Source: an optimization exercise on an open RTL-to-GDS flow (aim: small area). Production flows keep margins and buffers that such runs may drop.
Function was checked by simulation only, so behaviour that the tests miss may differ from the original.
The series may have gaps, and a smaller design here may also do less where the tests do not look.

File: design.v
module top_ps2(input wire clk, input wire rst, input wire ps2_clk, input wire ps2_data,
           output wire ascii_new, output wire [6:0] ascii_code);
    reg break_code, control_l, control_r, e0_code, kb_dc_cnt_0, kb_dc_cnt_1, kb_dc_cnt_2, kb_dc_cnt_3, kb_dc_cnt_4, kb_dc_cnt_5, kb_dc_cnt_6, kb_dc_cnt_7, kb_dc_cnt_8, kb_dc_flipflops_0, kb_dc_flipflops_1, kb_dc_result, kb_dc_sync_ff, kb_dd_cnt_0, kb_dd_cnt_1, kb_dd_cnt_2, kb_dd_cnt_3, kb_dd_cnt_4, kb_dd_cnt_5, kb_dd_cnt_6, kb_dd_cnt_7, kb_dd_cnt_8, kb_dd_flipflops_0, kb_dd_flipflops_1, kb_dd_result, kb_dd_sync_ff, kb_idle_0, kb_idle_1, kb_idle_10, kb_idle_11, kb_idle_2, kb_idle_3, kb_idle_4, kb_idle_5, kb_idle_6, kb_idle_7, kb_idle_8, kb_idle_9, kb_ps2_word_0, kb_ps2_word_1, kb_ps2_word_10, kb_ps2_word_2, kb_ps2_word_3, kb_ps2_word_4, kb_ps2_word_5, kb_ps2_word_6, kb_ps2_word_7, kb_ps2_word_8, kb_ps2_word_9, shift_l, shift_r, timer_0, timer_1, timer_2, timer_3;
    wire n101_li15, n106_li16, n111_li17, n116_li18, n121_li19, n126_li20, n131_li21, n136_li22, n141_li23, n146_li24, n151_li25, n156_li26, n161_li27, n166_li28, n171_li29, n176_li30, n181_li31, n186_li32, n191_li33, n196_li34, n201_li35, n206_li36, n211_li37, n216_li38, n221_li39, n226_li40, n231_li41, n236_li42, n241_li43, n246_li44, n251_li45, n256_li46, n261_li47, n266_li48, n26_li00, n271_li49, n276_li50, n281_li51, n286_li52, n291_li53, n296_li54, n301_li55, n306_li56, n311_li57, n316_li58, n31_li01, n36_li02, n41_li03, n46_li04, n51_li05, n56_li06, n61_li07, n66_li08, n71_li09, n76_li10, n81_li11, n86_li12, n91_li13, n96_li14, new_n190, new_n191, new_n193, new_n194, new_n195, new_n196, new_n197, new_n198, new_n199, new_n200, new_n201, new_n202, new_n203, new_n204, new_n205, new_n206, new_n207, new_n208, new_n209, new_n210, new_n211, new_n212, new_n213, new_n214, new_n215, new_n216, new_n217, new_n218, new_n219, new_n220, new_n221, new_n222, new_n223, new_n224, new_n225, new_n226, new_n227, new_n228, new_n229, new_n230, new_n231, new_n232, new_n233, new_n234, new_n235, new_n236, new_n237, new_n238, new_n239, new_n240, new_n241, new_n242, new_n243, new_n244, new_n245, new_n246, new_n247, new_n248, new_n249, new_n250, new_n251, new_n252, new_n253, new_n254, new_n255, new_n256, new_n257, new_n258, new_n259, new_n260, new_n261, new_n262, new_n263, new_n264, new_n265, new_n266, new_n267, new_n268, new_n269, new_n270, new_n271, new_n272, new_n273, new_n274, new_n276, new_n277, new_n278, new_n279, new_n280, new_n281, new_n282, new_n283, new_n284, new_n285, new_n286, new_n287, new_n288, new_n289, new_n290, new_n291, new_n292, new_n293, new_n294, new_n295, new_n296, new_n297, new_n298, new_n299, new_n300, new_n301, new_n302, new_n303, new_n304, new_n305, new_n306, new_n307, new_n308, new_n309, new_n310, new_n311, new_n313, new_n314, new_n315, new_n316, new_n317, new_n318, new_n319, new_n320, new_n321, new_n322, new_n323, new_n324, new_n325, new_n326, new_n327, new_n328, new_n329, new_n330, new_n332, new_n333, new_n334, new_n335, new_n336, new_n337, new_n338, new_n339, new_n340, new_n341, new_n342, new_n343, new_n344, new_n345, new_n346, new_n348, new_n349, new_n350, new_n351, new_n352, new_n353, new_n354, new_n355, new_n356, new_n357, new_n358, new_n359, new_n360, new_n361, new_n362, new_n363, new_n364, new_n365, new_n366, new_n367, new_n368, new_n369, new_n370, new_n371, new_n372, new_n373, new_n374, new_n375, new_n376, new_n377, new_n379, new_n380, new_n381, new_n382, new_n383, new_n384, new_n385, new_n386, new_n387, new_n388, new_n389, new_n390, new_n391, new_n392, new_n393, new_n394, new_n395, new_n396, new_n398, new_n399, new_n401, new_n402, new_n403, new_n404, new_n405, new_n406, new_n407, new_n408, new_n409, new_n410, new_n411, new_n412, new_n413, new_n414, new_n415, new_n416, new_n417, new_n418, new_n419, new_n420, new_n421, new_n422, new_n423, new_n424, new_n425, new_n426, new_n427, new_n428, new_n429, new_n430, new_n431, new_n432, new_n433, new_n434, new_n435, new_n436, new_n437, new_n438, new_n439, new_n440, new_n441, new_n442, new_n443, new_n444, new_n445, new_n446, new_n447, new_n448, new_n449, new_n450, new_n451, new_n452, new_n453, new_n454, new_n455, new_n456, new_n457, new_n458, new_n459, new_n460, new_n461, new_n462, new_n463, new_n464, new_n465, new_n466, new_n467, new_n468, new_n469, new_n470, new_n471, new_n472, new_n473, new_n474, new_n475, new_n476, new_n477, new_n478, new_n480, new_n481, new_n482, new_n483, new_n486, new_n487, new_n488, new_n489, new_n491, new_n492, new_n493, new_n494, new_n495, new_n496, new_n498, new_n499, new_n501, new_n502, new_n503, new_n504, new_n505, new_n506, new_n507, new_n508, new_n510, new_n511, new_n512, new_n513, new_n515, new_n516, new_n517, new_n518, new_n519, new_n521, new_n522, new_n523, new_n524, new_n525, new_n526, new_n528, new_n529, new_n530, new_n532, new_n533, new_n534, new_n535, new_n536, new_n537, new_n538, new_n543, new_n544, new_n553, new_n554, new_n555, new_n557, new_n558, new_n559, new_n560, new_n561, new_n562, new_n563, new_n568, new_n569, new_n578, new_n579, new_n580, new_n581, new_n594, new_n595, new_n596, new_n597, new_n598, new_n600, new_n601, new_n603, new_n604, new_n606, new_n607, new_n609, new_n610, new_n612, new_n613, new_n615, new_n616, new_n618, new_n619, new_n621, new_n622, new_n624, new_n625, new_n627, new_n628;
    assign new_n190 = timer_1 & timer_2;
    assign new_n191 = ~timer_2 & timer_3;
    assign ascii_new = ~(~new_n190 & ~new_n191);
    assign new_n193 = kb_dc_result & ~kb_ps2_word_3;
    assign new_n194 = ~kb_dc_result & ~kb_ps2_word_2;
    assign new_n195 = ~new_n193 & ~new_n194;
    assign new_n196 = kb_dc_result & ~kb_ps2_word_1;
    assign new_n197 = ~kb_dc_result & ~kb_ps2_word_0;
    assign new_n198 = ~new_n196 & ~new_n197;
    assign new_n199 = new_n195 & new_n198;
    assign new_n200 = kb_dc_result & ~kb_ps2_word_4;
    assign new_n201 = ~kb_dc_result & ~kb_ps2_word_3;
    assign new_n202 = ~new_n200 & ~new_n201;
    assign new_n203 = new_n199 & new_n202;
    assign new_n204 = kb_dc_result & ~kb_ps2_word_7;
    assign new_n205 = ~kb_dc_result & ~kb_ps2_word_6;
    assign new_n206 = ~new_n204 & ~new_n205;
    assign new_n207 = kb_dc_result & ~kb_ps2_word_5;
    assign new_n208 = ~kb_dc_result & ~kb_ps2_word_4;
    assign new_n209 = ~new_n207 & ~new_n208;
    assign new_n210 = ~new_n206 & new_n209;
    assign new_n211 = kb_dc_result & ~kb_ps2_word_2;
    assign new_n212 = ~kb_dc_result & ~kb_ps2_word_1;
    assign new_n213 = ~new_n211 & ~new_n212;
    assign new_n214 = new_n195 & new_n213;
    assign new_n215 = ~new_n202 & new_n214;
    assign new_n216 = kb_dc_result & ~kb_ps2_word_6;
    assign new_n217 = ~kb_dc_result & ~kb_ps2_word_5;
    assign new_n218 = ~new_n216 & ~new_n217;
    assign new_n219 = new_n209 & new_n218;
    assign new_n220 = new_n215 & new_n219;
    assign new_n221 = new_n198 & new_n209;
    assign new_n222 = ~new_n214 & ~new_n221;
    assign new_n223 = ~new_n195 & ~new_n209;
    assign new_n224 = new_n222 & ~new_n223;
    assign new_n225 = new_n202 & ~new_n213;
    assign new_n226 = new_n218 & new_n225;
    assign new_n227 = new_n224 & new_n226;
    assign new_n228 = ~new_n220 & ~new_n227;
    assign new_n229 = new_n210 & new_n228;
    assign new_n230 = new_n206 & new_n225;
    assign new_n231 = ~new_n198 & new_n206;
    assign new_n232 = new_n209 & new_n231;
    assign new_n233 = ~new_n230 & ~new_n232;
    assign new_n234 = new_n195 & ~new_n233;
    assign new_n235 = ~shift_r & ~shift_l;
    assign new_n236 = new_n206 & ~new_n235;
    assign new_n237 = ~new_n234 & ~new_n236;
    assign new_n238 = ~new_n229 & new_n237;
    assign new_n239 = ~new_n203 & ~new_n238;
    assign new_n240 = new_n199 & new_n239;
    assign new_n241 = ~new_n198 & new_n202;
    assign new_n242 = ~new_n195 & new_n241;
    assign new_n243 = new_n210 & ~new_n242;
    assign new_n244 = new_n218 & ~new_n243;
    assign new_n245 = new_n202 & ~new_n218;
    assign new_n246 = new_n195 & new_n235;
    assign new_n247 = ~new_n245 & new_n246;
    assign new_n248 = ~new_n213 & new_n247;
    assign new_n249 = ~new_n198 & ~new_n213;
    assign new_n250 = ~new_n248 & ~new_n249;
    assign new_n251 = ~new_n244 & new_n250;
    assign new_n252 = ~new_n206 & ~new_n209;
    assign new_n253 = new_n214 & new_n252;
    assign new_n254 = ~new_n195 & ~new_n213;
    assign new_n255 = ~new_n202 & new_n254;
    assign new_n256 = ~new_n209 & ~new_n255;
    assign new_n257 = ~new_n253 & new_n256;
    assign new_n258 = ~new_n251 & ~new_n257;
    assign new_n259 = ~new_n202 & ~new_n209;
    assign new_n260 = ~new_n221 & ~new_n259;
    assign new_n261 = ~new_n195 & ~new_n218;
    assign new_n262 = ~new_n209 & ~new_n213;
    assign new_n263 = new_n261 & ~new_n262;
    assign new_n264 = ~new_n260 & new_n263;
    assign new_n265 = ~new_n218 & new_n235;
    assign new_n266 = new_n202 & new_n213;
    assign new_n267 = ~new_n265 & ~new_n266;
    assign new_n268 = new_n231 & ~new_n267;
    assign new_n269 = ~new_n206 & ~new_n218;
    assign new_n270 = ~new_n249 & ~new_n269;
    assign new_n271 = ~new_n241 & ~new_n270;
    assign new_n272 = ~new_n268 & ~new_n271;
    assign new_n273 = ~new_n264 & new_n272;
    assign new_n274 = ~new_n258 & new_n273;
    assign ascii_code[0] = ~(~new_n240 & new_n274);
    assign new_n276 = ~control_r & ~control_l;
    assign new_n277 = new_n235 & new_n276;
    assign new_n278 = new_n214 & new_n277;
    assign new_n279 = ~new_n198 & ~new_n278;
    assign new_n280 = new_n209 & ~new_n279;
    assign new_n281 = new_n195 & new_n218;
    assign new_n282 = new_n202 & ~new_n281;
    assign new_n283 = new_n280 & new_n282;
    assign new_n284 = ~new_n209 & new_n215;
    assign new_n285 = ~new_n261 & ~new_n284;
    assign new_n286 = ~new_n283 & new_n285;
    assign new_n287 = ~new_n206 & ~new_n286;
    assign new_n288 = ~new_n209 & ~new_n218;
    assign new_n289 = ~new_n235 & new_n288;
    assign new_n290 = new_n241 & new_n289;
    assign new_n291 = new_n231 & ~new_n276;
    assign new_n292 = ~new_n290 & ~new_n291;
    assign new_n293 = new_n198 & ~new_n236;
    assign new_n294 = ~new_n202 & new_n209;
    assign new_n295 = ~new_n269 & new_n294;
    assign new_n296 = ~new_n293 & new_n295;
    assign new_n297 = ~new_n195 & new_n230;
    assign new_n298 = ~new_n296 & ~new_n297;
    assign new_n299 = new_n292 & new_n298;
    assign new_n300 = ~new_n203 & ~new_n255;
    assign new_n301 = new_n218 & ~new_n300;
    assign new_n302 = new_n218 & new_n266;
    assign new_n303 = ~new_n231 & ~new_n302;
    assign new_n304 = new_n223 & ~new_n303;
    assign new_n305 = ~new_n213 & new_n231;
    assign new_n306 = new_n214 & ~new_n235;
    assign new_n307 = new_n219 & new_n306;
    assign new_n308 = ~new_n305 & ~new_n307;
    assign new_n309 = ~new_n304 & new_n308;
    assign new_n310 = ~new_n301 & new_n309;
    assign new_n311 = new_n299 & new_n310;
    assign ascii_code[1] = ~(~new_n287 & new_n311);
    assign new_n313 = ~new_n265 & new_n266;
    assign new_n314 = ~new_n209 & ~new_n313;
    assign new_n315 = ~new_n239 & ~new_n314;
    assign new_n316 = ~new_n198 & new_n252;
    assign new_n317 = ~new_n202 & new_n206;
    assign new_n318 = ~new_n210 & new_n213;
    assign new_n319 = ~new_n317 & new_n318;
    assign new_n320 = ~new_n316 & new_n319;
    assign new_n321 = ~new_n242 & ~new_n249;
    assign new_n322 = new_n218 & ~new_n321;
    assign new_n323 = new_n198 & ~new_n281;
    assign new_n324 = new_n259 & ~new_n323;
    assign new_n325 = ~new_n195 & new_n209;
    assign new_n326 = ~new_n261 & ~new_n325;
    assign new_n327 = ~new_n324 & new_n326;
    assign new_n328 = ~new_n213 & ~new_n327;
    assign new_n329 = ~new_n322 & ~new_n328;
    assign new_n330 = ~new_n320 & new_n329;
    assign ascii_code[2] = ~(~new_n315 & new_n330);
    assign new_n332 = new_n215 & ~new_n276;
    assign new_n333 = new_n262 & new_n269;
    assign new_n334 = ~new_n332 & ~new_n333;
    assign new_n335 = ~new_n219 & ~new_n236;
    assign new_n336 = ~new_n198 & ~new_n202;
    assign new_n337 = ~new_n225 & ~new_n336;
    assign new_n338 = ~new_n335 & new_n337;
    assign new_n339 = ~new_n245 & ~new_n259;
    assign new_n340 = ~new_n195 & ~new_n198;
    assign new_n341 = ~new_n339 & new_n340;
    assign new_n342 = ~new_n338 & ~new_n341;
    assign new_n343 = new_n334 & new_n342;
    assign new_n344 = ~new_n206 & ~new_n289;
    assign new_n345 = ~new_n224 & ~new_n344;
    assign new_n346 = new_n308 & ~new_n345;
    assign ascii_code[3] = ~(new_n343 & new_n346);
    assign new_n348 = ~new_n206 & new_n240;
    assign new_n349 = new_n199 & new_n259;
    assign new_n350 = ~new_n222 & new_n281;
    assign new_n351 = ~new_n254 & ~new_n305;
    assign new_n352 = ~new_n350 & new_n351;
    assign new_n353 = new_n202 & ~new_n352;
    assign new_n354 = ~new_n349 & ~new_n353;
    assign new_n355 = new_n215 & ~new_n218;
    assign new_n356 = ~new_n253 & ~new_n355;
    assign new_n357 = new_n278 & ~new_n317;
    assign new_n358 = new_n198 & ~new_n213;
    assign new_n359 = ~new_n325 & ~new_n358;
    assign new_n360 = new_n317 & ~new_n359;
    assign new_n361 = ~new_n357 & ~new_n360;
    assign new_n362 = new_n356 & new_n361;
    assign new_n363 = new_n354 & new_n362;
    assign new_n364 = new_n247 & ~new_n363;
    assign new_n365 = ~new_n218 & new_n280;
    assign new_n366 = new_n292 & ~new_n365;
    assign new_n367 = new_n202 & ~new_n366;
    assign new_n368 = ~new_n213 & new_n236;
    assign new_n369 = new_n206 & new_n218;
    assign new_n370 = ~new_n269 & ~new_n369;
    assign new_n371 = ~new_n316 & new_n370;
    assign new_n372 = ~new_n368 & new_n371;
    assign new_n373 = ~new_n195 & ~new_n372;
    assign new_n374 = new_n228 & ~new_n234;
    assign new_n375 = ~new_n373 & new_n374;
    assign new_n376 = ~new_n367 & new_n375;
    assign new_n377 = ~new_n364 & new_n376;
    assign ascii_code[4] = ~(~new_n348 & new_n377);
    assign new_n379 = ~new_n209 & ~new_n231;
    assign new_n380 = new_n278 & ~new_n379;
    assign new_n381 = ~new_n202 & new_n269;
    assign new_n382 = ~new_n232 & ~new_n381;
    assign new_n383 = ~new_n380 & new_n382;
    assign new_n384 = new_n213 & ~new_n383;
    assign new_n385 = new_n206 & new_n242;
    assign new_n386 = ~new_n218 & new_n317;
    assign new_n387 = new_n358 & new_n386;
    assign new_n388 = new_n276 & ~new_n387;
    assign new_n389 = ~new_n385 & new_n388;
    assign new_n390 = new_n385 & ~new_n388;
    assign new_n391 = ~new_n389 & ~new_n390;
    assign new_n392 = ~new_n384 & ~new_n391;
    assign new_n393 = new_n209 & new_n236;
    assign new_n394 = new_n392 & new_n393;
    assign new_n395 = new_n242 & new_n288;
    assign new_n396 = new_n363 & ~new_n395;
    assign ascii_code[5] = ~(~new_n394 & new_n396);
    assign new_n398 = ~new_n333 & new_n354;
    assign new_n399 = ~new_n284 & new_n392;
    assign ascii_code[6] = new_n398 & new_n399;
    assign new_n401 = kb_ps2_word_3 & kb_ps2_word_4;
    assign new_n402 = kb_ps2_word_7 & ~new_n401;
    assign new_n403 = new_n356 & ~new_n402;
    assign new_n404 = ~new_n304 & ~new_n403;
    assign new_n405 = new_n398 & ~new_n404;
    assign new_n406 = kb_ps2_word_1 & kb_ps2_word_2;
    assign new_n407 = ~kb_ps2_word_1 & ~kb_ps2_word_2;
    assign new_n408 = ~new_n406 & ~new_n407;
    assign new_n409 = new_n404 & ~new_n408;
    assign new_n410 = ~new_n276 & ~new_n409;
    assign new_n411 = ~new_n405 & new_n410;
    assign new_n412 = kb_ps2_word_3 & new_n408;
    assign new_n413 = ~kb_ps2_word_3 & ~new_n408;
    assign new_n414 = ~new_n412 & ~new_n413;
    assign new_n415 = ~kb_ps2_word_4 & ~kb_ps2_word_5;
    assign new_n416 = kb_ps2_word_4 & kb_ps2_word_5;
    assign new_n417 = ~new_n415 & ~new_n416;
    assign new_n418 = kb_ps2_word_6 & kb_ps2_word_7;
    assign new_n419 = ~kb_ps2_word_6 & ~kb_ps2_word_7;
    assign new_n420 = ~new_n418 & ~new_n419;
    assign new_n421 = new_n417 & ~new_n420;
    assign new_n422 = ~new_n417 & new_n420;
    assign new_n423 = ~new_n421 & ~new_n422;
    assign new_n424 = ~kb_ps2_word_8 & kb_ps2_word_9;
    assign new_n425 = kb_ps2_word_8 & ~kb_ps2_word_9;
    assign new_n426 = ~new_n424 & ~new_n425;
    assign new_n427 = new_n423 & ~new_n426;
    assign new_n428 = ~new_n423 & new_n426;
    assign new_n429 = ~new_n427 & ~new_n428;
    assign new_n430 = ~new_n414 & new_n429;
    assign new_n431 = ~kb_idle_8 & ~kb_idle_9;
    assign new_n432 = ~kb_idle_10 & new_n431;
    assign new_n433 = ~kb_idle_4 & ~kb_idle_5;
    assign new_n434 = ~kb_idle_6 & ~kb_idle_7;
    assign new_n435 = new_n433 & new_n434;
    assign new_n436 = ~kb_idle_0 & ~kb_idle_1;
    assign new_n437 = ~kb_idle_2 & ~kb_idle_3;
    assign new_n438 = new_n436 & new_n437;
    assign new_n439 = new_n435 & new_n438;
    assign new_n440 = new_n432 & new_n439;
    assign new_n441 = kb_dc_result & kb_idle_11;
    assign new_n442 = ~kb_ps2_word_0 & kb_ps2_word_10;
    assign new_n443 = new_n441 & new_n442;
    assign new_n444 = new_n440 & new_n443;
    assign new_n445 = new_n414 & ~new_n429;
    assign new_n446 = new_n444 & ~new_n445;
    assign new_n447 = ~new_n430 & new_n446;
    assign new_n448 = ~new_n412 & ~new_n416;
    assign new_n449 = ~new_n231 & ~new_n415;
    assign new_n450 = ~new_n448 & new_n449;
    assign new_n451 = new_n222 & new_n402;
    assign new_n452 = ~kb_ps2_word_5 & new_n231;
    assign new_n453 = ~kb_ps2_word_6 & ~new_n452;
    assign new_n454 = ~new_n451 & new_n453;
    assign new_n455 = ~new_n450 & new_n454;
    assign new_n456 = e0_code & ~kb_ps2_word_2;
    assign new_n457 = ~kb_ps2_word_3 & kb_ps2_word_5;
    assign new_n458 = new_n456 & new_n457;
    assign new_n459 = new_n418 & ~new_n458;
    assign new_n460 = ~new_n215 & new_n459;
    assign new_n461 = new_n225 & new_n325;
    assign new_n462 = ~kb_ps2_word_3 & new_n407;
    assign new_n463 = kb_ps2_word_3 & new_n406;
    assign new_n464 = ~break_code & ~kb_ps2_word_8;
    assign new_n465 = ~new_n463 & new_n464;
    assign new_n466 = ~new_n462 & new_n465;
    assign new_n467 = ~new_n461 & new_n466;
    assign new_n468 = ~new_n460 & new_n467;
    assign new_n469 = ~new_n455 & new_n468;
    assign new_n470 = new_n447 & new_n469;
    assign new_n471 = ~new_n411 & new_n470;
    assign new_n472 = ~rst & ~new_n471;
    assign new_n473 = ~timer_1 & ~timer_2;
    assign new_n474 = timer_3 & ~new_n473;
    assign new_n475 = new_n472 & ~new_n474;
    assign new_n476 = timer_1 & timer_0;
    assign new_n477 = ~timer_1 & ~timer_0;
    assign new_n478 = ~new_n476 & ~new_n477;
    assign n26_li00 = new_n475 & new_n478;
    assign new_n480 = timer_2 & new_n476;
    assign new_n481 = ~timer_3 & ~new_n480;
    assign new_n482 = ~timer_2 & ~new_n476;
    assign new_n483 = new_n481 & ~new_n482;
    assign n31_li01 = new_n472 & new_n483;
    assign n36_li02 = new_n475 & ~new_n481;
    assign new_n486 = ~timer_3 & new_n473;
    assign new_n487 = ~timer_0 & ~new_n474;
    assign new_n488 = ~new_n486 & new_n487;
    assign new_n489 = ~new_n471 & ~new_n488;
    assign n41_li03 = ~rst & ~new_n489;
    assign new_n491 = kb_ps2_word_8 & new_n231;
    assign new_n492 = new_n301 & new_n491;
    assign new_n493 = new_n447 & ~new_n492;
    assign new_n494 = ~rst & ~new_n493;
    assign new_n495 = kb_ps2_word_5 & new_n447;
    assign new_n496 = ~break_code & ~new_n495;
    assign n46_li04 = new_n494 & ~new_n496;
    assign new_n498 = ~kb_ps2_word_5 & new_n447;
    assign new_n499 = ~e0_code & ~new_n498;
    assign n51_li05 = new_n494 & ~new_n499;
    assign new_n501 = new_n424 & new_n444;
    assign new_n502 = new_n381 & new_n501;
    assign new_n503 = new_n249 & new_n502;
    assign new_n504 = new_n329 & new_n503;
    assign new_n505 = e0_code & new_n504;
    assign new_n506 = break_code & new_n505;
    assign new_n507 = ~control_r & ~new_n505;
    assign new_n508 = ~rst & ~new_n507;
    assign n56_li06 = ~new_n506 & new_n508;
    assign new_n510 = ~e0_code & new_n504;
    assign new_n511 = break_code & new_n510;
    assign new_n512 = ~control_l & ~new_n510;
    assign new_n513 = ~rst & ~new_n512;
    assign n61_li07 = ~new_n511 & new_n513;
    assign new_n515 = new_n230 & new_n264;
    assign new_n516 = new_n501 & new_n515;
    assign new_n517 = break_code & new_n516;
    assign new_n518 = ~shift_r & ~new_n516;
    assign new_n519 = ~rst & ~new_n518;
    assign n66_li08 = ~new_n517 & new_n519;
    assign new_n521 = kb_ps2_word_2 & new_n209;
    assign new_n522 = new_n222 & new_n521;
    assign new_n523 = new_n502 & new_n522;
    assign new_n524 = break_code & new_n523;
    assign new_n525 = ~shift_l & ~new_n523;
    assign new_n526 = ~rst & ~new_n525;
    assign n71_li09 = ~new_n524 & new_n526;
    assign new_n528 = ~kb_dd_flipflops_0 & ~kb_dd_flipflops_1;
    assign new_n529 = kb_dd_flipflops_0 & kb_dd_flipflops_1;
    assign new_n530 = ~new_n528 & ~new_n529;
    assign n111_li17 = kb_dd_cnt_2 & ~new_n530;
    assign new_n532 = ~kb_dd_cnt_1 & ~kb_dd_cnt_8;
    assign new_n533 = ~kb_dd_cnt_3 & ~kb_dd_cnt_5;
    assign new_n534 = new_n532 & new_n533;
    assign new_n535 = n111_li17 & new_n534;
    assign new_n536 = ~kb_dd_flipflops_1 & new_n535;
    assign new_n537 = ~kb_dd_result & ~new_n535;
    assign new_n538 = ~rst & ~new_n537;
    assign n76_li10 = ~new_n536 & new_n538;
    assign n81_li11 = ~rst & ps2_data;
    assign n86_li12 = ~rst & kb_dd_sync_ff;
    assign n91_li13 = ~rst & kb_dd_flipflops_0;
    assign new_n543 = kb_dd_cnt_1 & kb_dd_cnt_8;
    assign new_n544 = ~new_n532 & ~new_n543;
    assign n96_li14 = ~new_n530 & new_n544;
    assign n101_li15 = ~(~kb_dd_cnt_0 & ~new_n530);
    assign n106_li16 = ~(~kb_dd_cnt_1 & ~new_n530);
    assign n116_li18 = ~(~kb_dd_cnt_3 & ~new_n530);
    assign n121_li19 = ~(~kb_dd_cnt_4 & ~new_n530);
    assign n126_li20 = kb_dd_cnt_5 & ~new_n530;
    assign n131_li21 = ~(~kb_dd_cnt_6 & ~new_n530);
    assign n136_li22 = kb_dd_cnt_7 & ~new_n530;
    assign new_n553 = ~kb_dc_flipflops_0 & ~kb_dc_flipflops_1;
    assign new_n554 = kb_dc_flipflops_0 & kb_dc_flipflops_1;
    assign new_n555 = ~new_n553 & ~new_n554;
    assign n176_li30 = kb_dc_cnt_2 & ~new_n555;
    assign new_n557 = ~kb_dc_cnt_1 & ~kb_dc_cnt_8;
    assign new_n558 = ~kb_dc_cnt_3 & ~kb_dc_cnt_5;
    assign new_n559 = new_n557 & new_n558;
    assign new_n560 = n176_li30 & new_n559;
    assign new_n561 = ~kb_dc_flipflops_1 & new_n560;
    assign new_n562 = ~kb_dc_result & ~new_n560;
    assign new_n563 = ~rst & ~new_n562;
    assign n141_li23 = ~new_n561 & new_n563;
    assign n146_li24 = ~rst & ps2_clk;
    assign n151_li25 = ~rst & kb_dc_sync_ff;
    assign n156_li26 = ~rst & kb_dc_flipflops_0;
    assign new_n568 = kb_dc_cnt_1 & kb_dc_cnt_8;
    assign new_n569 = ~new_n557 & ~new_n568;
    assign n161_li27 = ~new_n555 & new_n569;
    assign n166_li28 = ~(~kb_dc_cnt_0 & ~new_n555);
    assign n171_li29 = ~(~kb_dc_cnt_1 & ~new_n555);
    assign n181_li31 = ~(~kb_dc_cnt_3 & ~new_n555);
    assign n186_li32 = ~(~kb_dc_cnt_4 & ~new_n555);
    assign n191_li33 = kb_dc_cnt_5 & ~new_n555;
    assign n196_li34 = ~(~kb_dc_cnt_6 & ~new_n555);
    assign n201_li35 = kb_dc_cnt_7 & ~new_n555;
    assign new_n578 = ~kb_idle_0 & ~kb_idle_11;
    assign new_n579 = kb_idle_0 & kb_idle_11;
    assign new_n580 = ~new_n578 & ~new_n579;
    assign new_n581 = ~new_n440 & new_n580;
    assign n206_li36 = ~(kb_dc_result & ~new_n581);
    assign n211_li37 = ~(kb_dc_result & ~kb_idle_0);
    assign n216_li38 = kb_dc_result & kb_idle_1;
    assign n221_li39 = kb_dc_result & kb_idle_2;
    assign n226_li40 = ~(kb_dc_result & ~kb_idle_3);
    assign n231_li41 = kb_dc_result & kb_idle_4;
    assign n236_li42 = ~(kb_dc_result & ~kb_idle_5);
    assign n241_li43 = ~(kb_dc_result & ~kb_idle_6);
    assign n246_li44 = kb_dc_result & kb_idle_7;
    assign n251_li45 = kb_dc_result & kb_idle_8;
    assign n256_li46 = kb_dc_result & kb_idle_9;
    assign n261_li47 = ~(kb_dc_result & ~kb_idle_10);
    assign new_n594 = kb_dc_result & new_n561;
    assign new_n595 = ~rst & new_n594;
    assign new_n596 = kb_ps2_word_1 & new_n595;
    assign new_n597 = ~rst & ~new_n594;
    assign new_n598 = kb_ps2_word_0 & new_n597;
    assign n266_li48 = ~(~new_n596 & ~new_n598);
    assign new_n600 = kb_ps2_word_2 & new_n595;
    assign new_n601 = kb_ps2_word_1 & new_n597;
    assign n271_li49 = ~(~new_n600 & ~new_n601);
    assign new_n603 = kb_ps2_word_3 & new_n595;
    assign new_n604 = kb_ps2_word_2 & new_n597;
    assign n276_li50 = ~(~new_n603 & ~new_n604);
    assign new_n606 = kb_ps2_word_4 & new_n595;
    assign new_n607 = kb_ps2_word_3 & new_n597;
    assign n281_li51 = ~(~new_n606 & ~new_n607);
    assign new_n609 = kb_ps2_word_5 & new_n595;
    assign new_n610 = kb_ps2_word_4 & new_n597;
    assign n286_li52 = ~(~new_n609 & ~new_n610);
    assign new_n612 = kb_ps2_word_6 & new_n595;
    assign new_n613 = kb_ps2_word_5 & new_n597;
    assign n291_li53 = ~(~new_n612 & ~new_n613);
    assign new_n615 = kb_ps2_word_7 & new_n595;
    assign new_n616 = kb_ps2_word_6 & new_n597;
    assign n296_li54 = ~(~new_n615 & ~new_n616);
    assign new_n618 = kb_ps2_word_8 & new_n595;
    assign new_n619 = kb_ps2_word_7 & new_n597;
    assign n301_li55 = ~(~new_n618 & ~new_n619);
    assign new_n621 = kb_ps2_word_9 & new_n595;
    assign new_n622 = kb_ps2_word_8 & new_n597;
    assign n306_li56 = ~(~new_n621 & ~new_n622);
    assign new_n624 = kb_ps2_word_10 & new_n595;
    assign new_n625 = kb_ps2_word_9 & new_n597;
    assign n311_li57 = ~(~new_n624 & ~new_n625);
    assign new_n627 = kb_ps2_word_10 & new_n597;
    assign new_n628 = n76_li10 & new_n594;
    assign n316_li58 = ~(~new_n627 & ~new_n628);
    always @(posedge clk) begin
        timer_1 <= n26_li00;
        timer_2 <= n31_li01;
        timer_3 <= n36_li02;
        timer_0 <= n41_li03;
        break_code <= n46_li04;
        e0_code <= n51_li05;
        control_r <= n56_li06;
        control_l <= n61_li07;
        shift_r <= n66_li08;
        shift_l <= n71_li09;
        kb_dd_result <= n76_li10;
        kb_dd_sync_ff <= n81_li11;
        kb_dd_flipflops_0 <= n86_li12;
        kb_dd_flipflops_1 <= n91_li13;
        kb_dd_cnt_0 <= n96_li14;
        kb_dd_cnt_1 <= n101_li15;
        kb_dd_cnt_2 <= n106_li16;
        kb_dd_cnt_3 <= n111_li17;
        kb_dd_cnt_4 <= n116_li18;
        kb_dd_cnt_5 <= n121_li19;
        kb_dd_cnt_6 <= n126_li20;
        kb_dd_cnt_7 <= n131_li21;
        kb_dd_cnt_8 <= n136_li22;
        kb_dc_result <= n141_li23;
        kb_dc_sync_ff <= n146_li24;
        kb_dc_flipflops_0 <= n151_li25;
        kb_dc_flipflops_1 <= n156_li26;
        kb_dc_cnt_0 <= n161_li27;
        kb_dc_cnt_1 <= n166_li28;
        kb_dc_cnt_2 <= n171_li29;
        kb_dc_cnt_3 <= n176_li30;
        kb_dc_cnt_4 <= n181_li31;
        kb_dc_cnt_5 <= n186_li32;
        kb_dc_cnt_6 <= n191_li33;
        kb_dc_cnt_7 <= n196_li34;
        kb_dc_cnt_8 <= n201_li35;
        kb_idle_0 <= n206_li36;
        kb_idle_1 <= n211_li37;
        kb_idle_2 <= n216_li38;
        kb_idle_3 <= n221_li39;
        kb_idle_4 <= n226_li40;
        kb_idle_5 <= n231_li41;
        kb_idle_6 <= n236_li42;
        kb_idle_7 <= n241_li43;
        kb_idle_8 <= n246_li44;
        kb_idle_9 <= n251_li45;
        kb_idle_10 <= n256_li46;
        kb_idle_11 <= n261_li47;
        kb_ps2_word_0 <= n266_li48;
        kb_ps2_word_1 <= n271_li49;
        kb_ps2_word_2 <= n276_li50;
        kb_ps2_word_3 <= n281_li51;
        kb_ps2_word_4 <= n286_li52;
        kb_ps2_word_5 <= n291_li53;
        kb_ps2_word_6 <= n296_li54;
        kb_ps2_word_7 <= n301_li55;
        kb_ps2_word_8 <= n306_li56;
        kb_ps2_word_9 <= n311_li57;
        kb_ps2_word_10 <= n316_li58;
    end
endmodule
File: run.sh
#!/bin/bash
# synth_recipe.tcl (not shown) runs the flow's synth.tcl, then flattens the netlist and writes it again
# the make line also repeats each setting of config.mk as NAME=value (left out here)
make -C /OpenROAD-flow-scripts/flow DESIGN_CONFIG=/design/flow/config.mk WORK_HOME=/design/flow/orfs CLKGATE_MAP_FILE= SYNTH_SCRIPT=/design/flow/synth_recipe.tcl finish
File: config.mk
export PLATFORM = sky130hd
export DESIGN_NAME = top_ps2
export DESIGN_NICKNAME = top_ps2
export VERILOG_FILES = /design/flow/design.v
export SDC_FILE = /design/flow/constraint.sdc
export NUM_CORES = 4
export LEC_CHECK = 0
export ABC_AREA = 1
export CAP_MARGIN = 20
export CORE_MARGIN = 2
export CORE_UTILIZATION = 40
export CTS_BUF_LIST = sky130_fd_sc_hd__clkbuf_4 sky130_fd_sc_hd__clkbuf_2
export CTS_CLUSTER_DIAMETER = 100
export CTS_CLUSTER_SIZE = 30
export PLACE_DENSITY = 0.6
export SLEW_MARGIN = 20
File: constraint.sdc
create_clock -name core_clock -period 20.0 [get_ports {clk}]
set_input_delay 4.0000 -clock core_clock [delete_from_list [all_inputs] [get_ports {clk}]]
set_output_delay 4.0000 -clock core_clock [all_outputs]
set_load 0.01 [all_outputs]
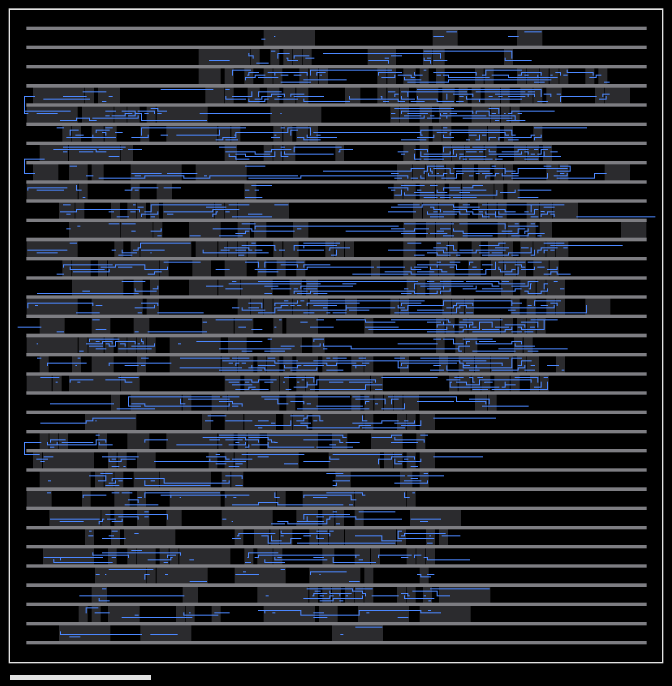
*The metal 1 layer, run 1*
Bar = 20 microns. Supply wires on this layer in grey.
The longest straight run is 22.5 microns. 464 nets have wire on it.

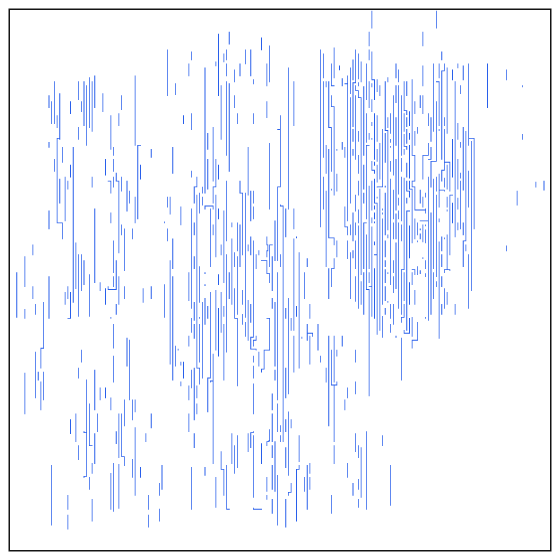
*Signal wires on met2, run 1*
The longest straight run is 40.3 microns. 370 nets have wire on it. The wires run mostly vertical.

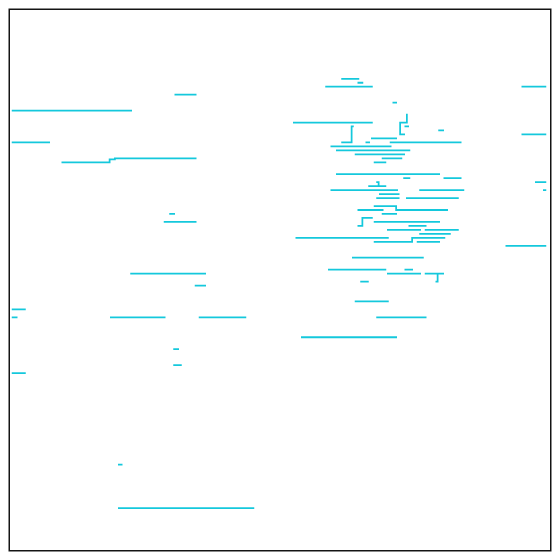
*M3 wires, run 1*
The wires run mostly horizontal. The layer carries 432 microns of wire. The layer holds 5.9% of the routed length. The longest straight run is 23.0 microns.

==> flow_summary.toml, run 1 <==
[sta]
finalSetupViolCount = 0
finalMaxSlewViolations = 0
tns_ns = 0
rsz0062_at_grt = "false"
max_freq_ghz = 0.1343
min_period_ns = 7.445
worstMarginPinSlew_ns = 0.9480
fin_ws_ns = 12.55
hold_violations = 0
hold_ws_ns = 0.4118
slew_headroom = 0.3637
period_share = 0.3723

[die]
ios = 12
initial_utilization = 0.4082
taps = 102

[logic_synthesis]
async_flop_share = 0
synth-compound-area-share = 0.1210
synth_common_cells = "104 x nand2_1, 76 x inv_1, 59 x dfxtp_1"
synth.largest_area_cell = "dfxtp_1"
yosysTopAreaCellShare = 0.3784
synth_edf_count = 0
synth_most_common_cell = "nand2_1"
synth_top_family_by_area = "simple AND/OR/NAND/NOR gates"
syn_avg_cell_area_sq_um = 6.757
synth_warnings = 1
synth_xor_area_frac = 0.01122
muxShareOfSynthArea = 0.003607
synthTopCellsByArea = "dfxtp_1 38%, nand2_1 13%, inv_1 9.1%"
ys_seq_area_frac = 0.3784
yosys.area_share.simple = 0.3234
yosys.cell_types.count = 37

[setup_path]
ff2ff_setup_slack_ns = 17.27
slowest_stage = "dfxtp_1"
end_kind = "output pin"
crit_chain = "nand2_1 > o21ai_1 > nand2_1 > nand2_1 > nor2_1 > a22oi_2 > nand3_1 > nand2_1 > nand4_1 > nand2_1 > clkdlybuf4s50_1"
r2r-start = "kb_dc_result"
critPathBufInv = 1
cp_common_cell = "nand2_1"
rr_worst_depth = 12
max_stage_delay_ns = 0.84
cp-startpoint = "kb_dc_result"
crit_type = "flip-flop to output pin"

[routing]
drcViolationCount = 0
drtPass1Iterations = 5
routedWlPerCell_microns = 12.52
vias_per_cell = 5.014
wl_met2_microns = 3227
vias = 2913
drt_iter0_drc = 140
wl_met3_microns = 432

[global_route]
grt_max_degree = 25
antenna_found_initial = 0
grt_pass1_wl_microns = 12750
grt_pass1_vias = 2798
grt.total_usage = 0.1869
grt_util_met3 = 0.03824

[layout]
inv_count = 81
most-common-layout-cells = "104 x nand2_1, 76 x inv_1, 59 x dfxtp_1, 55 x nor2_1, 29 x nand3_1"
nonClkBufAreaFrac = 0.03218
fin_area_sq_mm = 0.003422
multiInputGateArea_sq_mm = 0.001572
nFlopsAndLatches = 59
seq_area_frac = 0.3452
mostFrequentLayoutCell = "nand2_1"
area_growth_pct = 9.619
nets = 489
nFillCells = 787
largest_class = "multi-input combinational cells"
multi_input_area_share = 0.4592

[status]
outcome = "no timing/DRC/antenna violations"

[clocking]
cts_resized = 0
post-cts-setup-buffer-count = 0
hold_buffers = 0
clk_path_buf_depth = 2
cts_buffers = 9
clock_latency_ns = 0.41

[worst_hold_path]
min_from = "kb_dc_sync_ff"

[placement]
port_buffers = 11
dp_slack_ns = 13.04
placed_cells = 565

[flow_run]
maxCapViolCount = 0
==> run 1 -> run 2 <==
--- a/config.mk
+++ b/config.mk
@@ -9,8 +9,5 @@
 export CAP_MARGIN = 20
 export CORE_MARGIN = 2
 export CORE_UTILIZATION = 40
-export CTS_BUF_LIST = sky130_fd_sc_hd__clkbuf_4 sky130_fd_sc_hd__clkbuf_2
-export CTS_CLUSTER_DIAMETER = 100
-export CTS_CLUSTER_SIZE = 30
 export PLACE_DENSITY = 0.6
 export SLEW_MARGIN = 20
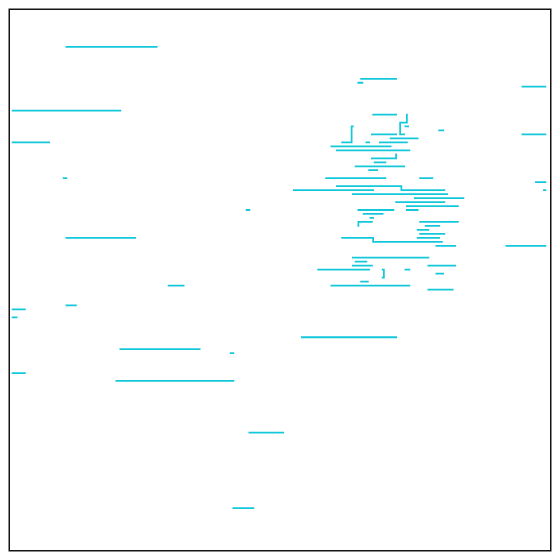
*M3 wires, run 2*
The layer holds 5.6% of the routed length. 50 nets have wire on it. The wires run mostly horizontal.

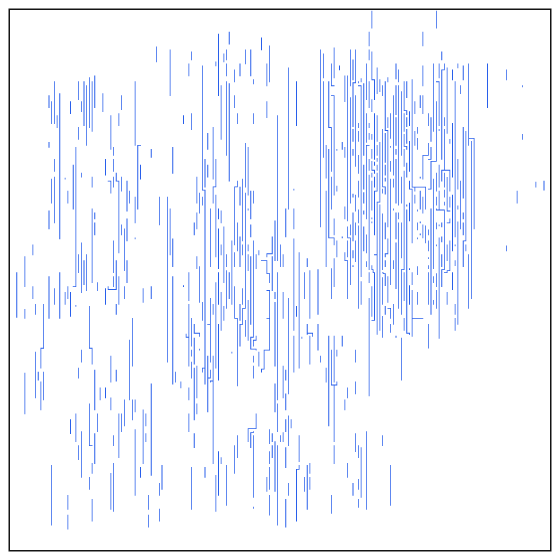
*Signal wires on met2, run 2*
met2 Use GR: 0.2956
DR vias: 2923

==> run 2 against run 1 <==
  * Clock-buffer cell count did not move
  * First-iteration DRC count rose by 14%
  * Sequential share of layout area fell by 0.56 points
  * Die area did not move
  * Routed wire length barely moved
  * Non-clock buffer count did not move
  * Still clean
  * Final cell count did not move
  * Final area rose by 1.6%
  * Fmax rose by 1.1%
  * Critical path depth did not move
==> flow_summary.toml, run 2 <==
[status]
outcome = "no timing/DRC/antenna violations"

[global_route]
grt_pass1_vias = 2796
grt_max_degree = 25
antenna_found_initial = 0
grt_pass1_wl_microns = 12770
grt_util_met3 = 0.03824

[logic_synthesis]
synth.largest_area_cell = "dfxtp_1"
async_flop_share = 0
yosys.area_share.simple = 0.3234
synth_common_cells = "104 x nand2_1, 76 x inv_1, 59 x dfxtp_1"
syn_avg_cell_area_sq_um = 6.757
synth_xor_area_frac = 0.01122
synth_top_family_by_area = "simple AND/OR/NAND/NOR gates"
synth_most_common_cell = "nand2_1"
synth-adder-area-share = 0.04409
ys_seq_area_frac = 0.3784
synthTopCellsByArea = "dfxtp_1 38%, nand2_1 13%, inv_1 9.1%"
yosys.cell_types.count = 37
synth-compound-area-share = 0.1210
yosysTopAreaCellShare = 0.3784
synth_warnings = 1

[placement]
dp_slack_ns = 13.04
port_buffers = 11
placed_cells = 565

[layout]
nets = 489
area_growth_pct = 11.42
most-common-layout-cells = "104 x nand2_1, 76 x inv_1, 59 x dfxtp_1, 55 x nor2_1, 29 x nand3_1"
nonClkBufAreaFrac = 0.03165
seq_area_frac = 0.3396
nFlopsAndLatches = 59
multiInputGateArea_sq_mm = 0.001572
nFillCells = 775
inv_count = 81
fin_area_sq_mm = 0.003478
mostFrequentLayoutCell = "nand2_1"
largest_class = "multi-input combinational cells"

[sta]
min_period_ns = 7.363
max_freq_ghz = 0.1358
finalMaxSlewViolations = 0
fin_ws_ns = 12.64
hold_ws_ns = 0.4071
rsz0062_at_grt = "false"
period_share = 0.3682
slew_headroom = 0.3624
hold_violations = 0
worstMarginPinSlew_ns = 0.9501
finalSetupViolCount = 0
tns_ns = 0

[setup_path]
end_kind = "output pin"
crit_type = "flip-flop to output pin"
arrival_ns = 3.36
rr_worst_depth = 12
max_stage_delay_ns = 0.82
ff2ff_setup_slack_ns = 17.30
crit_chain = "nand2_1 > o21ai_1 > nand2_1 > nand2_1 > nor2_1 > a22oi_2 > nand3_1 > nand2_1 > nand4_1 > nand2_1 > clkdlybuf4s50_1"
r2r-start = "kb_dc_result"
critPathBufInv = 1
cp_common_cell = "nand2_1"

[routing]
vias_per_cell = 5.031
wl_met2_microns = 3162
drcViolationCount = 0
drtPass1Iterations = 5
wl_met3_microns = 403
drt_iter0_drc = 160
routedWlPerCell_microns = 12.52

[clocking]
post-cts-setup-buffer-count = 0
hold_buffers = 0
cts_buffers = 9
clock_latency_ns = 0.34
clk_path_buf_depth = 2

[die]
core_sq_mm = 0.007647
initial_utilization = 0.4082

[worst_hold_path]
min_from = "kb_dc_sync_ff"

[flow_run]
maxCapViolCount = 0
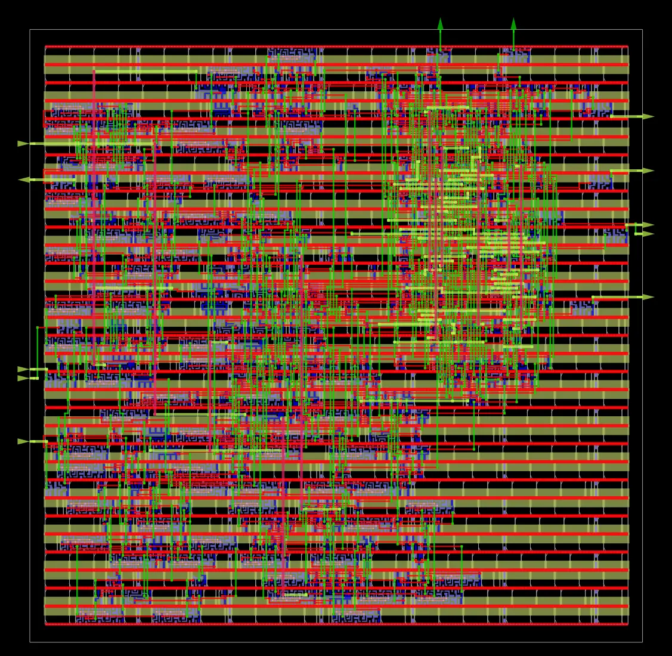
*Wires after detailed routing, run 2*
total wire length: 7273 microns
met1 wire length: 3419 microns
GRT Util Overall: 0.1878

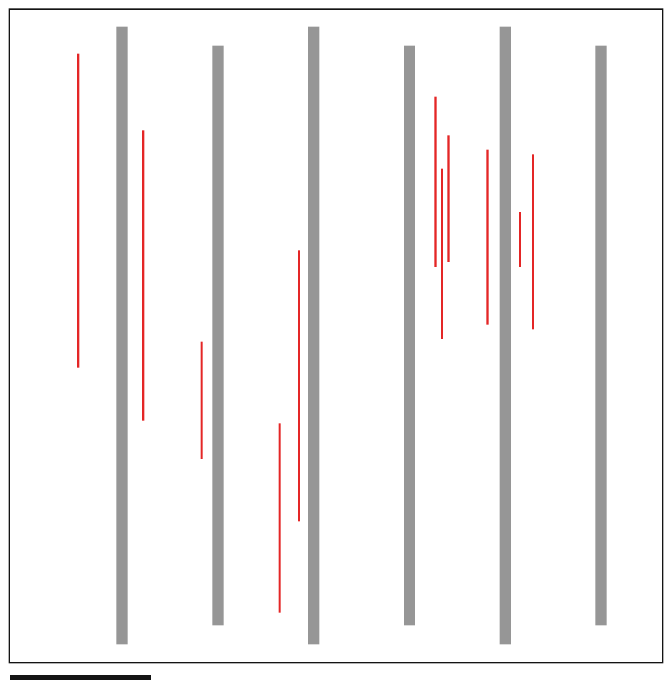
*Met4 routing, run 2*
Bar = 20 microns. Supply wires on this layer in grey.
The layer carries 288 microns of wire. The wires run mostly vertical.

==> run 2 -> run 3 <==
--- a/config.mk
+++ b/config.mk
@@ -9,5 +9,8 @@
 export CAP_MARGIN = 20
 export CORE_MARGIN = 2
 export CORE_UTILIZATION = 40
+export CTS_BUF_LIST = sky130_fd_sc_hd__clkbuf_8
+export CTS_CLUSTER_DIAMETER = 500
+export CTS_CLUSTER_SIZE = 60
 export PLACE_DENSITY = 0.6
 export SLEW_MARGIN = 20
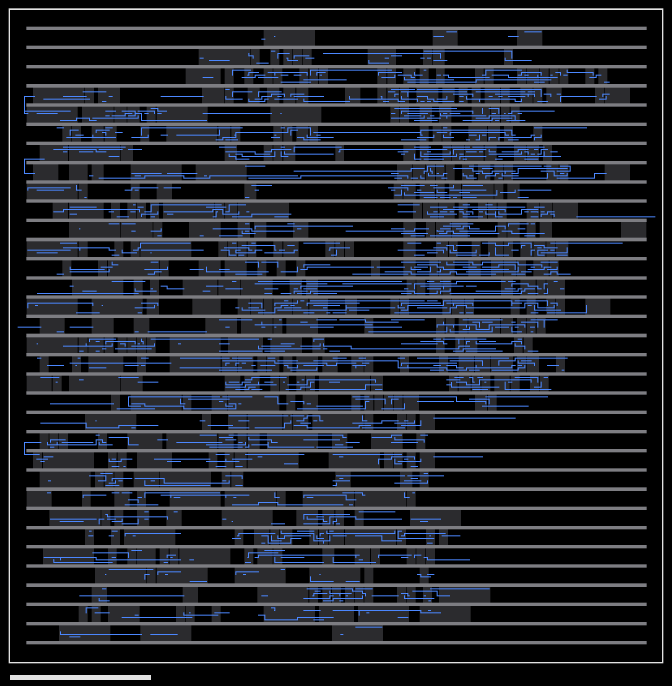
*The metal 1 layer, run 3*
Bar = 20 microns. Supply wires on this layer in grey.
The wires run mostly horizontal. The layer holds 47% of the routed length. The longest straight run is 20.2 microns.
GRT met1 Usage: 0.2386

==> run 3 against run 2 <==
  * Still clean
  * Die area unchanged
  * Via count unchanged
  * Non-clock buffer count unchanged
  * Sequential cell count unchanged
  * Global-route usage unchanged
  * Sequential share of layout area unchanged
  * First-iteration DRC count unchanged
==> flow_summary.toml, run 3 <==
[status]
outcome = "no timing/DRC/antenna violations"

[logic_synthesis]
synth-compound-area-share = 0.1210
yosys.area_share.simple = 0.3234
muxShareOfSynthArea = 0.003607
yosysTopAreaCellShare = 0.3784
synth.largest_area_cell = "dfxtp_1"
ys_seq_area_frac = 0.3784
synth_common_cells = "104 x nand2_1, 76 x inv_1, 59 x dfxtp_1"
synth_most_common_cell = "nand2_1"
synth_top_family_by_area = "simple AND/OR/NAND/NOR gates"
synth-adder-area-share = 0.04409
syn-cell-area_sq_mm = 0.003122
synth_warnings = 1
ys.flop_type = "dfxtp_1"
syn_avg_cell_area_sq_um = 6.757
async_flop_share = 0
synth_edf_count = 0
yosys.cell_types.count = 37
synthTopCellsByArea = "dfxtp_1 38%, nand2_1 13%, inv_1 9.1%"
synth_xor_area_frac = 0.01122

[layout]
seq_area_frac = 0.3396
clkbuf_count = 9
fin_area_sq_mm = 0.003478
area_growth_pct = 11.42
nFlopsAndLatches = 59
multiInputGateArea_sq_mm = 0.001572
largest_class = "multi-input combinational cells"
most-common-layout-cells = "104 x nand2_1, 76 x inv_1, 59 x dfxtp_1, 55 x nor2_1, 29 x nand3_1"
nFillCells = 775
num-nonclk-buffers = 11
inv_count = 81
diodes = 0
nonClkBufAreaFrac = 0.03165
mostFrequentLayoutCell = "nand2_1"
multi_input_cells = 312
nets = 489
multi_input_area_share = 0.4518

[clocking]
cts_sinks = 59
clk_path_buf_depth = 2
cts_tree = "done"
cts_resized = 0
clock_latency_ns = 0.34
cts_buffers = 9
hold_buffers = 0
post-cts-setup-buffer-count = 0

[sta]
worstMarginPinSlew_ns = 0.9501
slew_headroom = 0.3624
rsz0062_at_grt = "false"
fin_ws_ns = 12.64
hold_ws_ns = 0.4071
max_freq_ghz = 0.1358
hold_violations = 0
period_share = 0.3682
finalMaxSlewViolations = 0
finalSetupViolCount = 0
min_period_ns = 7.363
tns_ns = 0

[routing]
drt_wl_total_microns = 7273
routedWlPerCell_microns = 12.52
wl_met3_microns = 403
drt_iter0_drc = 160
met1_length_microns = 3419
vias = 2923
wl_met2_microns = 3162
drtPass1Iterations = 5
drcViolationCount = 0
vias_per_cell = 5.031

[placement]
post_dp_cell_area_sq_mm = 0.003294
port_buffers = 11
dp_slack_ns = 13.04
placed_cells = 565

[global_route]
grt_util_met3 = 0.03824
met2_usage = 0.2956
antenna_found_initial = 0
grt_pass1_vias = 2796
grt.total_usage = 0.1878
grt_max_degree = 25
grt_pass1_wl_microns = 12770

[setup_path]
reg2reg_to = "control_l"
rr_worst_depth = 12
cp_common_cell = "nand2_1"
slowest_stage = "dfxtp_1"
end_kind = "output pin"
crit_type = "flip-flop to output pin"
crit_chain = "nand2_1 > o21ai_1 > nand2_1 > nand2_1 > nor2_1 > a22oi_2 > nand3_1 > nand2_1 > nand4_1 > nand2_1 > clkdlybuf4s50_1"
arrival_ns = 3.36
r2r-start = "kb_dc_result"
cp-startpoint = "kb_dc_result"
ff2ff_setup_slack_ns = 17.30
max_stage_delay_ns = 0.82
critPathBufInv = 1

[die]
placementRows = 32
ios = 12
initial_utilization = 0.4082
die_w_microns = 92.34
taps = 102
core_sq_mm = 0.007647

[flow_run]
maxCapViolCount = 0

[worst_hold_path]
min_from = "kb_dc_sync_ff"
==> run 3 -> run 4 <==
--- a/config.mk
+++ b/config.mk
@@ -9,7 +9,7 @@
 export CAP_MARGIN = 20
 export CORE_MARGIN = 2
 export CORE_UTILIZATION = 40
-export CTS_BUF_LIST = sky130_fd_sc_hd__clkbuf_8
+export CTS_BUF_LIST = sky130_fd_sc_hd__clkbuf_16
 export CTS_CLUSTER_DIAMETER = 500
 export CTS_CLUSTER_SIZE = 60
 export PLACE_DENSITY = 0.6
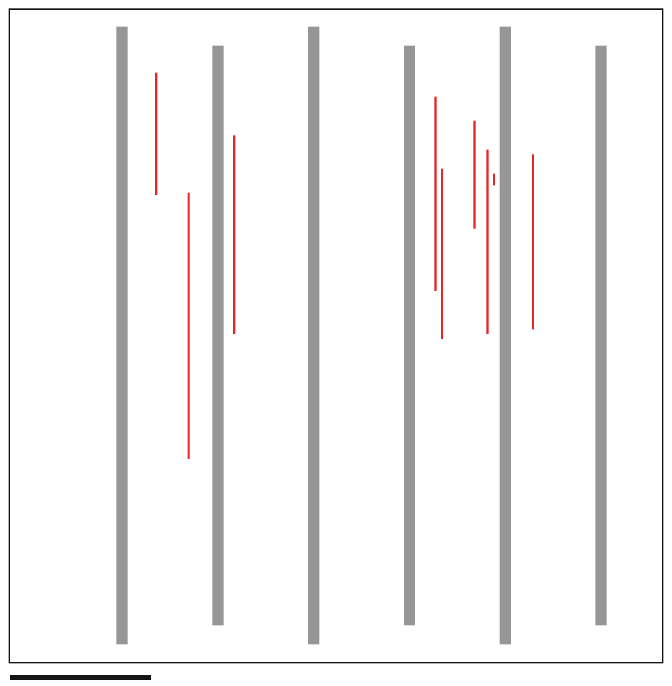
*Met4 routing, run 4*
Bar = 20 microns. Supply wires on this layer in grey.
The layer carries 200 microns of wire. The longest straight run is 37.4 microns. The wires run mostly vertical. The layer holds 2.7% of the routed length.
DR vias: 2936
total wire length: 7336 microns

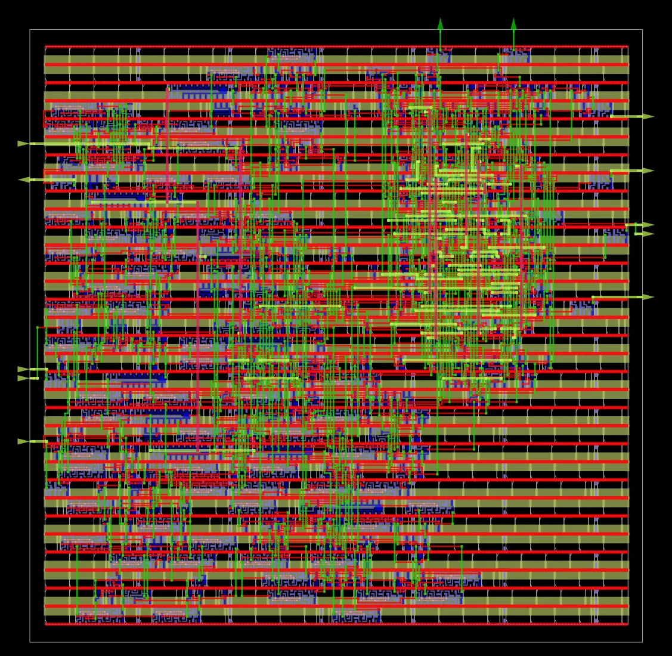
*Wires after detailed routing, run 4*
routed len/inst: 12.63 microns
GRT Util Overall: 0.1879
met1 wire length: 3402 microns
max layer used: met4
met3 WL post-DR: 428 microns

==> run 4 against run 3 <==
  * Non-clock buffer count stayed put
  * Die area unchanged
  * Clock-buffer cell count stayed put
  * Critical path depth did not move
  * Hold slack hardly changed
  * Global-route usage about the same
  * Still clean on timing, DRC and antenna
  * Register-to-register slack got worse by 0.03 ns
  * Fmax about the same
==> flow_summary.toml, run 4 <==
[setup_path]
r2r-start = "kb_dc_result"
cp-startpoint = "kb_dc_result"
cp_common_cell = "nand2_1"
critPathBufInv = 1
arrival_ns = 3.37
slowest_stage = "dfxtp_1"
reg2reg_to = "control_l"
ff2ff_setup_slack_ns = 17.27

[logic_synthesis]
muxShareOfSynthArea = 0.003607
synth_most_common_cell = "nand2_1"
syn_avg_cell_area_sq_um = 6.757
synth.largest_area_cell = "dfxtp_1"
synth_edf_count = 0
synth_warnings = 1
ys.flop_type = "dfxtp_1"

[sta]
fin_ws_ns = 12.63
rsz0062_at_grt = "false"
slew_headroom = 0.3503
tns_ns = 0
period_share = 0.3685
hold_violations = 0
finalMaxSlewViolations = 0

[die]
taps = 102
die_w_microns = 92.34
core_sq_mm = 0.007647

[routing]
wl_met2_microns = 3306
drcViolationCount = 0

[global_route]
antenna_found_initial = 0
grt_util_met3 = 0.03011
met2_usage = 0.3047

[clocking]
hold_buffers = 0
clk_path_buf_depth = 2
cts_resized = 0
cts_buffers = 9

[layout]
mostFrequentLayoutCell = "nand2_1"
nFillCells = 763
fin_area_sq_mm = 0.003580
area_growth_pct = 14.67

[status]
outcome = "no timing/DRC/antenna violations"

[placement]
post_dp_cell_area_sq_mm = 0.003294
dp_slack_ns = 13.04

[flow_run]
maxCapViolCount = 0

[worst_hold_path]
min_from = "kb_dc_sync_ff"
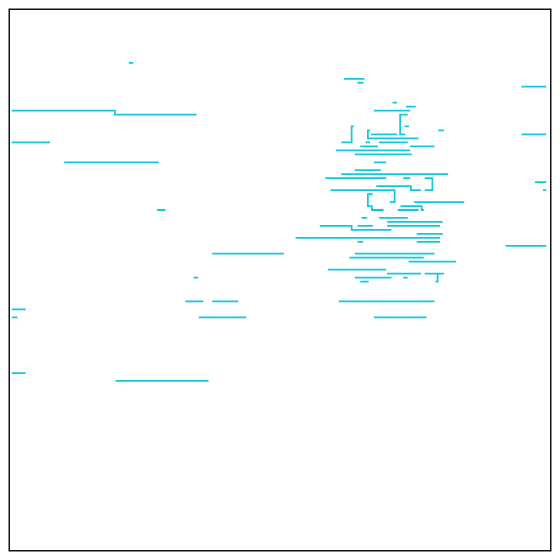
*M3 wires, run 4*
52 nets have wire on it. The longest straight run is 24.4 microns.

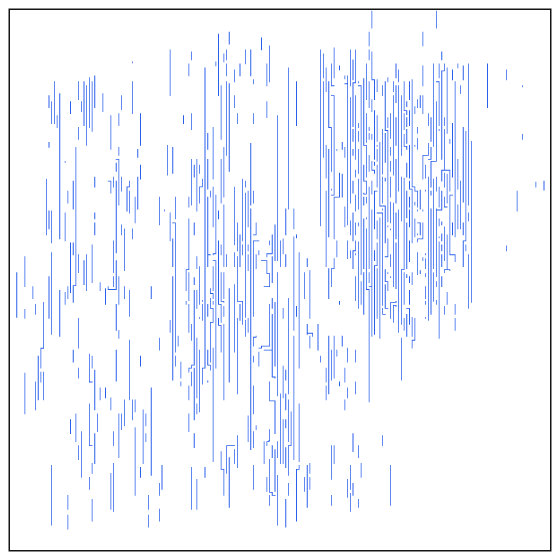
*Signal wires on met2, run 4*
374 nets have wire on it. The longest straight run is 51.3 microns. The layer carries 3310 microns of wire.

==> run 4 -> run 5 <==
==> flow/run.sh (new file) <==
#!/bin/bash
# Own layout flow: the standard synthesis, then the combinational logic between the
# (unchanged) registers is mapped again with an area-oriented ABC script, then the standard flow's
# standard layout steps from that netlist on. Each tool's output goes to its own log here.
set -euo pipefail
W=$(pwd)
F=$W/flow
R=$W/orfs/results/$FLOW_PLATFORM/top_ps2/base
LIB=$FLOW_HOME/platforms/$FLOW_PLATFORM/lib/sky130_fd_sc_hd__tt_025C_1v80.lib
YOSYS=$FLOW_HOME/../tools/install/yosys/bin/yosys
[ -x "$YOSYS" ] || YOSYS=yosys

bash standard.sh "$R/1_2_yosys.v" > synth_standard.log 2>&1
cp "$R/1_2_yosys.v" netlist_standard.v

# 2. map the logic between the registers again (registers kept as black boxes)
DONT_USE=$(sed -n '/DONT_USE_CELLS += /,/^#/p' "$FLOW_HOME/platforms/$FLOW_PLATFORM/config.mk" \
  | grep -o 'sky130_fd_sc_hd__[a-z0-9_]*' | sed 's/^/-dont_use /' | tr '\n' ' ')
cat > remap.ys <<EOY
read_liberty -ignore_miss_func $LIB
read_verilog netlist_standard.v
hierarchy -top $FLOW_TOP
blackbox sky130_fd_sc_hd__dfxtp_1
flatten
opt -purge
abc -liberty $LIB $DONT_USE -script $F/remap.abc
opt_clean -purge
splitnets
opt_clean -purge
hilomap -singleton -hicell sky130_fd_sc_hd__conb_1 HI -locell sky130_fd_sc_hd__conb_1 LO
insbuf -buf sky130_fd_sc_hd__buf_4 A X
stat -liberty $LIB
write_verilog -noattr -nohex -nodec netlist_remapped.v
EOY
"$YOSYS" -l remap.log -q -s remap.ys
cp netlist_remapped.v "$R/1_2_yosys.v"
touch "$R/1_2_yosys.v"

# 3. the standard layout steps on the remapped netlist
source "$F/layout_env.sh"
bash standard.sh finish > layout.log 2>&1
==> flow/layout_env.sh (new file) <==
# extra settings for the layout steps (none)
==> flow/remap.abc (new file) <==
strash
dch -f
amap
topo
stime -c
==> standard.sh (new file) <==
#!/bin/bash
# synth_recipe.tcl (not shown) runs the flow's synth.tcl, then flattens the netlist and writes it again
# the make line also repeats each setting of config.mk as NAME=value (left out here)
make -C /OpenROAD-flow-scripts/flow DESIGN_CONFIG=/design/flow/config.mk WORK_HOME=/design/flow/orfs CLKGATE_MAP_FILE= SYNTH_SCRIPT=/design/flow/synth_recipe.tcl "${@:-finish}"
--- a/config.mk
+++ b/config.mk
@@ -9,8 +9,5 @@
 export CAP_MARGIN = 20
 export CORE_MARGIN = 2
 export CORE_UTILIZATION = 40
-export CTS_BUF_LIST = sky130_fd_sc_hd__clkbuf_16
-export CTS_CLUSTER_DIAMETER = 500
-export CTS_CLUSTER_SIZE = 60
 export PLACE_DENSITY = 0.6
 export SLEW_MARGIN = 20
removed: run.sh
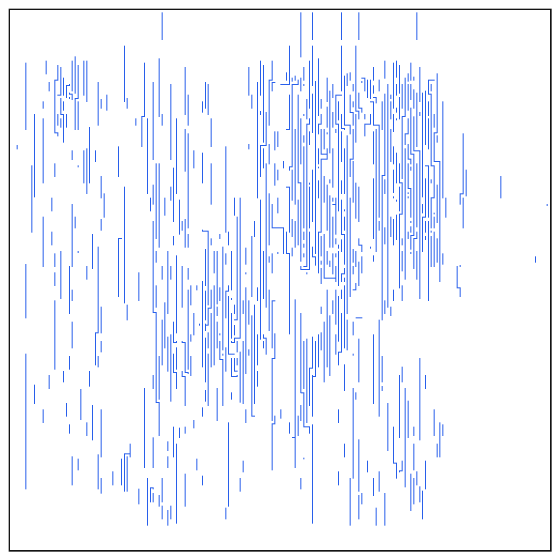
*Signal wires on met2, run 5*
The layer carries 3040 microns of wire. The wires run mostly vertical. 317 nets have wire on it. The longest straight run is 35.4 microns. The layer holds 43% of the routed length.

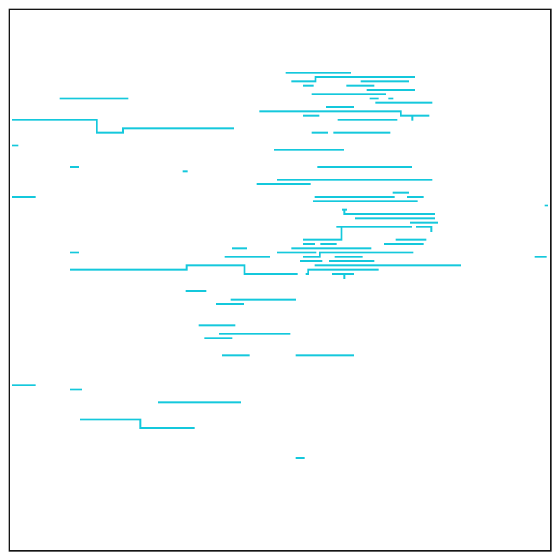
*M3 wires, run 5*
met3 usage: 0.05871
DR vias: 2612
total wire length: 7047 microns

==> run 5 against run 4 <==
  * Still clean
  * Final area decreased by 13%
  * Fmax decreased by 15%
  * Sequential cell count unchanged
  * Global-route usage increased by 1.8 points
  * Critical path depth unchanged
  * Largest cell class unchanged
==> flow_summary.toml, run 5 <==
[logic_synthesis]
synth_warnings = 1
syn-cell-area_sq_mm = 0.002676
synthesis.nets = 351

[routing]
top_layer = "met4"
drcViolationCount = 0
drt_iter0_drc = 242
met1_length_microns = 3251
wl_met3_microns = 569
drtPass1Iterations = 16
vias_per_cell = 5.766
routedWlPerCell_microns = 15.56
wl_met2_microns = 3038

[layout]
diodes = 0
mostFrequentLayoutCell = "nor2_1"
nonClkBufAreaFrac = 0.04010
multi_input_cells = 251
multiInputGateArea_sq_mm = 0.001356
most-common-layout-cells = "71 x nor2_1, 59 x dfxtp_1, 37 x clkinv_1, 23 x o22ai_1, 19 x nor3_1"
clkbuf_count = 9
largest_class = "multi-input combinational cells"
nFlopsAndLatches = 59
area_growth_pct = 16.60
nFillCells = 661
multi_input_area_share = 0.4346
seq_area_frac = 0.3785
num-nonclk-buffers = 13
fin_area_sq_mm = 0.003120

[sta]
fin_ws_ns = 11.30
slew_headroom = 0.4199
finalSetupViolCount = 0
min_period_ns = 8.698
worstMarginPinSlew_ns = 0.8702
period_share = 0.4349
hold_violations = 0
max_freq_ghz = 0.1150
tns_ns = 0
rsz0062_at_grt = "false"
hold_ws_ns = 0.4159

[setup_path]
rr_worst_depth = 14
critPathBufInv = 3
end_kind = "output pin"
max_stage_delay_ns = 0.80
slowest_stage = "o22ai_1"
ff2ff_setup_slack_ns = 15.60
cp-start-kind = "flip-flop"
reg2reg_to = "timer_3"
cp-startpoint = "kb_dc_result"
arrival_ns = 4.70

[clocking]
hold_buffers = 0
clock_latency_ns = 0.34
clk_path_buf_depth = 2
cts_tree = "done"
path_clk_slew_ns = 0.07
cts_resized = 0
cts_sinks = 59
cts_buffers = 9

[die]
initial_utilization = 0.4167
ios = 12
placementRows = 29
core_sq_mm = 0.006422
taps = 77
die_w_microns = 85.80

[worst_hold_path]
holdPathEnd = "kb_dd_cnt_5"
hold_path_class = "flip-flop to flip-flop"

[flow_run]
maxCapViolCount = 0

[global_route]
grt_pass1_wl_microns = 11880
grt.total_usage = 0.2061
met2_usage = 0.3075
grt_pass1_vias = 2538
antenna_found_initial = 0
grt_max_degree = 19
use_met1 = 0.2754
top_usage_layer = "met2"

[placement]
placed_cells = 437
port_buffers = 11
dp_slack_ns = 11.80
post_dp_cell_area_sq_mm = 0.002898

[status]
outcome = "no timing/DRC/antenna violations"
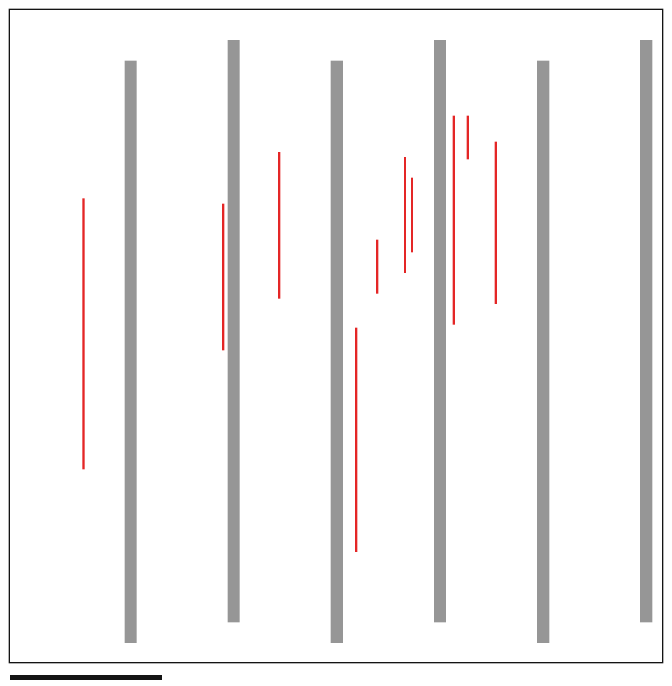
*Met4 routing, run 5*
Bar = 20 microns. Supply wires on this layer in grey.
The layer holds 2.7% of the routed length. The layer carries 188 microns of wire. 8 nets have wire on it. The longest straight run is 35.4 microns. The wires run mostly vertical.

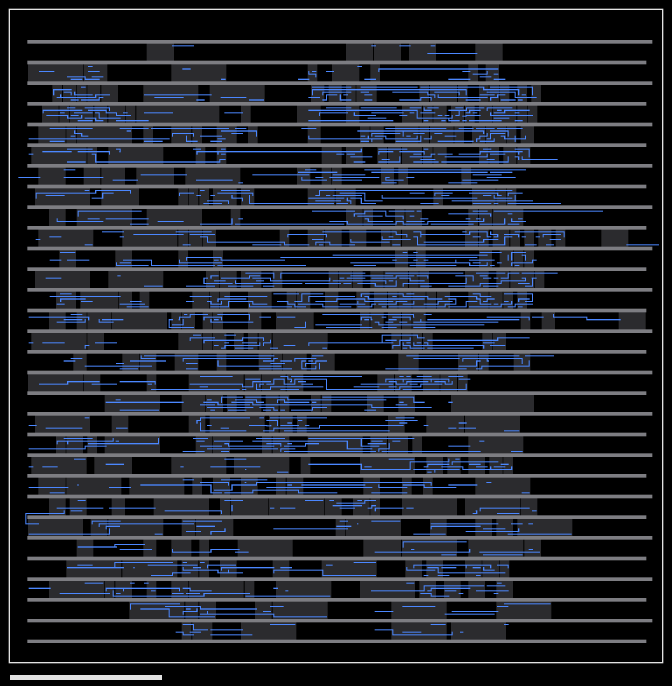
*The metal 1 layer, run 5*
Bar = 20 microns. Supply wires on this layer in grey.
The layer carries 3250 microns of wire. The layer holds 46% of the routed length. The longest straight run is 25.8 microns. The wires run mostly horizontal. 360 nets have wire on it.

==> run 6: too many edits to list; what changed since run 5 <==
design.v: 506 -> 502 lines; modules unchanged: 0
  top_ps2: edited, 506 -> 502 lines
==> flow/layout_env.sh (replaced) <==
export CTS_ARGS="-sink_clustering_enable -repair_clock_nets -dont_use_dummy_load -buf_list {sky130_fd_sc_hd__clkbuf_8}"
# Port buffers: the smallest buffer (the ports are lightly loaded).
export BUFFER_PORTS_ARGS="-buffer_cell sky130_fd_sc_hd__buf_1"
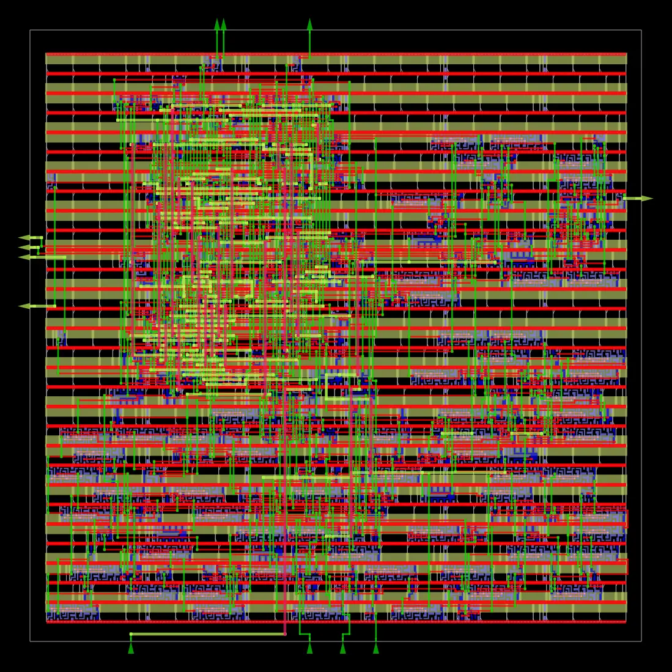
*Wires after detailed routing, run 6*
total wire length: 7113 microns
metal2 WL: 2988 microns

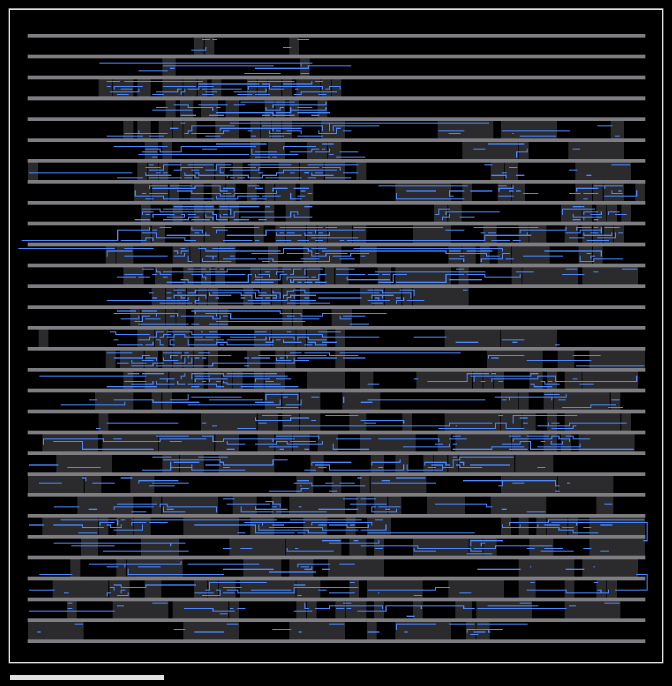
*The metal 1 layer, run 6*
Bar = 20 microns. Supply wires on this layer in grey.
The wires run mostly horizontal. The longest straight run is 33.6 microns. The layer holds 44% of the routed length.

==> run 6 against run 5 <==
  * Worst setup slack improved by 0.58 ns
  * Sequential share of layout area increased by 3.3 points
  * Synthesized area decreased by 2.1%
  * Critical path type unchanged
  * Hold slack got worse by 0.039 ns
  * Largest cell class unchanged
  * Highest routed layer unchanged
==> flow_summary.toml, run 6 <==
[layout]
largest_class = "multi-input combinational cells"
multi_input_area_share = 0.4426
mostFrequentLayoutCell = "nor2_1"
inv_count = 34
fin_area_sq_mm = 0.002920
num-nonclk-buffers = 16
nFillCells = 645
most-common-layout-cells = "76 x nor2_1, 60 x dfxtp_1, 34 x clkinv_1, 30 x nand2_1, 23 x nor3_1"
clkbuf_count = 9
seq_area_frac = 0.4113
nonClkBufAreaFrac = 0.02699
area_growth_pct = 11.41
multi_input_cells = 247
nFlopsAndLatches = 60
diodes = 0

[flow_run]
maxCapViolCount = 0

[setup_path]
rr_worst_depth = 14
cp-startpoint = "kb_dc_result"
slowest_stage = "o22ai_1"
cp-start-kind = "flip-flop"
arrival_ns = 4.12
reg2reg_to = "timer_1__n"
end_kind = "output pin"
ff2ff_setup_slack_ns = 15.36
crit_chain = "clkinv_1 > o22ai_1 > clkinv_1 > nor2_1 > clkinv_1 > nor2_1 > clkinv_1 > nor2_1 > nor4_1 > o211ai_1 > or3_1 > buf_1"
r2r-start = "kb_dc_result"
max_stage_delay_ns = 0.75
cp_common_cell = "clkinv_1"

[global_route]
grt.total_usage = 0.2025
grt_pass1_wl_microns = 11540
antenna_found_initial = 0
top_usage_layer = "met2"
grt_pass1_vias = 2387
grt_max_degree = 17
use_met1 = 0.2577

[worst_hold_path]
min_from = "kb_dd_sync_ff_n"
holdPathEnd = "kb_dd_flipflops_0"
hold_path_class = "flip-flop to flip-flop"

[clocking]
clock_latency_ns = 0.34
clk_path_buf_depth = 2
post-cts-setup-buffer-count = 0
cts_buffers = 9
cts_sinks = 60
cts_resized = 0
hold_buffers = 0
cts_tree = "done"

[die]
placementRows = 29
ios = 12
taps = 77
die_w_microns = 84.95
initial_utilization = 0.4128

[routing]
routedWlPerCell_microns = 16.06
met1_length_microns = 3139
drcViolationCount = 0
top_layer = "met4"
vias_per_cell = 5.939

[logic_synthesis]
syn_avg_cell_area_sq_um = 7.687
synthesis.nets = 345

[sta]
max_freq_ghz = 0.1232
hold_violations = 0
min_period_ns = 8.115
hold_ws_ns = 0.3769
tns_ns = 0
period_share = 0.4058
worstMarginPinSlew_ns = 0.7972

[placement]
port_buffers = 11

[status]
outcome = "no timing/DRC/antenna violations"
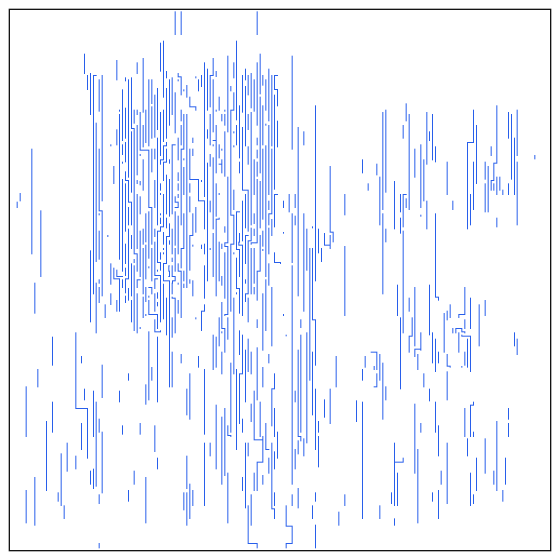
*Signal wires on met2, run 6*
The layer holds 42% of the routed length. 299 nets have wire on it. The layer carries 2990 microns of wire. The wires run mostly vertical.
DR vias: 2631
met2 Use GR: 0.2983

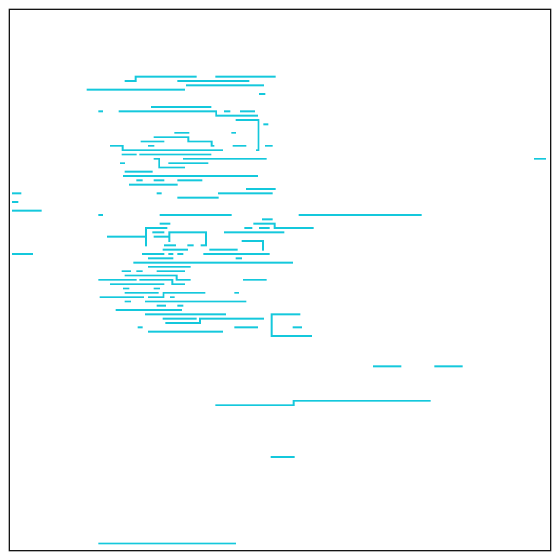
*M3 wires, run 6*
60 nets have wire on it. The longest straight run is 24.8 microns. The wires run mostly horizontal. The layer holds 8.7% of the routed length.
met3 usage: 0.07101

==> run 6 -> run 7 <==
==> flow/layout_env.sh (replaced) <==
export CTS_ARGS="-sink_clustering_enable -repair_clock_nets -dont_use_dummy_load -buf_list {sky130_fd_sc_hd__clkbuf_4 sky130_fd_sc_hd__clkbuf_2}"
# Port buffers: the smallest buffer (the ports are lightly loaded).
export BUFFER_PORTS_ARGS="-buffer_cell sky130_fd_sc_hd__buf_1"
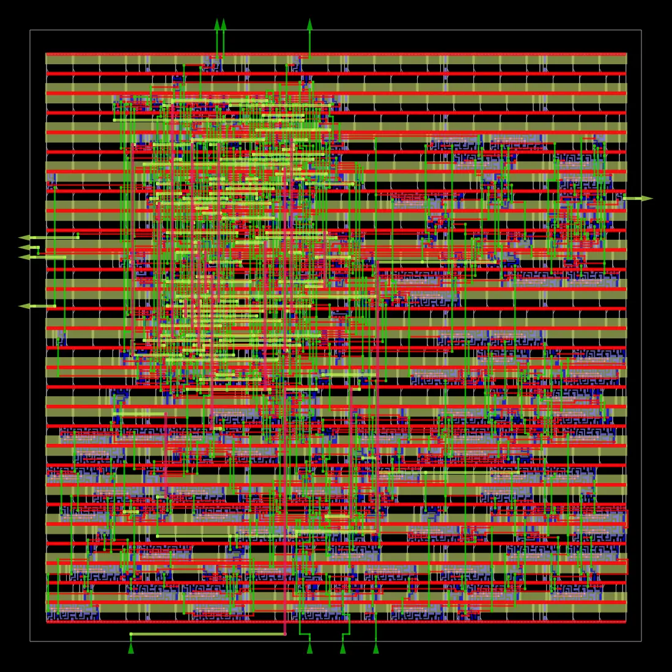
*Wires after detailed routing, run 7*
routed len/inst: 15.84 microns
met3 WL post-DR: 620 microns
met1 wire length: 3069 microns

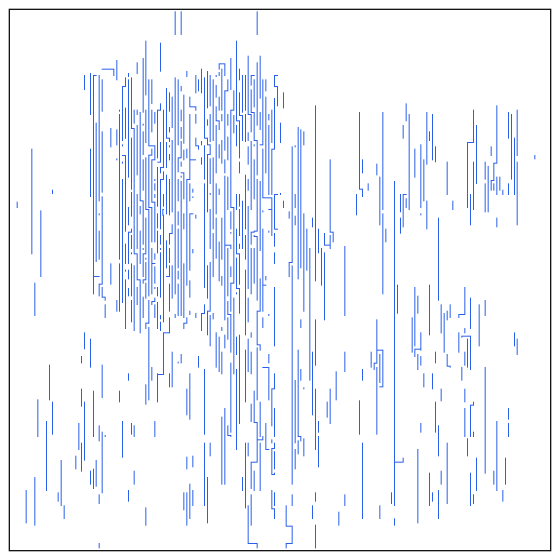
*Signal wires on met2, run 7*
total wire length: 7019 microns
met2 Use GR: 0.2990
DR vias: 2587

==> run 7 against run 6 <==
  * Sequential share of layout area up 0.81 points
  * First-iteration DRC count up 32%
  * Global-route usage about the same
  * Routed wire length down 1.3%
  * Non-clock buffer count unchanged
  * Hold slack better by 0.0040 ns
==> flow_summary.toml, run 7 <==
[setup_path]
cp-start-kind = "flip-flop"
end_kind = "output pin"
rr_worst_depth = 14
arrival_ns = 4.13
crit_type = "flip-flop to output pin"
cp-startpoint = "kb_dc_result"
cp_common_cell = "clkinv_1"
reg2reg_to = "timer_1__n"
crit_chain = "clkinv_1 > o22ai_1 > clkinv_1 > nor2_1 > clkinv_1 > nor2_1 > clkinv_1 > nor2_1 > nor4_1 > o211ai_1 > or3_1 > buf_1"
slowest_stage = "o22ai_1"
ff2ff_setup_slack_ns = 15.42
r2r-start = "kb_dc_result"

[sta]
hold_ws_ns = 0.3809
worstMarginPinSlew_ns = 0.7857
min_period_ns = 8.130
slew_headroom = 0.4762
period_share = 0.4065
tns_ns = 0
fin_ws_ns = 11.87
finalSetupViolCount = 0

[layout]
diodes = 0
num-nonclk-buffers = 16
inv_count = 34
multi_input_cells = 247
area_growth_pct = 9.260
nFillCells = 651
largest_class = "multi-input combinational cells"
seq_area_frac = 0.4194
multiInputGateArea_sq_mm = 0.001292
nets = 372
nFlopsAndLatches = 60
multi_input_area_share = 0.4513

[status]
outcome = "no timing/DRC/antenna violations"

[global_route]
grt_max_degree = 17
antenna_found_initial = 0
top_usage_layer = "met2"

[routing]
drtPass1Iterations = 5
drcViolationCount = 0
wl_met2_microns = 2980

[clocking]
clk_path_buf_depth = 2
cts_buffers = 9
cts_tree = "done"
post-cts-setup-buffer-count = 0

[logic_synthesis]
syn_avg_cell_area_sq_um = 7.687

[die]
placementRows = 29
taps = 77
die_w_microns = 84.95

[worst_hold_path]
min_from = "kb_dd_sync_ff_n"
hold_path_class = "flip-flop to flip-flop"
holdPathEnd = "kb_dd_flipflops_0"

[placement]
placed_cells = 434
post_dp_cell_area_sq_mm = 0.002796

[flow_run]
maxCapViolCount = 0
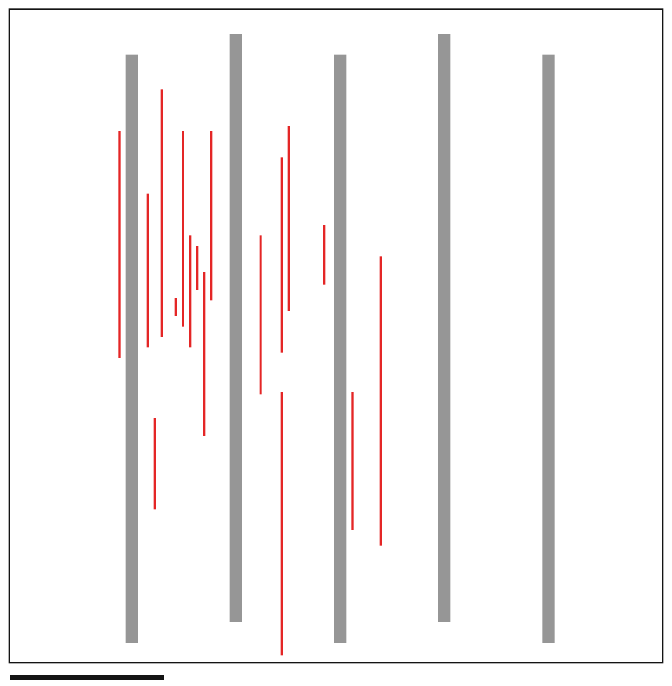
*Met4 routing, run 7*
Bar = 20 microns. Supply wires on this layer in grey.

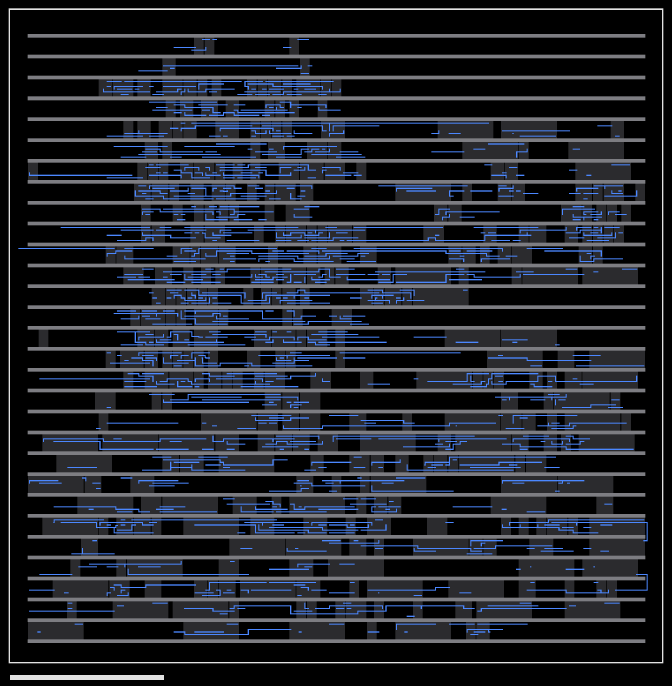
*The metal 1 layer, run 7*
Bar = 20 microns. Supply wires on this layer in grey.
The layer carries 3070 microns of wire. 354 nets have wire on it. The longest straight run is 38.6 microns. The wires run mostly horizontal.
GRT met1 Usage: 0.2577

## Run 8: large edit since run 7, in outline
design.v: 502 -> 484 lines; modules unchanged: 0
  top_ps2: edited, 502 -> 484 lines
--- a/config.mk
+++ b/config.mk
@@ -10,4 +10,5 @@
 export CORE_MARGIN = 2
 export CORE_UTILIZATION = 40
+export GPL_TIMING_DRIVEN = 0
 export PLACE_DENSITY = 0.6
 export SLEW_MARGIN = 20
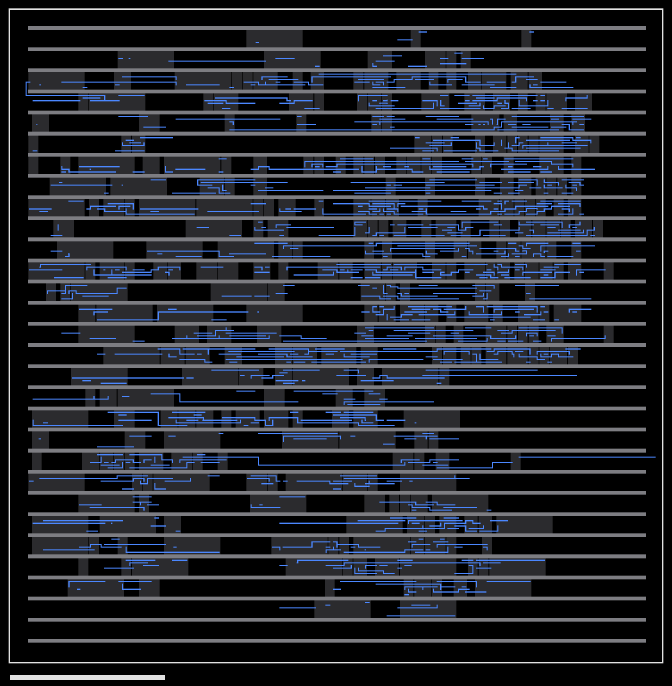
*The metal 1 layer, run 8*
Bar = 20 microns. Supply wires on this layer in grey.
GRT met1 Usage: 0.2520
DR vias: 2452

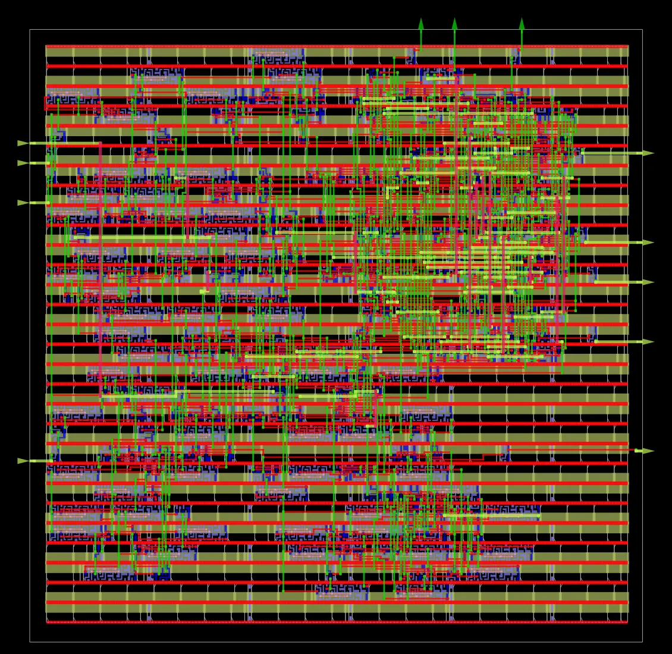
*Wires after detailed routing, run 8*
met1 wire length: 2829 microns
total wire length: 6217 microns
metal2 WL: 2701 microns
routed len/inst: 14.66 microns

==> run 8 against run 7 <==
  * Worst setup slack got worse by 0.62 ns
  * Hold slack got worse by 0.032 ns
  * First-iteration DRC count increased by 5.4%
  * Clock-buffer cell count unchanged
  * Critical path type unchanged
  * Via count decreased by 5.2%
  * Final area decreased by 3.4%
==> flow_summary.toml, run 8 <==
[routing]
wl_met3_microns = 480
drtPass1Iterations = 6
drt_iter0_drc = 293
vias_per_cell = 5.783
drcViolationCount = 0
top_layer = "met4"

[sta]
worstMarginPinSlew_ns = 1.109
fin_ws_ns = 11.25
slew_headroom = 0.2608
min_period_ns = 8.748
period_share = 0.4374
finalMaxSlewViolations = 0
hold_ws_ns = 0.3488
max_freq_ghz = 0.1143
finalSetupViolCount = 0
tns_ns = 0
hold_violations = 0
rsz0062_at_grt = "false"

[global_route]
met2_usage = 0.2676
grt_pass1_vias = 2221
grt.total_usage = 0.1830
grt_pass1_wl_microns = 10490
grt_util_met3 = 0.04352
antenna_found_initial = 0
top_usage_layer = "met2"
grt_max_degree = 19

[die]
ios = 12
taps = 77
placementRows = 29
initial_utilization = 0.4070
core_sq_mm = 0.006277
die_w_microns = 83.92

[logic_synthesis]
synth_warnings = 1
synthesis.nets = 331
syn-cell-area_sq_mm = 0.002555
syn_avg_cell_area_sq_um = 7.813

[layout]
clkbuf_count = 9
largest_class = "multi-input combinational cells"
multi_input_cells = 232
area_growth_pct = 8.276
nFillCells = 628
drive_above_1_share = 0.02882
nonClkBufAreaFrac = 0.01493
nets = 353
fin_area_sq_mm = 0.002766
diodes = 0
seq_area_frac = 0.4197
nFlopsAndLatches = 58
inv_count = 37
multi_input_area_share = 0.4559
mostFrequentLayoutCell = "nor2_1"
most-common-layout-cells = "82 x nor2_1, 58 x dfxtp_1, 37 x clkinv_1, 15 x nand2_1, 15 x o21ai_0"
num-nonclk-buffers = 11
multiInputGateArea_sq_mm = 0.001261

[worst_hold_path]
holdPathEnd = "kb_dd_cnt_8"
hold_path_class = "flip-flop to flip-flop"
min_from = "kb_dd_cnt_7__n"

[status]
outcome = "no timing/DRC/antenna violations"

[setup_path]
cp-startpoint = "kb_dc_result"
cp-start-kind = "flip-flop"
arrival_ns = 4.75
max_stage_delay_ns = 0.88
crit_family = "compound AO/OA/AOI/OAI gates"
cp_common_cell = "nor2_1"
critPathBufInv = 3
crit_type = "flip-flop to output pin"
r2r-start = "kb_dc_result"
end_kind = "output pin"
ff2ff_setup_slack_ns = 15.73
slowest_stage = "o22ai_1"
crit_chain = "clkinv_1 > o22ai_1 > clkinv_1 > nor2_1 > nor2_1 > a21oi_1 > nor3_1 > nor2_1 > o21ai_0 > or4b_1 > o21a_1 > o221ai_1 > buf_1"
reg2reg_to = "out_char_n"
rr_worst_depth = 12

[placement]
post_dp_cell_area_sq_mm = 0.002693
port_buffers = 11
hpwl_microns = 4434
placed_cells = 415
dp_slack_ns = 11.53
gp_congestion = 0.9211

[clocking]
hold_buffers = 0
clock_latency_ns = 0.38
cts_buffers = 9
post-cts-setup-buffer-count = 0
cts_tree = "done"
clk_path_buf_depth = 2
path_clk_slew_ns = 0.09
cts_resized = 0
cts_sinks = 58

[flow_run]
maxCapViolCount = 0
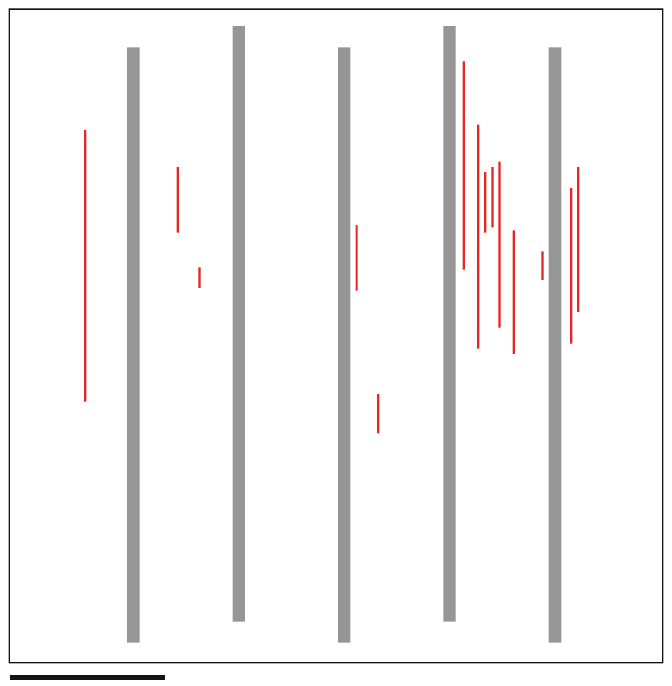
*Met4 routing, run 8*
Bar = 20 microns. Supply wires on this layer in grey.
12 nets have wire on it. The layer carries 206 microns of wire. The longest straight run is 34.7 microns. The wires run mostly vertical. The layer holds 3.3% of the routed length.

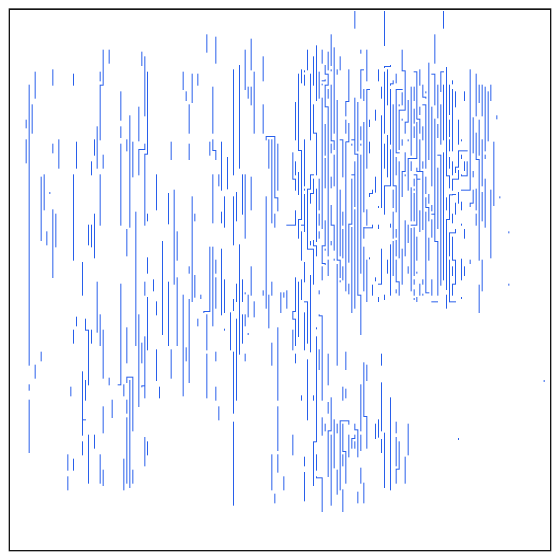
*Signal wires on met2, run 8*
289 nets have wire on it. The layer holds 43% of the routed length. The longest straight run is 43.5 microns. The wires run mostly vertical.

## Run 9: large edit since run 8, in outline
design.v: 484 -> 488 lines; modules unchanged: 0
  top_ps2: edited, 484 -> 488 lines
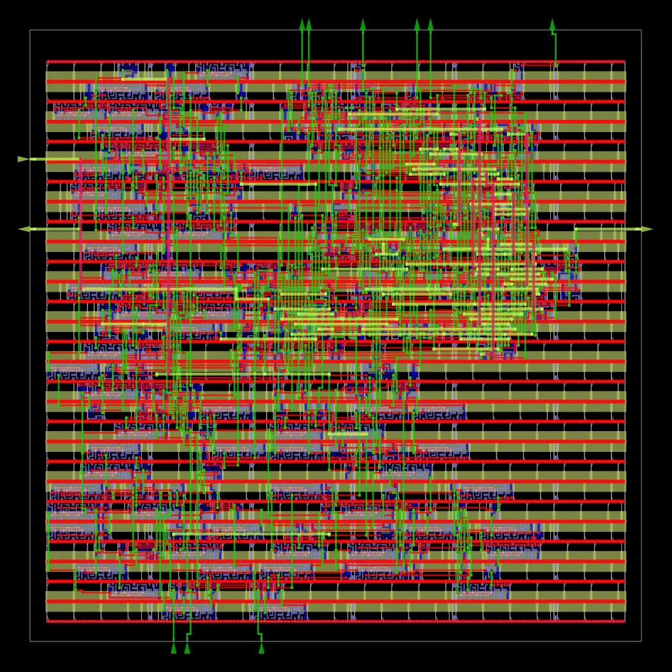
*Wires after detailed routing, run 9*
routed len/inst: 15.08 microns
GRT Util Overall: 0.1877
met3 WL post-DR: 540 microns

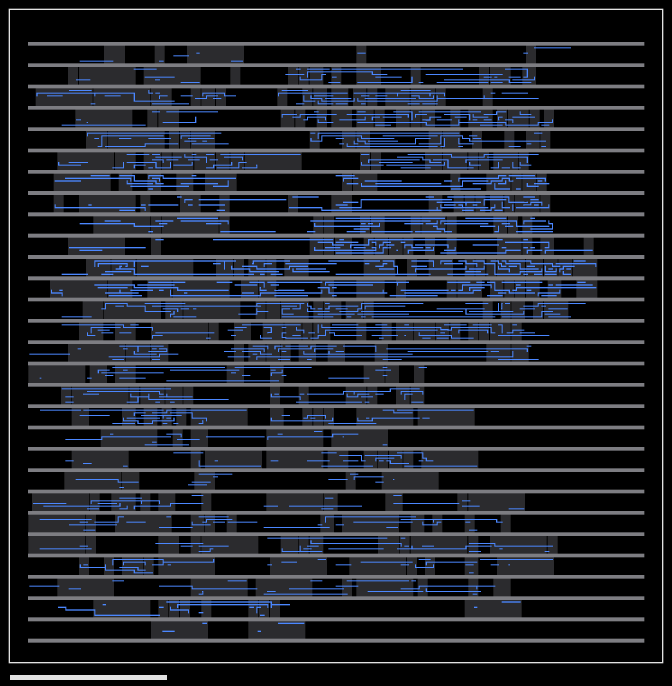
*The metal 1 layer, run 9*
Bar = 20 microns. Supply wires on this layer in grey.
333 nets have wire on it. The longest straight run is 32.7 microns. The layer carries 2880 microns of wire. The wires run mostly horizontal.
total wire length: 6275 microns
GRT met1 Usage: 0.2480

==> run 9 against run 8 <==
  * Fmax shrank 7.3%
  * Final area shrank 2.0%
  * Register-to-register slack worse by 0.03 ns
  * Worst setup slack got worse by 0.68 ns
  * Sequential share of layout area is 0.11 points higher
  * Routed wire length grew 0.93%
  * Die area fell by 1.7%
  * Synthesized cell count fell by 1.8%
  * First-iteration DRC count fell by 13%
  * Critical path type unchanged
  * Highest routed layer unchanged
==> flow_summary.toml, run 9 <==
[sta]
slew_headroom = 0.3117
finalSetupViolCount = 0
min_period_ns = 9.432
fin_ws_ns = 10.57
worstMarginPinSlew_ns = 1.032
rsz0062_at_grt = "false"
period_share = 0.4716
hold_violations = 0
tns_ns = 0
finalMaxSlewViolations = 0
hold_ws_ns = 0.3445

[setup_path]
rr_worst_depth = 12
crit_type = "flip-flop to output pin"
cp-start-kind = "flip-flop"
crit_chain = "clkinv_1 > o22ai_1 > clkinv_1 > nor2_1 > nand2_1 > a31oi_1 > clkinv_1 > o22ai_1 > clkinv_1 > o32ai_1 > o2111a_1 > a31o_1 > nand3_1 > a31oi_1 > nor3_1 > nor2_1 > nor2_1 > o21ai_0 > buf_1"
ff2ff_setup_slack_ns = 15.70
critPathBufInv = 5
crit_family = "compound AO/OA/AOI/OAI gates"
cp-startpoint = "kb_dc_result"
r2r-start = "kb_dc_result"
slowest_stage = "o22ai_1"
end_kind = "output pin"

[global_route]
grt_max_degree = 15
top_usage_layer = "met2"
grt_pass1_vias = 2299
antenna_found_initial = 0

[clocking]
post-cts-setup-buffer-count = 0
cts_resized = 0
cts_buffers = 9
path_clk_slew_ns = 0.08
cts_tree = "done"
clk_path_buf_depth = 2
hold_buffers = 0

[layout]
nonClkBufAreaFrac = 0.01523
multi_input_area_share = 0.4421
drive_above_1_share = 0.02639
multiInputGateArea_sq_mm = 0.001199
clkbuf_count = 9
nets = 347
seq_area_frac = 0.4209
fin_area_sq_mm = 0.002711
multi_input_cells = 219
mostFrequentLayoutCell = "nor2_1"
inv_count = 45
nFlopsAndLatches = 57
nFillCells = 596
largest_class = "multi-input combinational cells"
diodes = 0
area_growth_pct = 8.080
most-common-layout-cells = "64 x nor2_1, 57 x dfxtp_1, 45 x clkinv_1, 23 x o21ai_0, 22 x nand2_1"

[die]
initial_utilization = 0.4188
ios = 12
core_sq_mm = 0.005991
die_w_microns = 83.20

[placement]
hpwl_microns = 4525
post_dp_cell_area_sq_mm = 0.002644
dp_slack_ns = 11.12
gp_congestion = 0.9299
placed_cells = 407

[worst_hold_path]
hold_path_class = "flip-flop to flip-flop"
holdPathEnd = "kb_idle_5"
min_from = "kb_idle_4"

[logic_synthesis]
synth_warnings = 1
syn-cell-area_sq_mm = 0.002509
synthesis.nets = 325
syn_avg_cell_area_sq_um = 7.815

[routing]
wl_met2_microns = 2683
drtPass1Iterations = 6
drcViolationCount = 0
met1_length_microns = 2877
drt_iter0_drc = 255
vias_per_cell = 5.885

[flow_run]
maxCapViolCount = 0

[status]
outcome = "no timing/DRC/antenna violations"
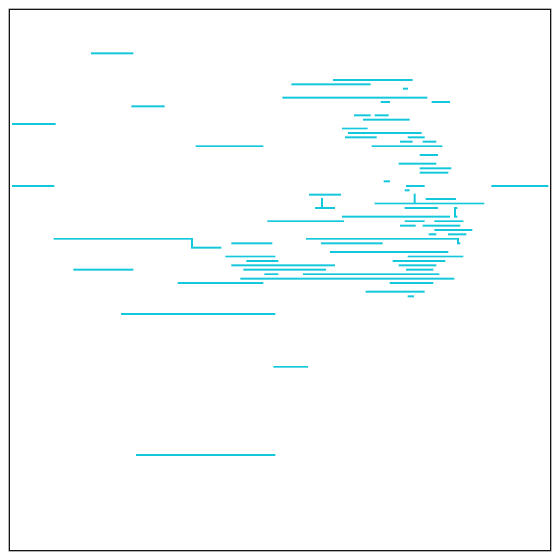
*M3 wires, run 9*
met3 usage: 0.04771
DR vias: 2448

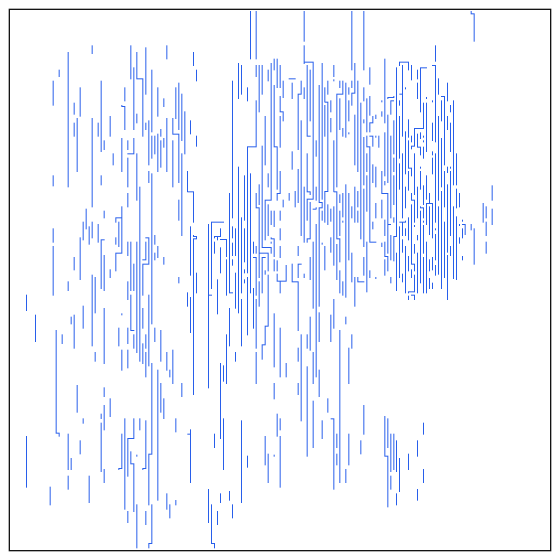
*Signal wires on met2, run 9*
The wires run mostly vertical. 289 nets have wire on it. The layer carries 2680 microns of wire. The layer holds 43% of the routed length.
met2 Use GR: 0.2793

--- run 10: outline of the changes from run 9 ---
design.v: 488 -> 488 lines; modules unchanged: 0
  top_ps2: edited, 488 -> 488 lines
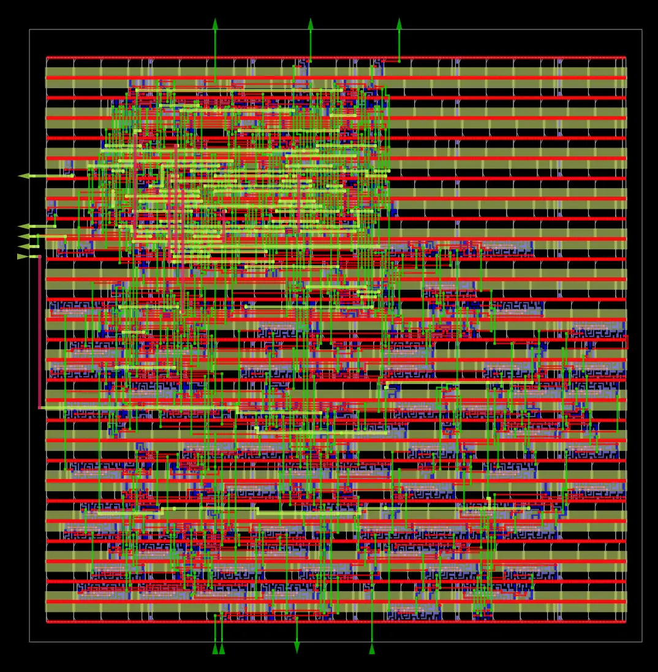
*Wires after detailed routing, run 10*
GRT Util Overall: 0.1984
met1 wire length: 2963 microns

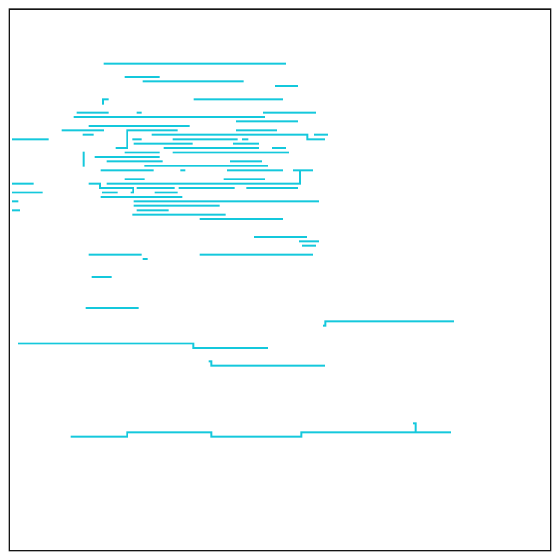
*M3 wires, run 10*
DR vias: 2405
met3 usage: 0.08913
total wire length: 6174 microns

==> run 10 against run 9 <==
  * Still clean
  * Sequential cell count unchanged
  * Non-clock buffer count unchanged
  * Clock skew decreased by 0.0033 ns
  * Final area decreased by 1.2%
  * Via count decreased by 1.8%
  * Register-to-register slack got worse by 0.02 ns
  * Fmax decreased by 2.5%
  * Clock-buffer cell count unchanged
  * Sequential share of layout area increased by 0.51 points
==> flow_summary.toml, run 10 <==
[routing]
drcViolationCount = 0
wl_met3_microns = 671
top_layer = "met4"

[setup_path]
cp-startpoint = "kb_dc_result"
slowest_stage = "o22ai_1"
cp-start-kind = "flip-flop"
reg2reg_to = "kb_idle_0"
crit_family = "compound AO/OA/AOI/OAI gates"
max_stage_delay_ns = 0.73
arrival_ns = 5.67

[clocking]
cts_resized = 0
path_clk_slew_ns = 0.08
clock_latency_ns = 0.38
cts_buffers = 9
cts_tree = "done"
hold_buffers = 0

[global_route]
antenna_found_initial = 0
grt_max_degree = 14
grt_pass1_wl_microns = 10230
grt_pass1_vias = 2180

[placement]
post_dp_cell_area_sq_mm = 0.002611
port_buffers = 11
dp_slack_ns = 10.94

[die]
die_w_microns = 82.68
placementRows = 28

[layout]
nonClkBufAreaFrac = 0.01541
multiInputGateArea_sq_mm = 0.001189
nFillCells = 612
nFlopsAndLatches = 57
multi_input_cells = 221
inv_count = 39
nets = 343

[sta]
worstMarginPinSlew_ns = 1.141
finalMaxSlewViolations = 0
tns_ns = 0
hold_ws_ns = 0.3569
period_share = 0.4835
min_period_ns = 9.670

[worst_hold_path]
hold_path_class = "flip-flop to flip-flop"
min_from = "kb_idle_2"
holdPathEnd = "kb_idle_3"

[logic_synthesis]
synth_warnings = 1
syn-cell-area_sq_mm = 0.002476

[flow_run]
maxCapViolCount = 0

[status]
outcome = "no timing/DRC/antenna violations"
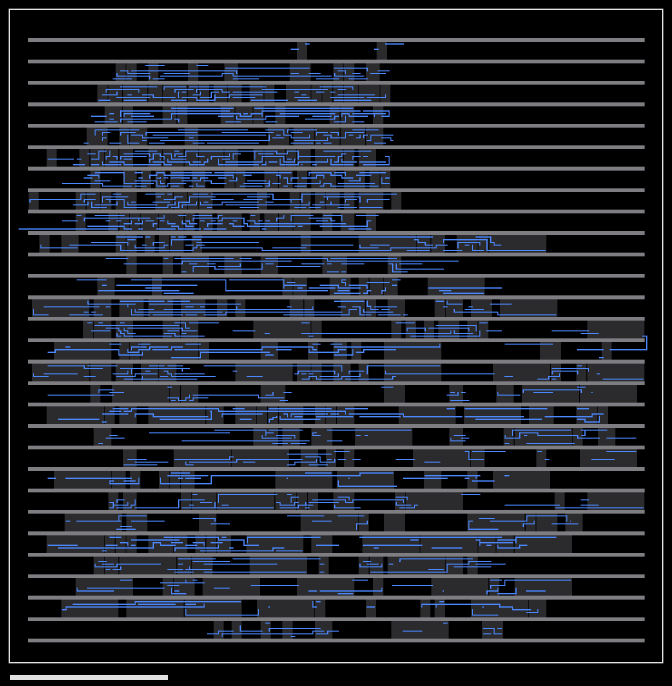
*The metal 1 layer, run 10*
Bar = 20 microns. Supply wires on this layer in grey.
The longest straight run is 30.4 microns. The layer carries 2960 microns of wire. 331 nets have wire on it. The layer holds 48% of the routed length. The wires run mostly horizontal.
GRT met1 Usage: 0.2793

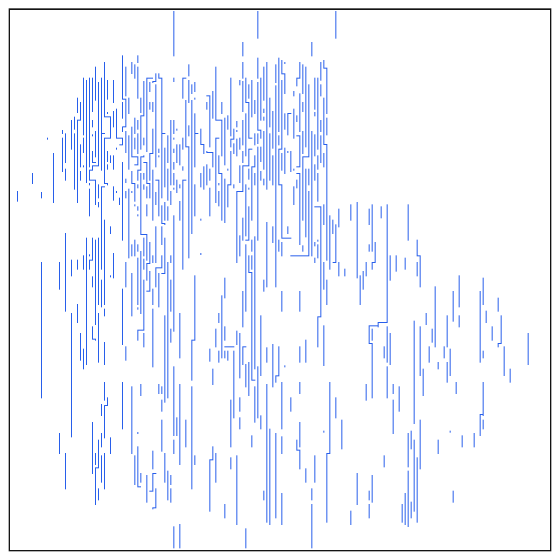
*Signal wires on met2, run 10*
met2 Use GR: 0.2685


==> layout pictures side by side <==
Met4 routing.
Bar = 20 microns. Supply wires on this layer in grey.
panel A
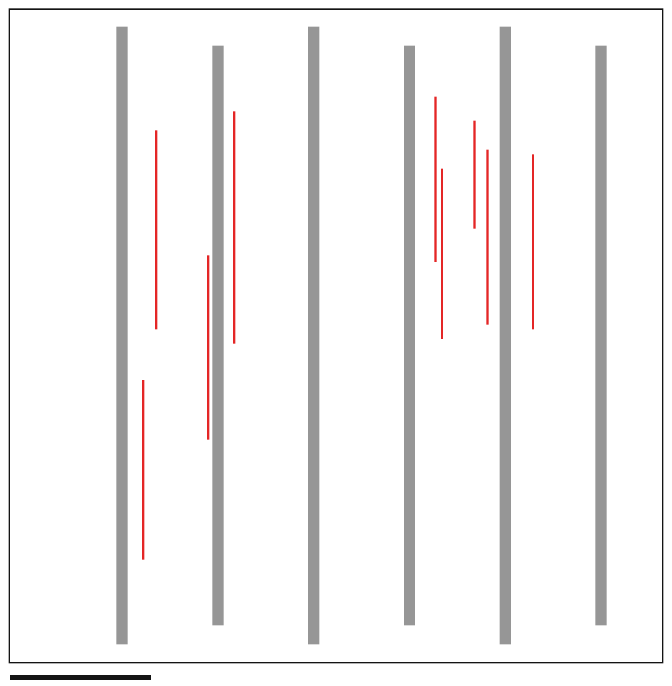
panel B
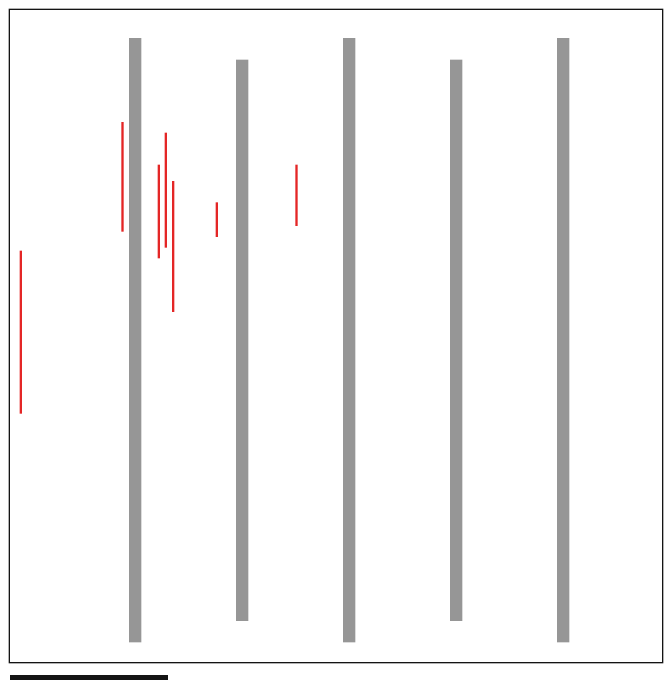
panel C
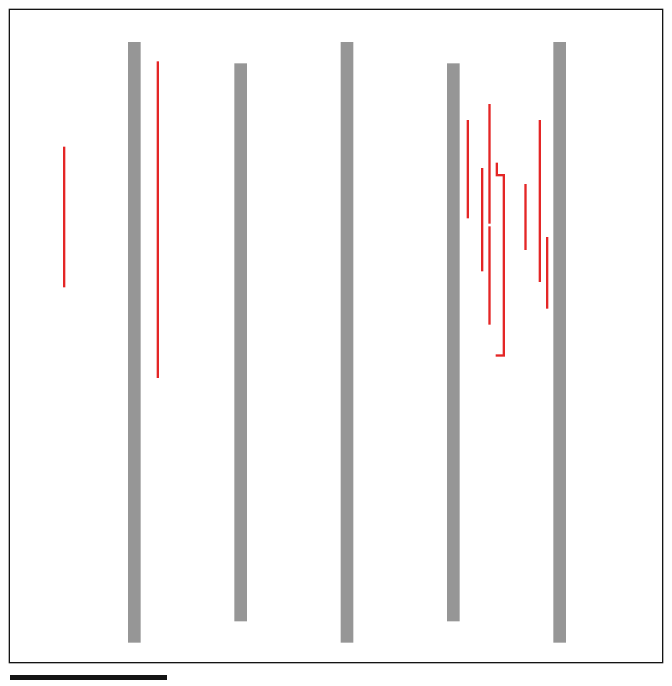
panel C -> run 9
panel B -> run 10
panel A -> run 1
- largest die: panel A

Key to panel B:
7 nets have wire on it. The wires run mostly vertical.

[re-timing with driven ports]
The results above use ideal ports. As a check the final layouts listed here were re-extracted and re-timed, cells and wires unchanged. Step 1: set_driving_cell puts a clkbuf_16 on clk and a buf_2 on each other input, an assumption about the parent block. Step 2 moves the port delays by t, midway between the first and last clock arrival at a register: inputs arrive t later, outputs are due t later. That takes back most of the time a late clock gives input paths. Slacks: no drivers / after step 1 / after step 2; pairs: no drivers / after step 1.
| run | t (ns) | setup slack, ns | hold slack, ns | worst setup path at the end | latest minus earliest clock arrival (ns) |
|---|---|---|---|---|---|
| run 1 | 0.429 | 12.555 / 12.529 / 12.959 | 0.412 / 0.412 / 0.412 | register to output | 0.013 / 0.013 |
| run 2 | 0.368 | 12.637 / 12.607 / 12.975 | 0.407 / 0.407 / 0.407 | register to output | 0.006 / 0.006 |
| run 3 | 0.368 | 12.637 / 12.607 / 12.975 | 0.407 / 0.407 / 0.407 | register to output | 0.006 / 0.006 |
| run 4 | 0.352 | 12.631 / 12.597 / 12.949 | 0.407 / 0.407 / 0.407 | register to output | 0.004 / 0.004 |
| run 5 | 0.359 | 11.302 / 11.274 / 11.633 | 0.416 / 0.416 / 0.416 | register to output | 0.012 / 0.012 |
| run 6 | 0.350 | 11.885 / 11.858 / 12.208 | 0.377 / 0.377 / 0.377 | register to output | 0.027 / 0.027 |
| run 7 | 0.404 | 11.870 / 11.845 / 12.249 | 0.381 / 0.381 / 0.381 | register to output | 0.042 / 0.042 |
| run 8 | 0.385 | 11.252 / 11.227 / 11.612 | 0.349 / 0.349 / 0.349 | register to output | 0.046 / 0.046 |
| run 9 | 0.408 | 10.568 / 10.543 / 10.951 | 0.345 / 0.345 / 0.345 | register to output | 0.039 / 0.038 |
| run 10 | 0.392 | 10.330 / 10.305 / 10.697 | 0.357 / 0.357 / 0.357 | register to output | 0.026 / 0.026 |
After both steps every run listed still meets setup and hold.
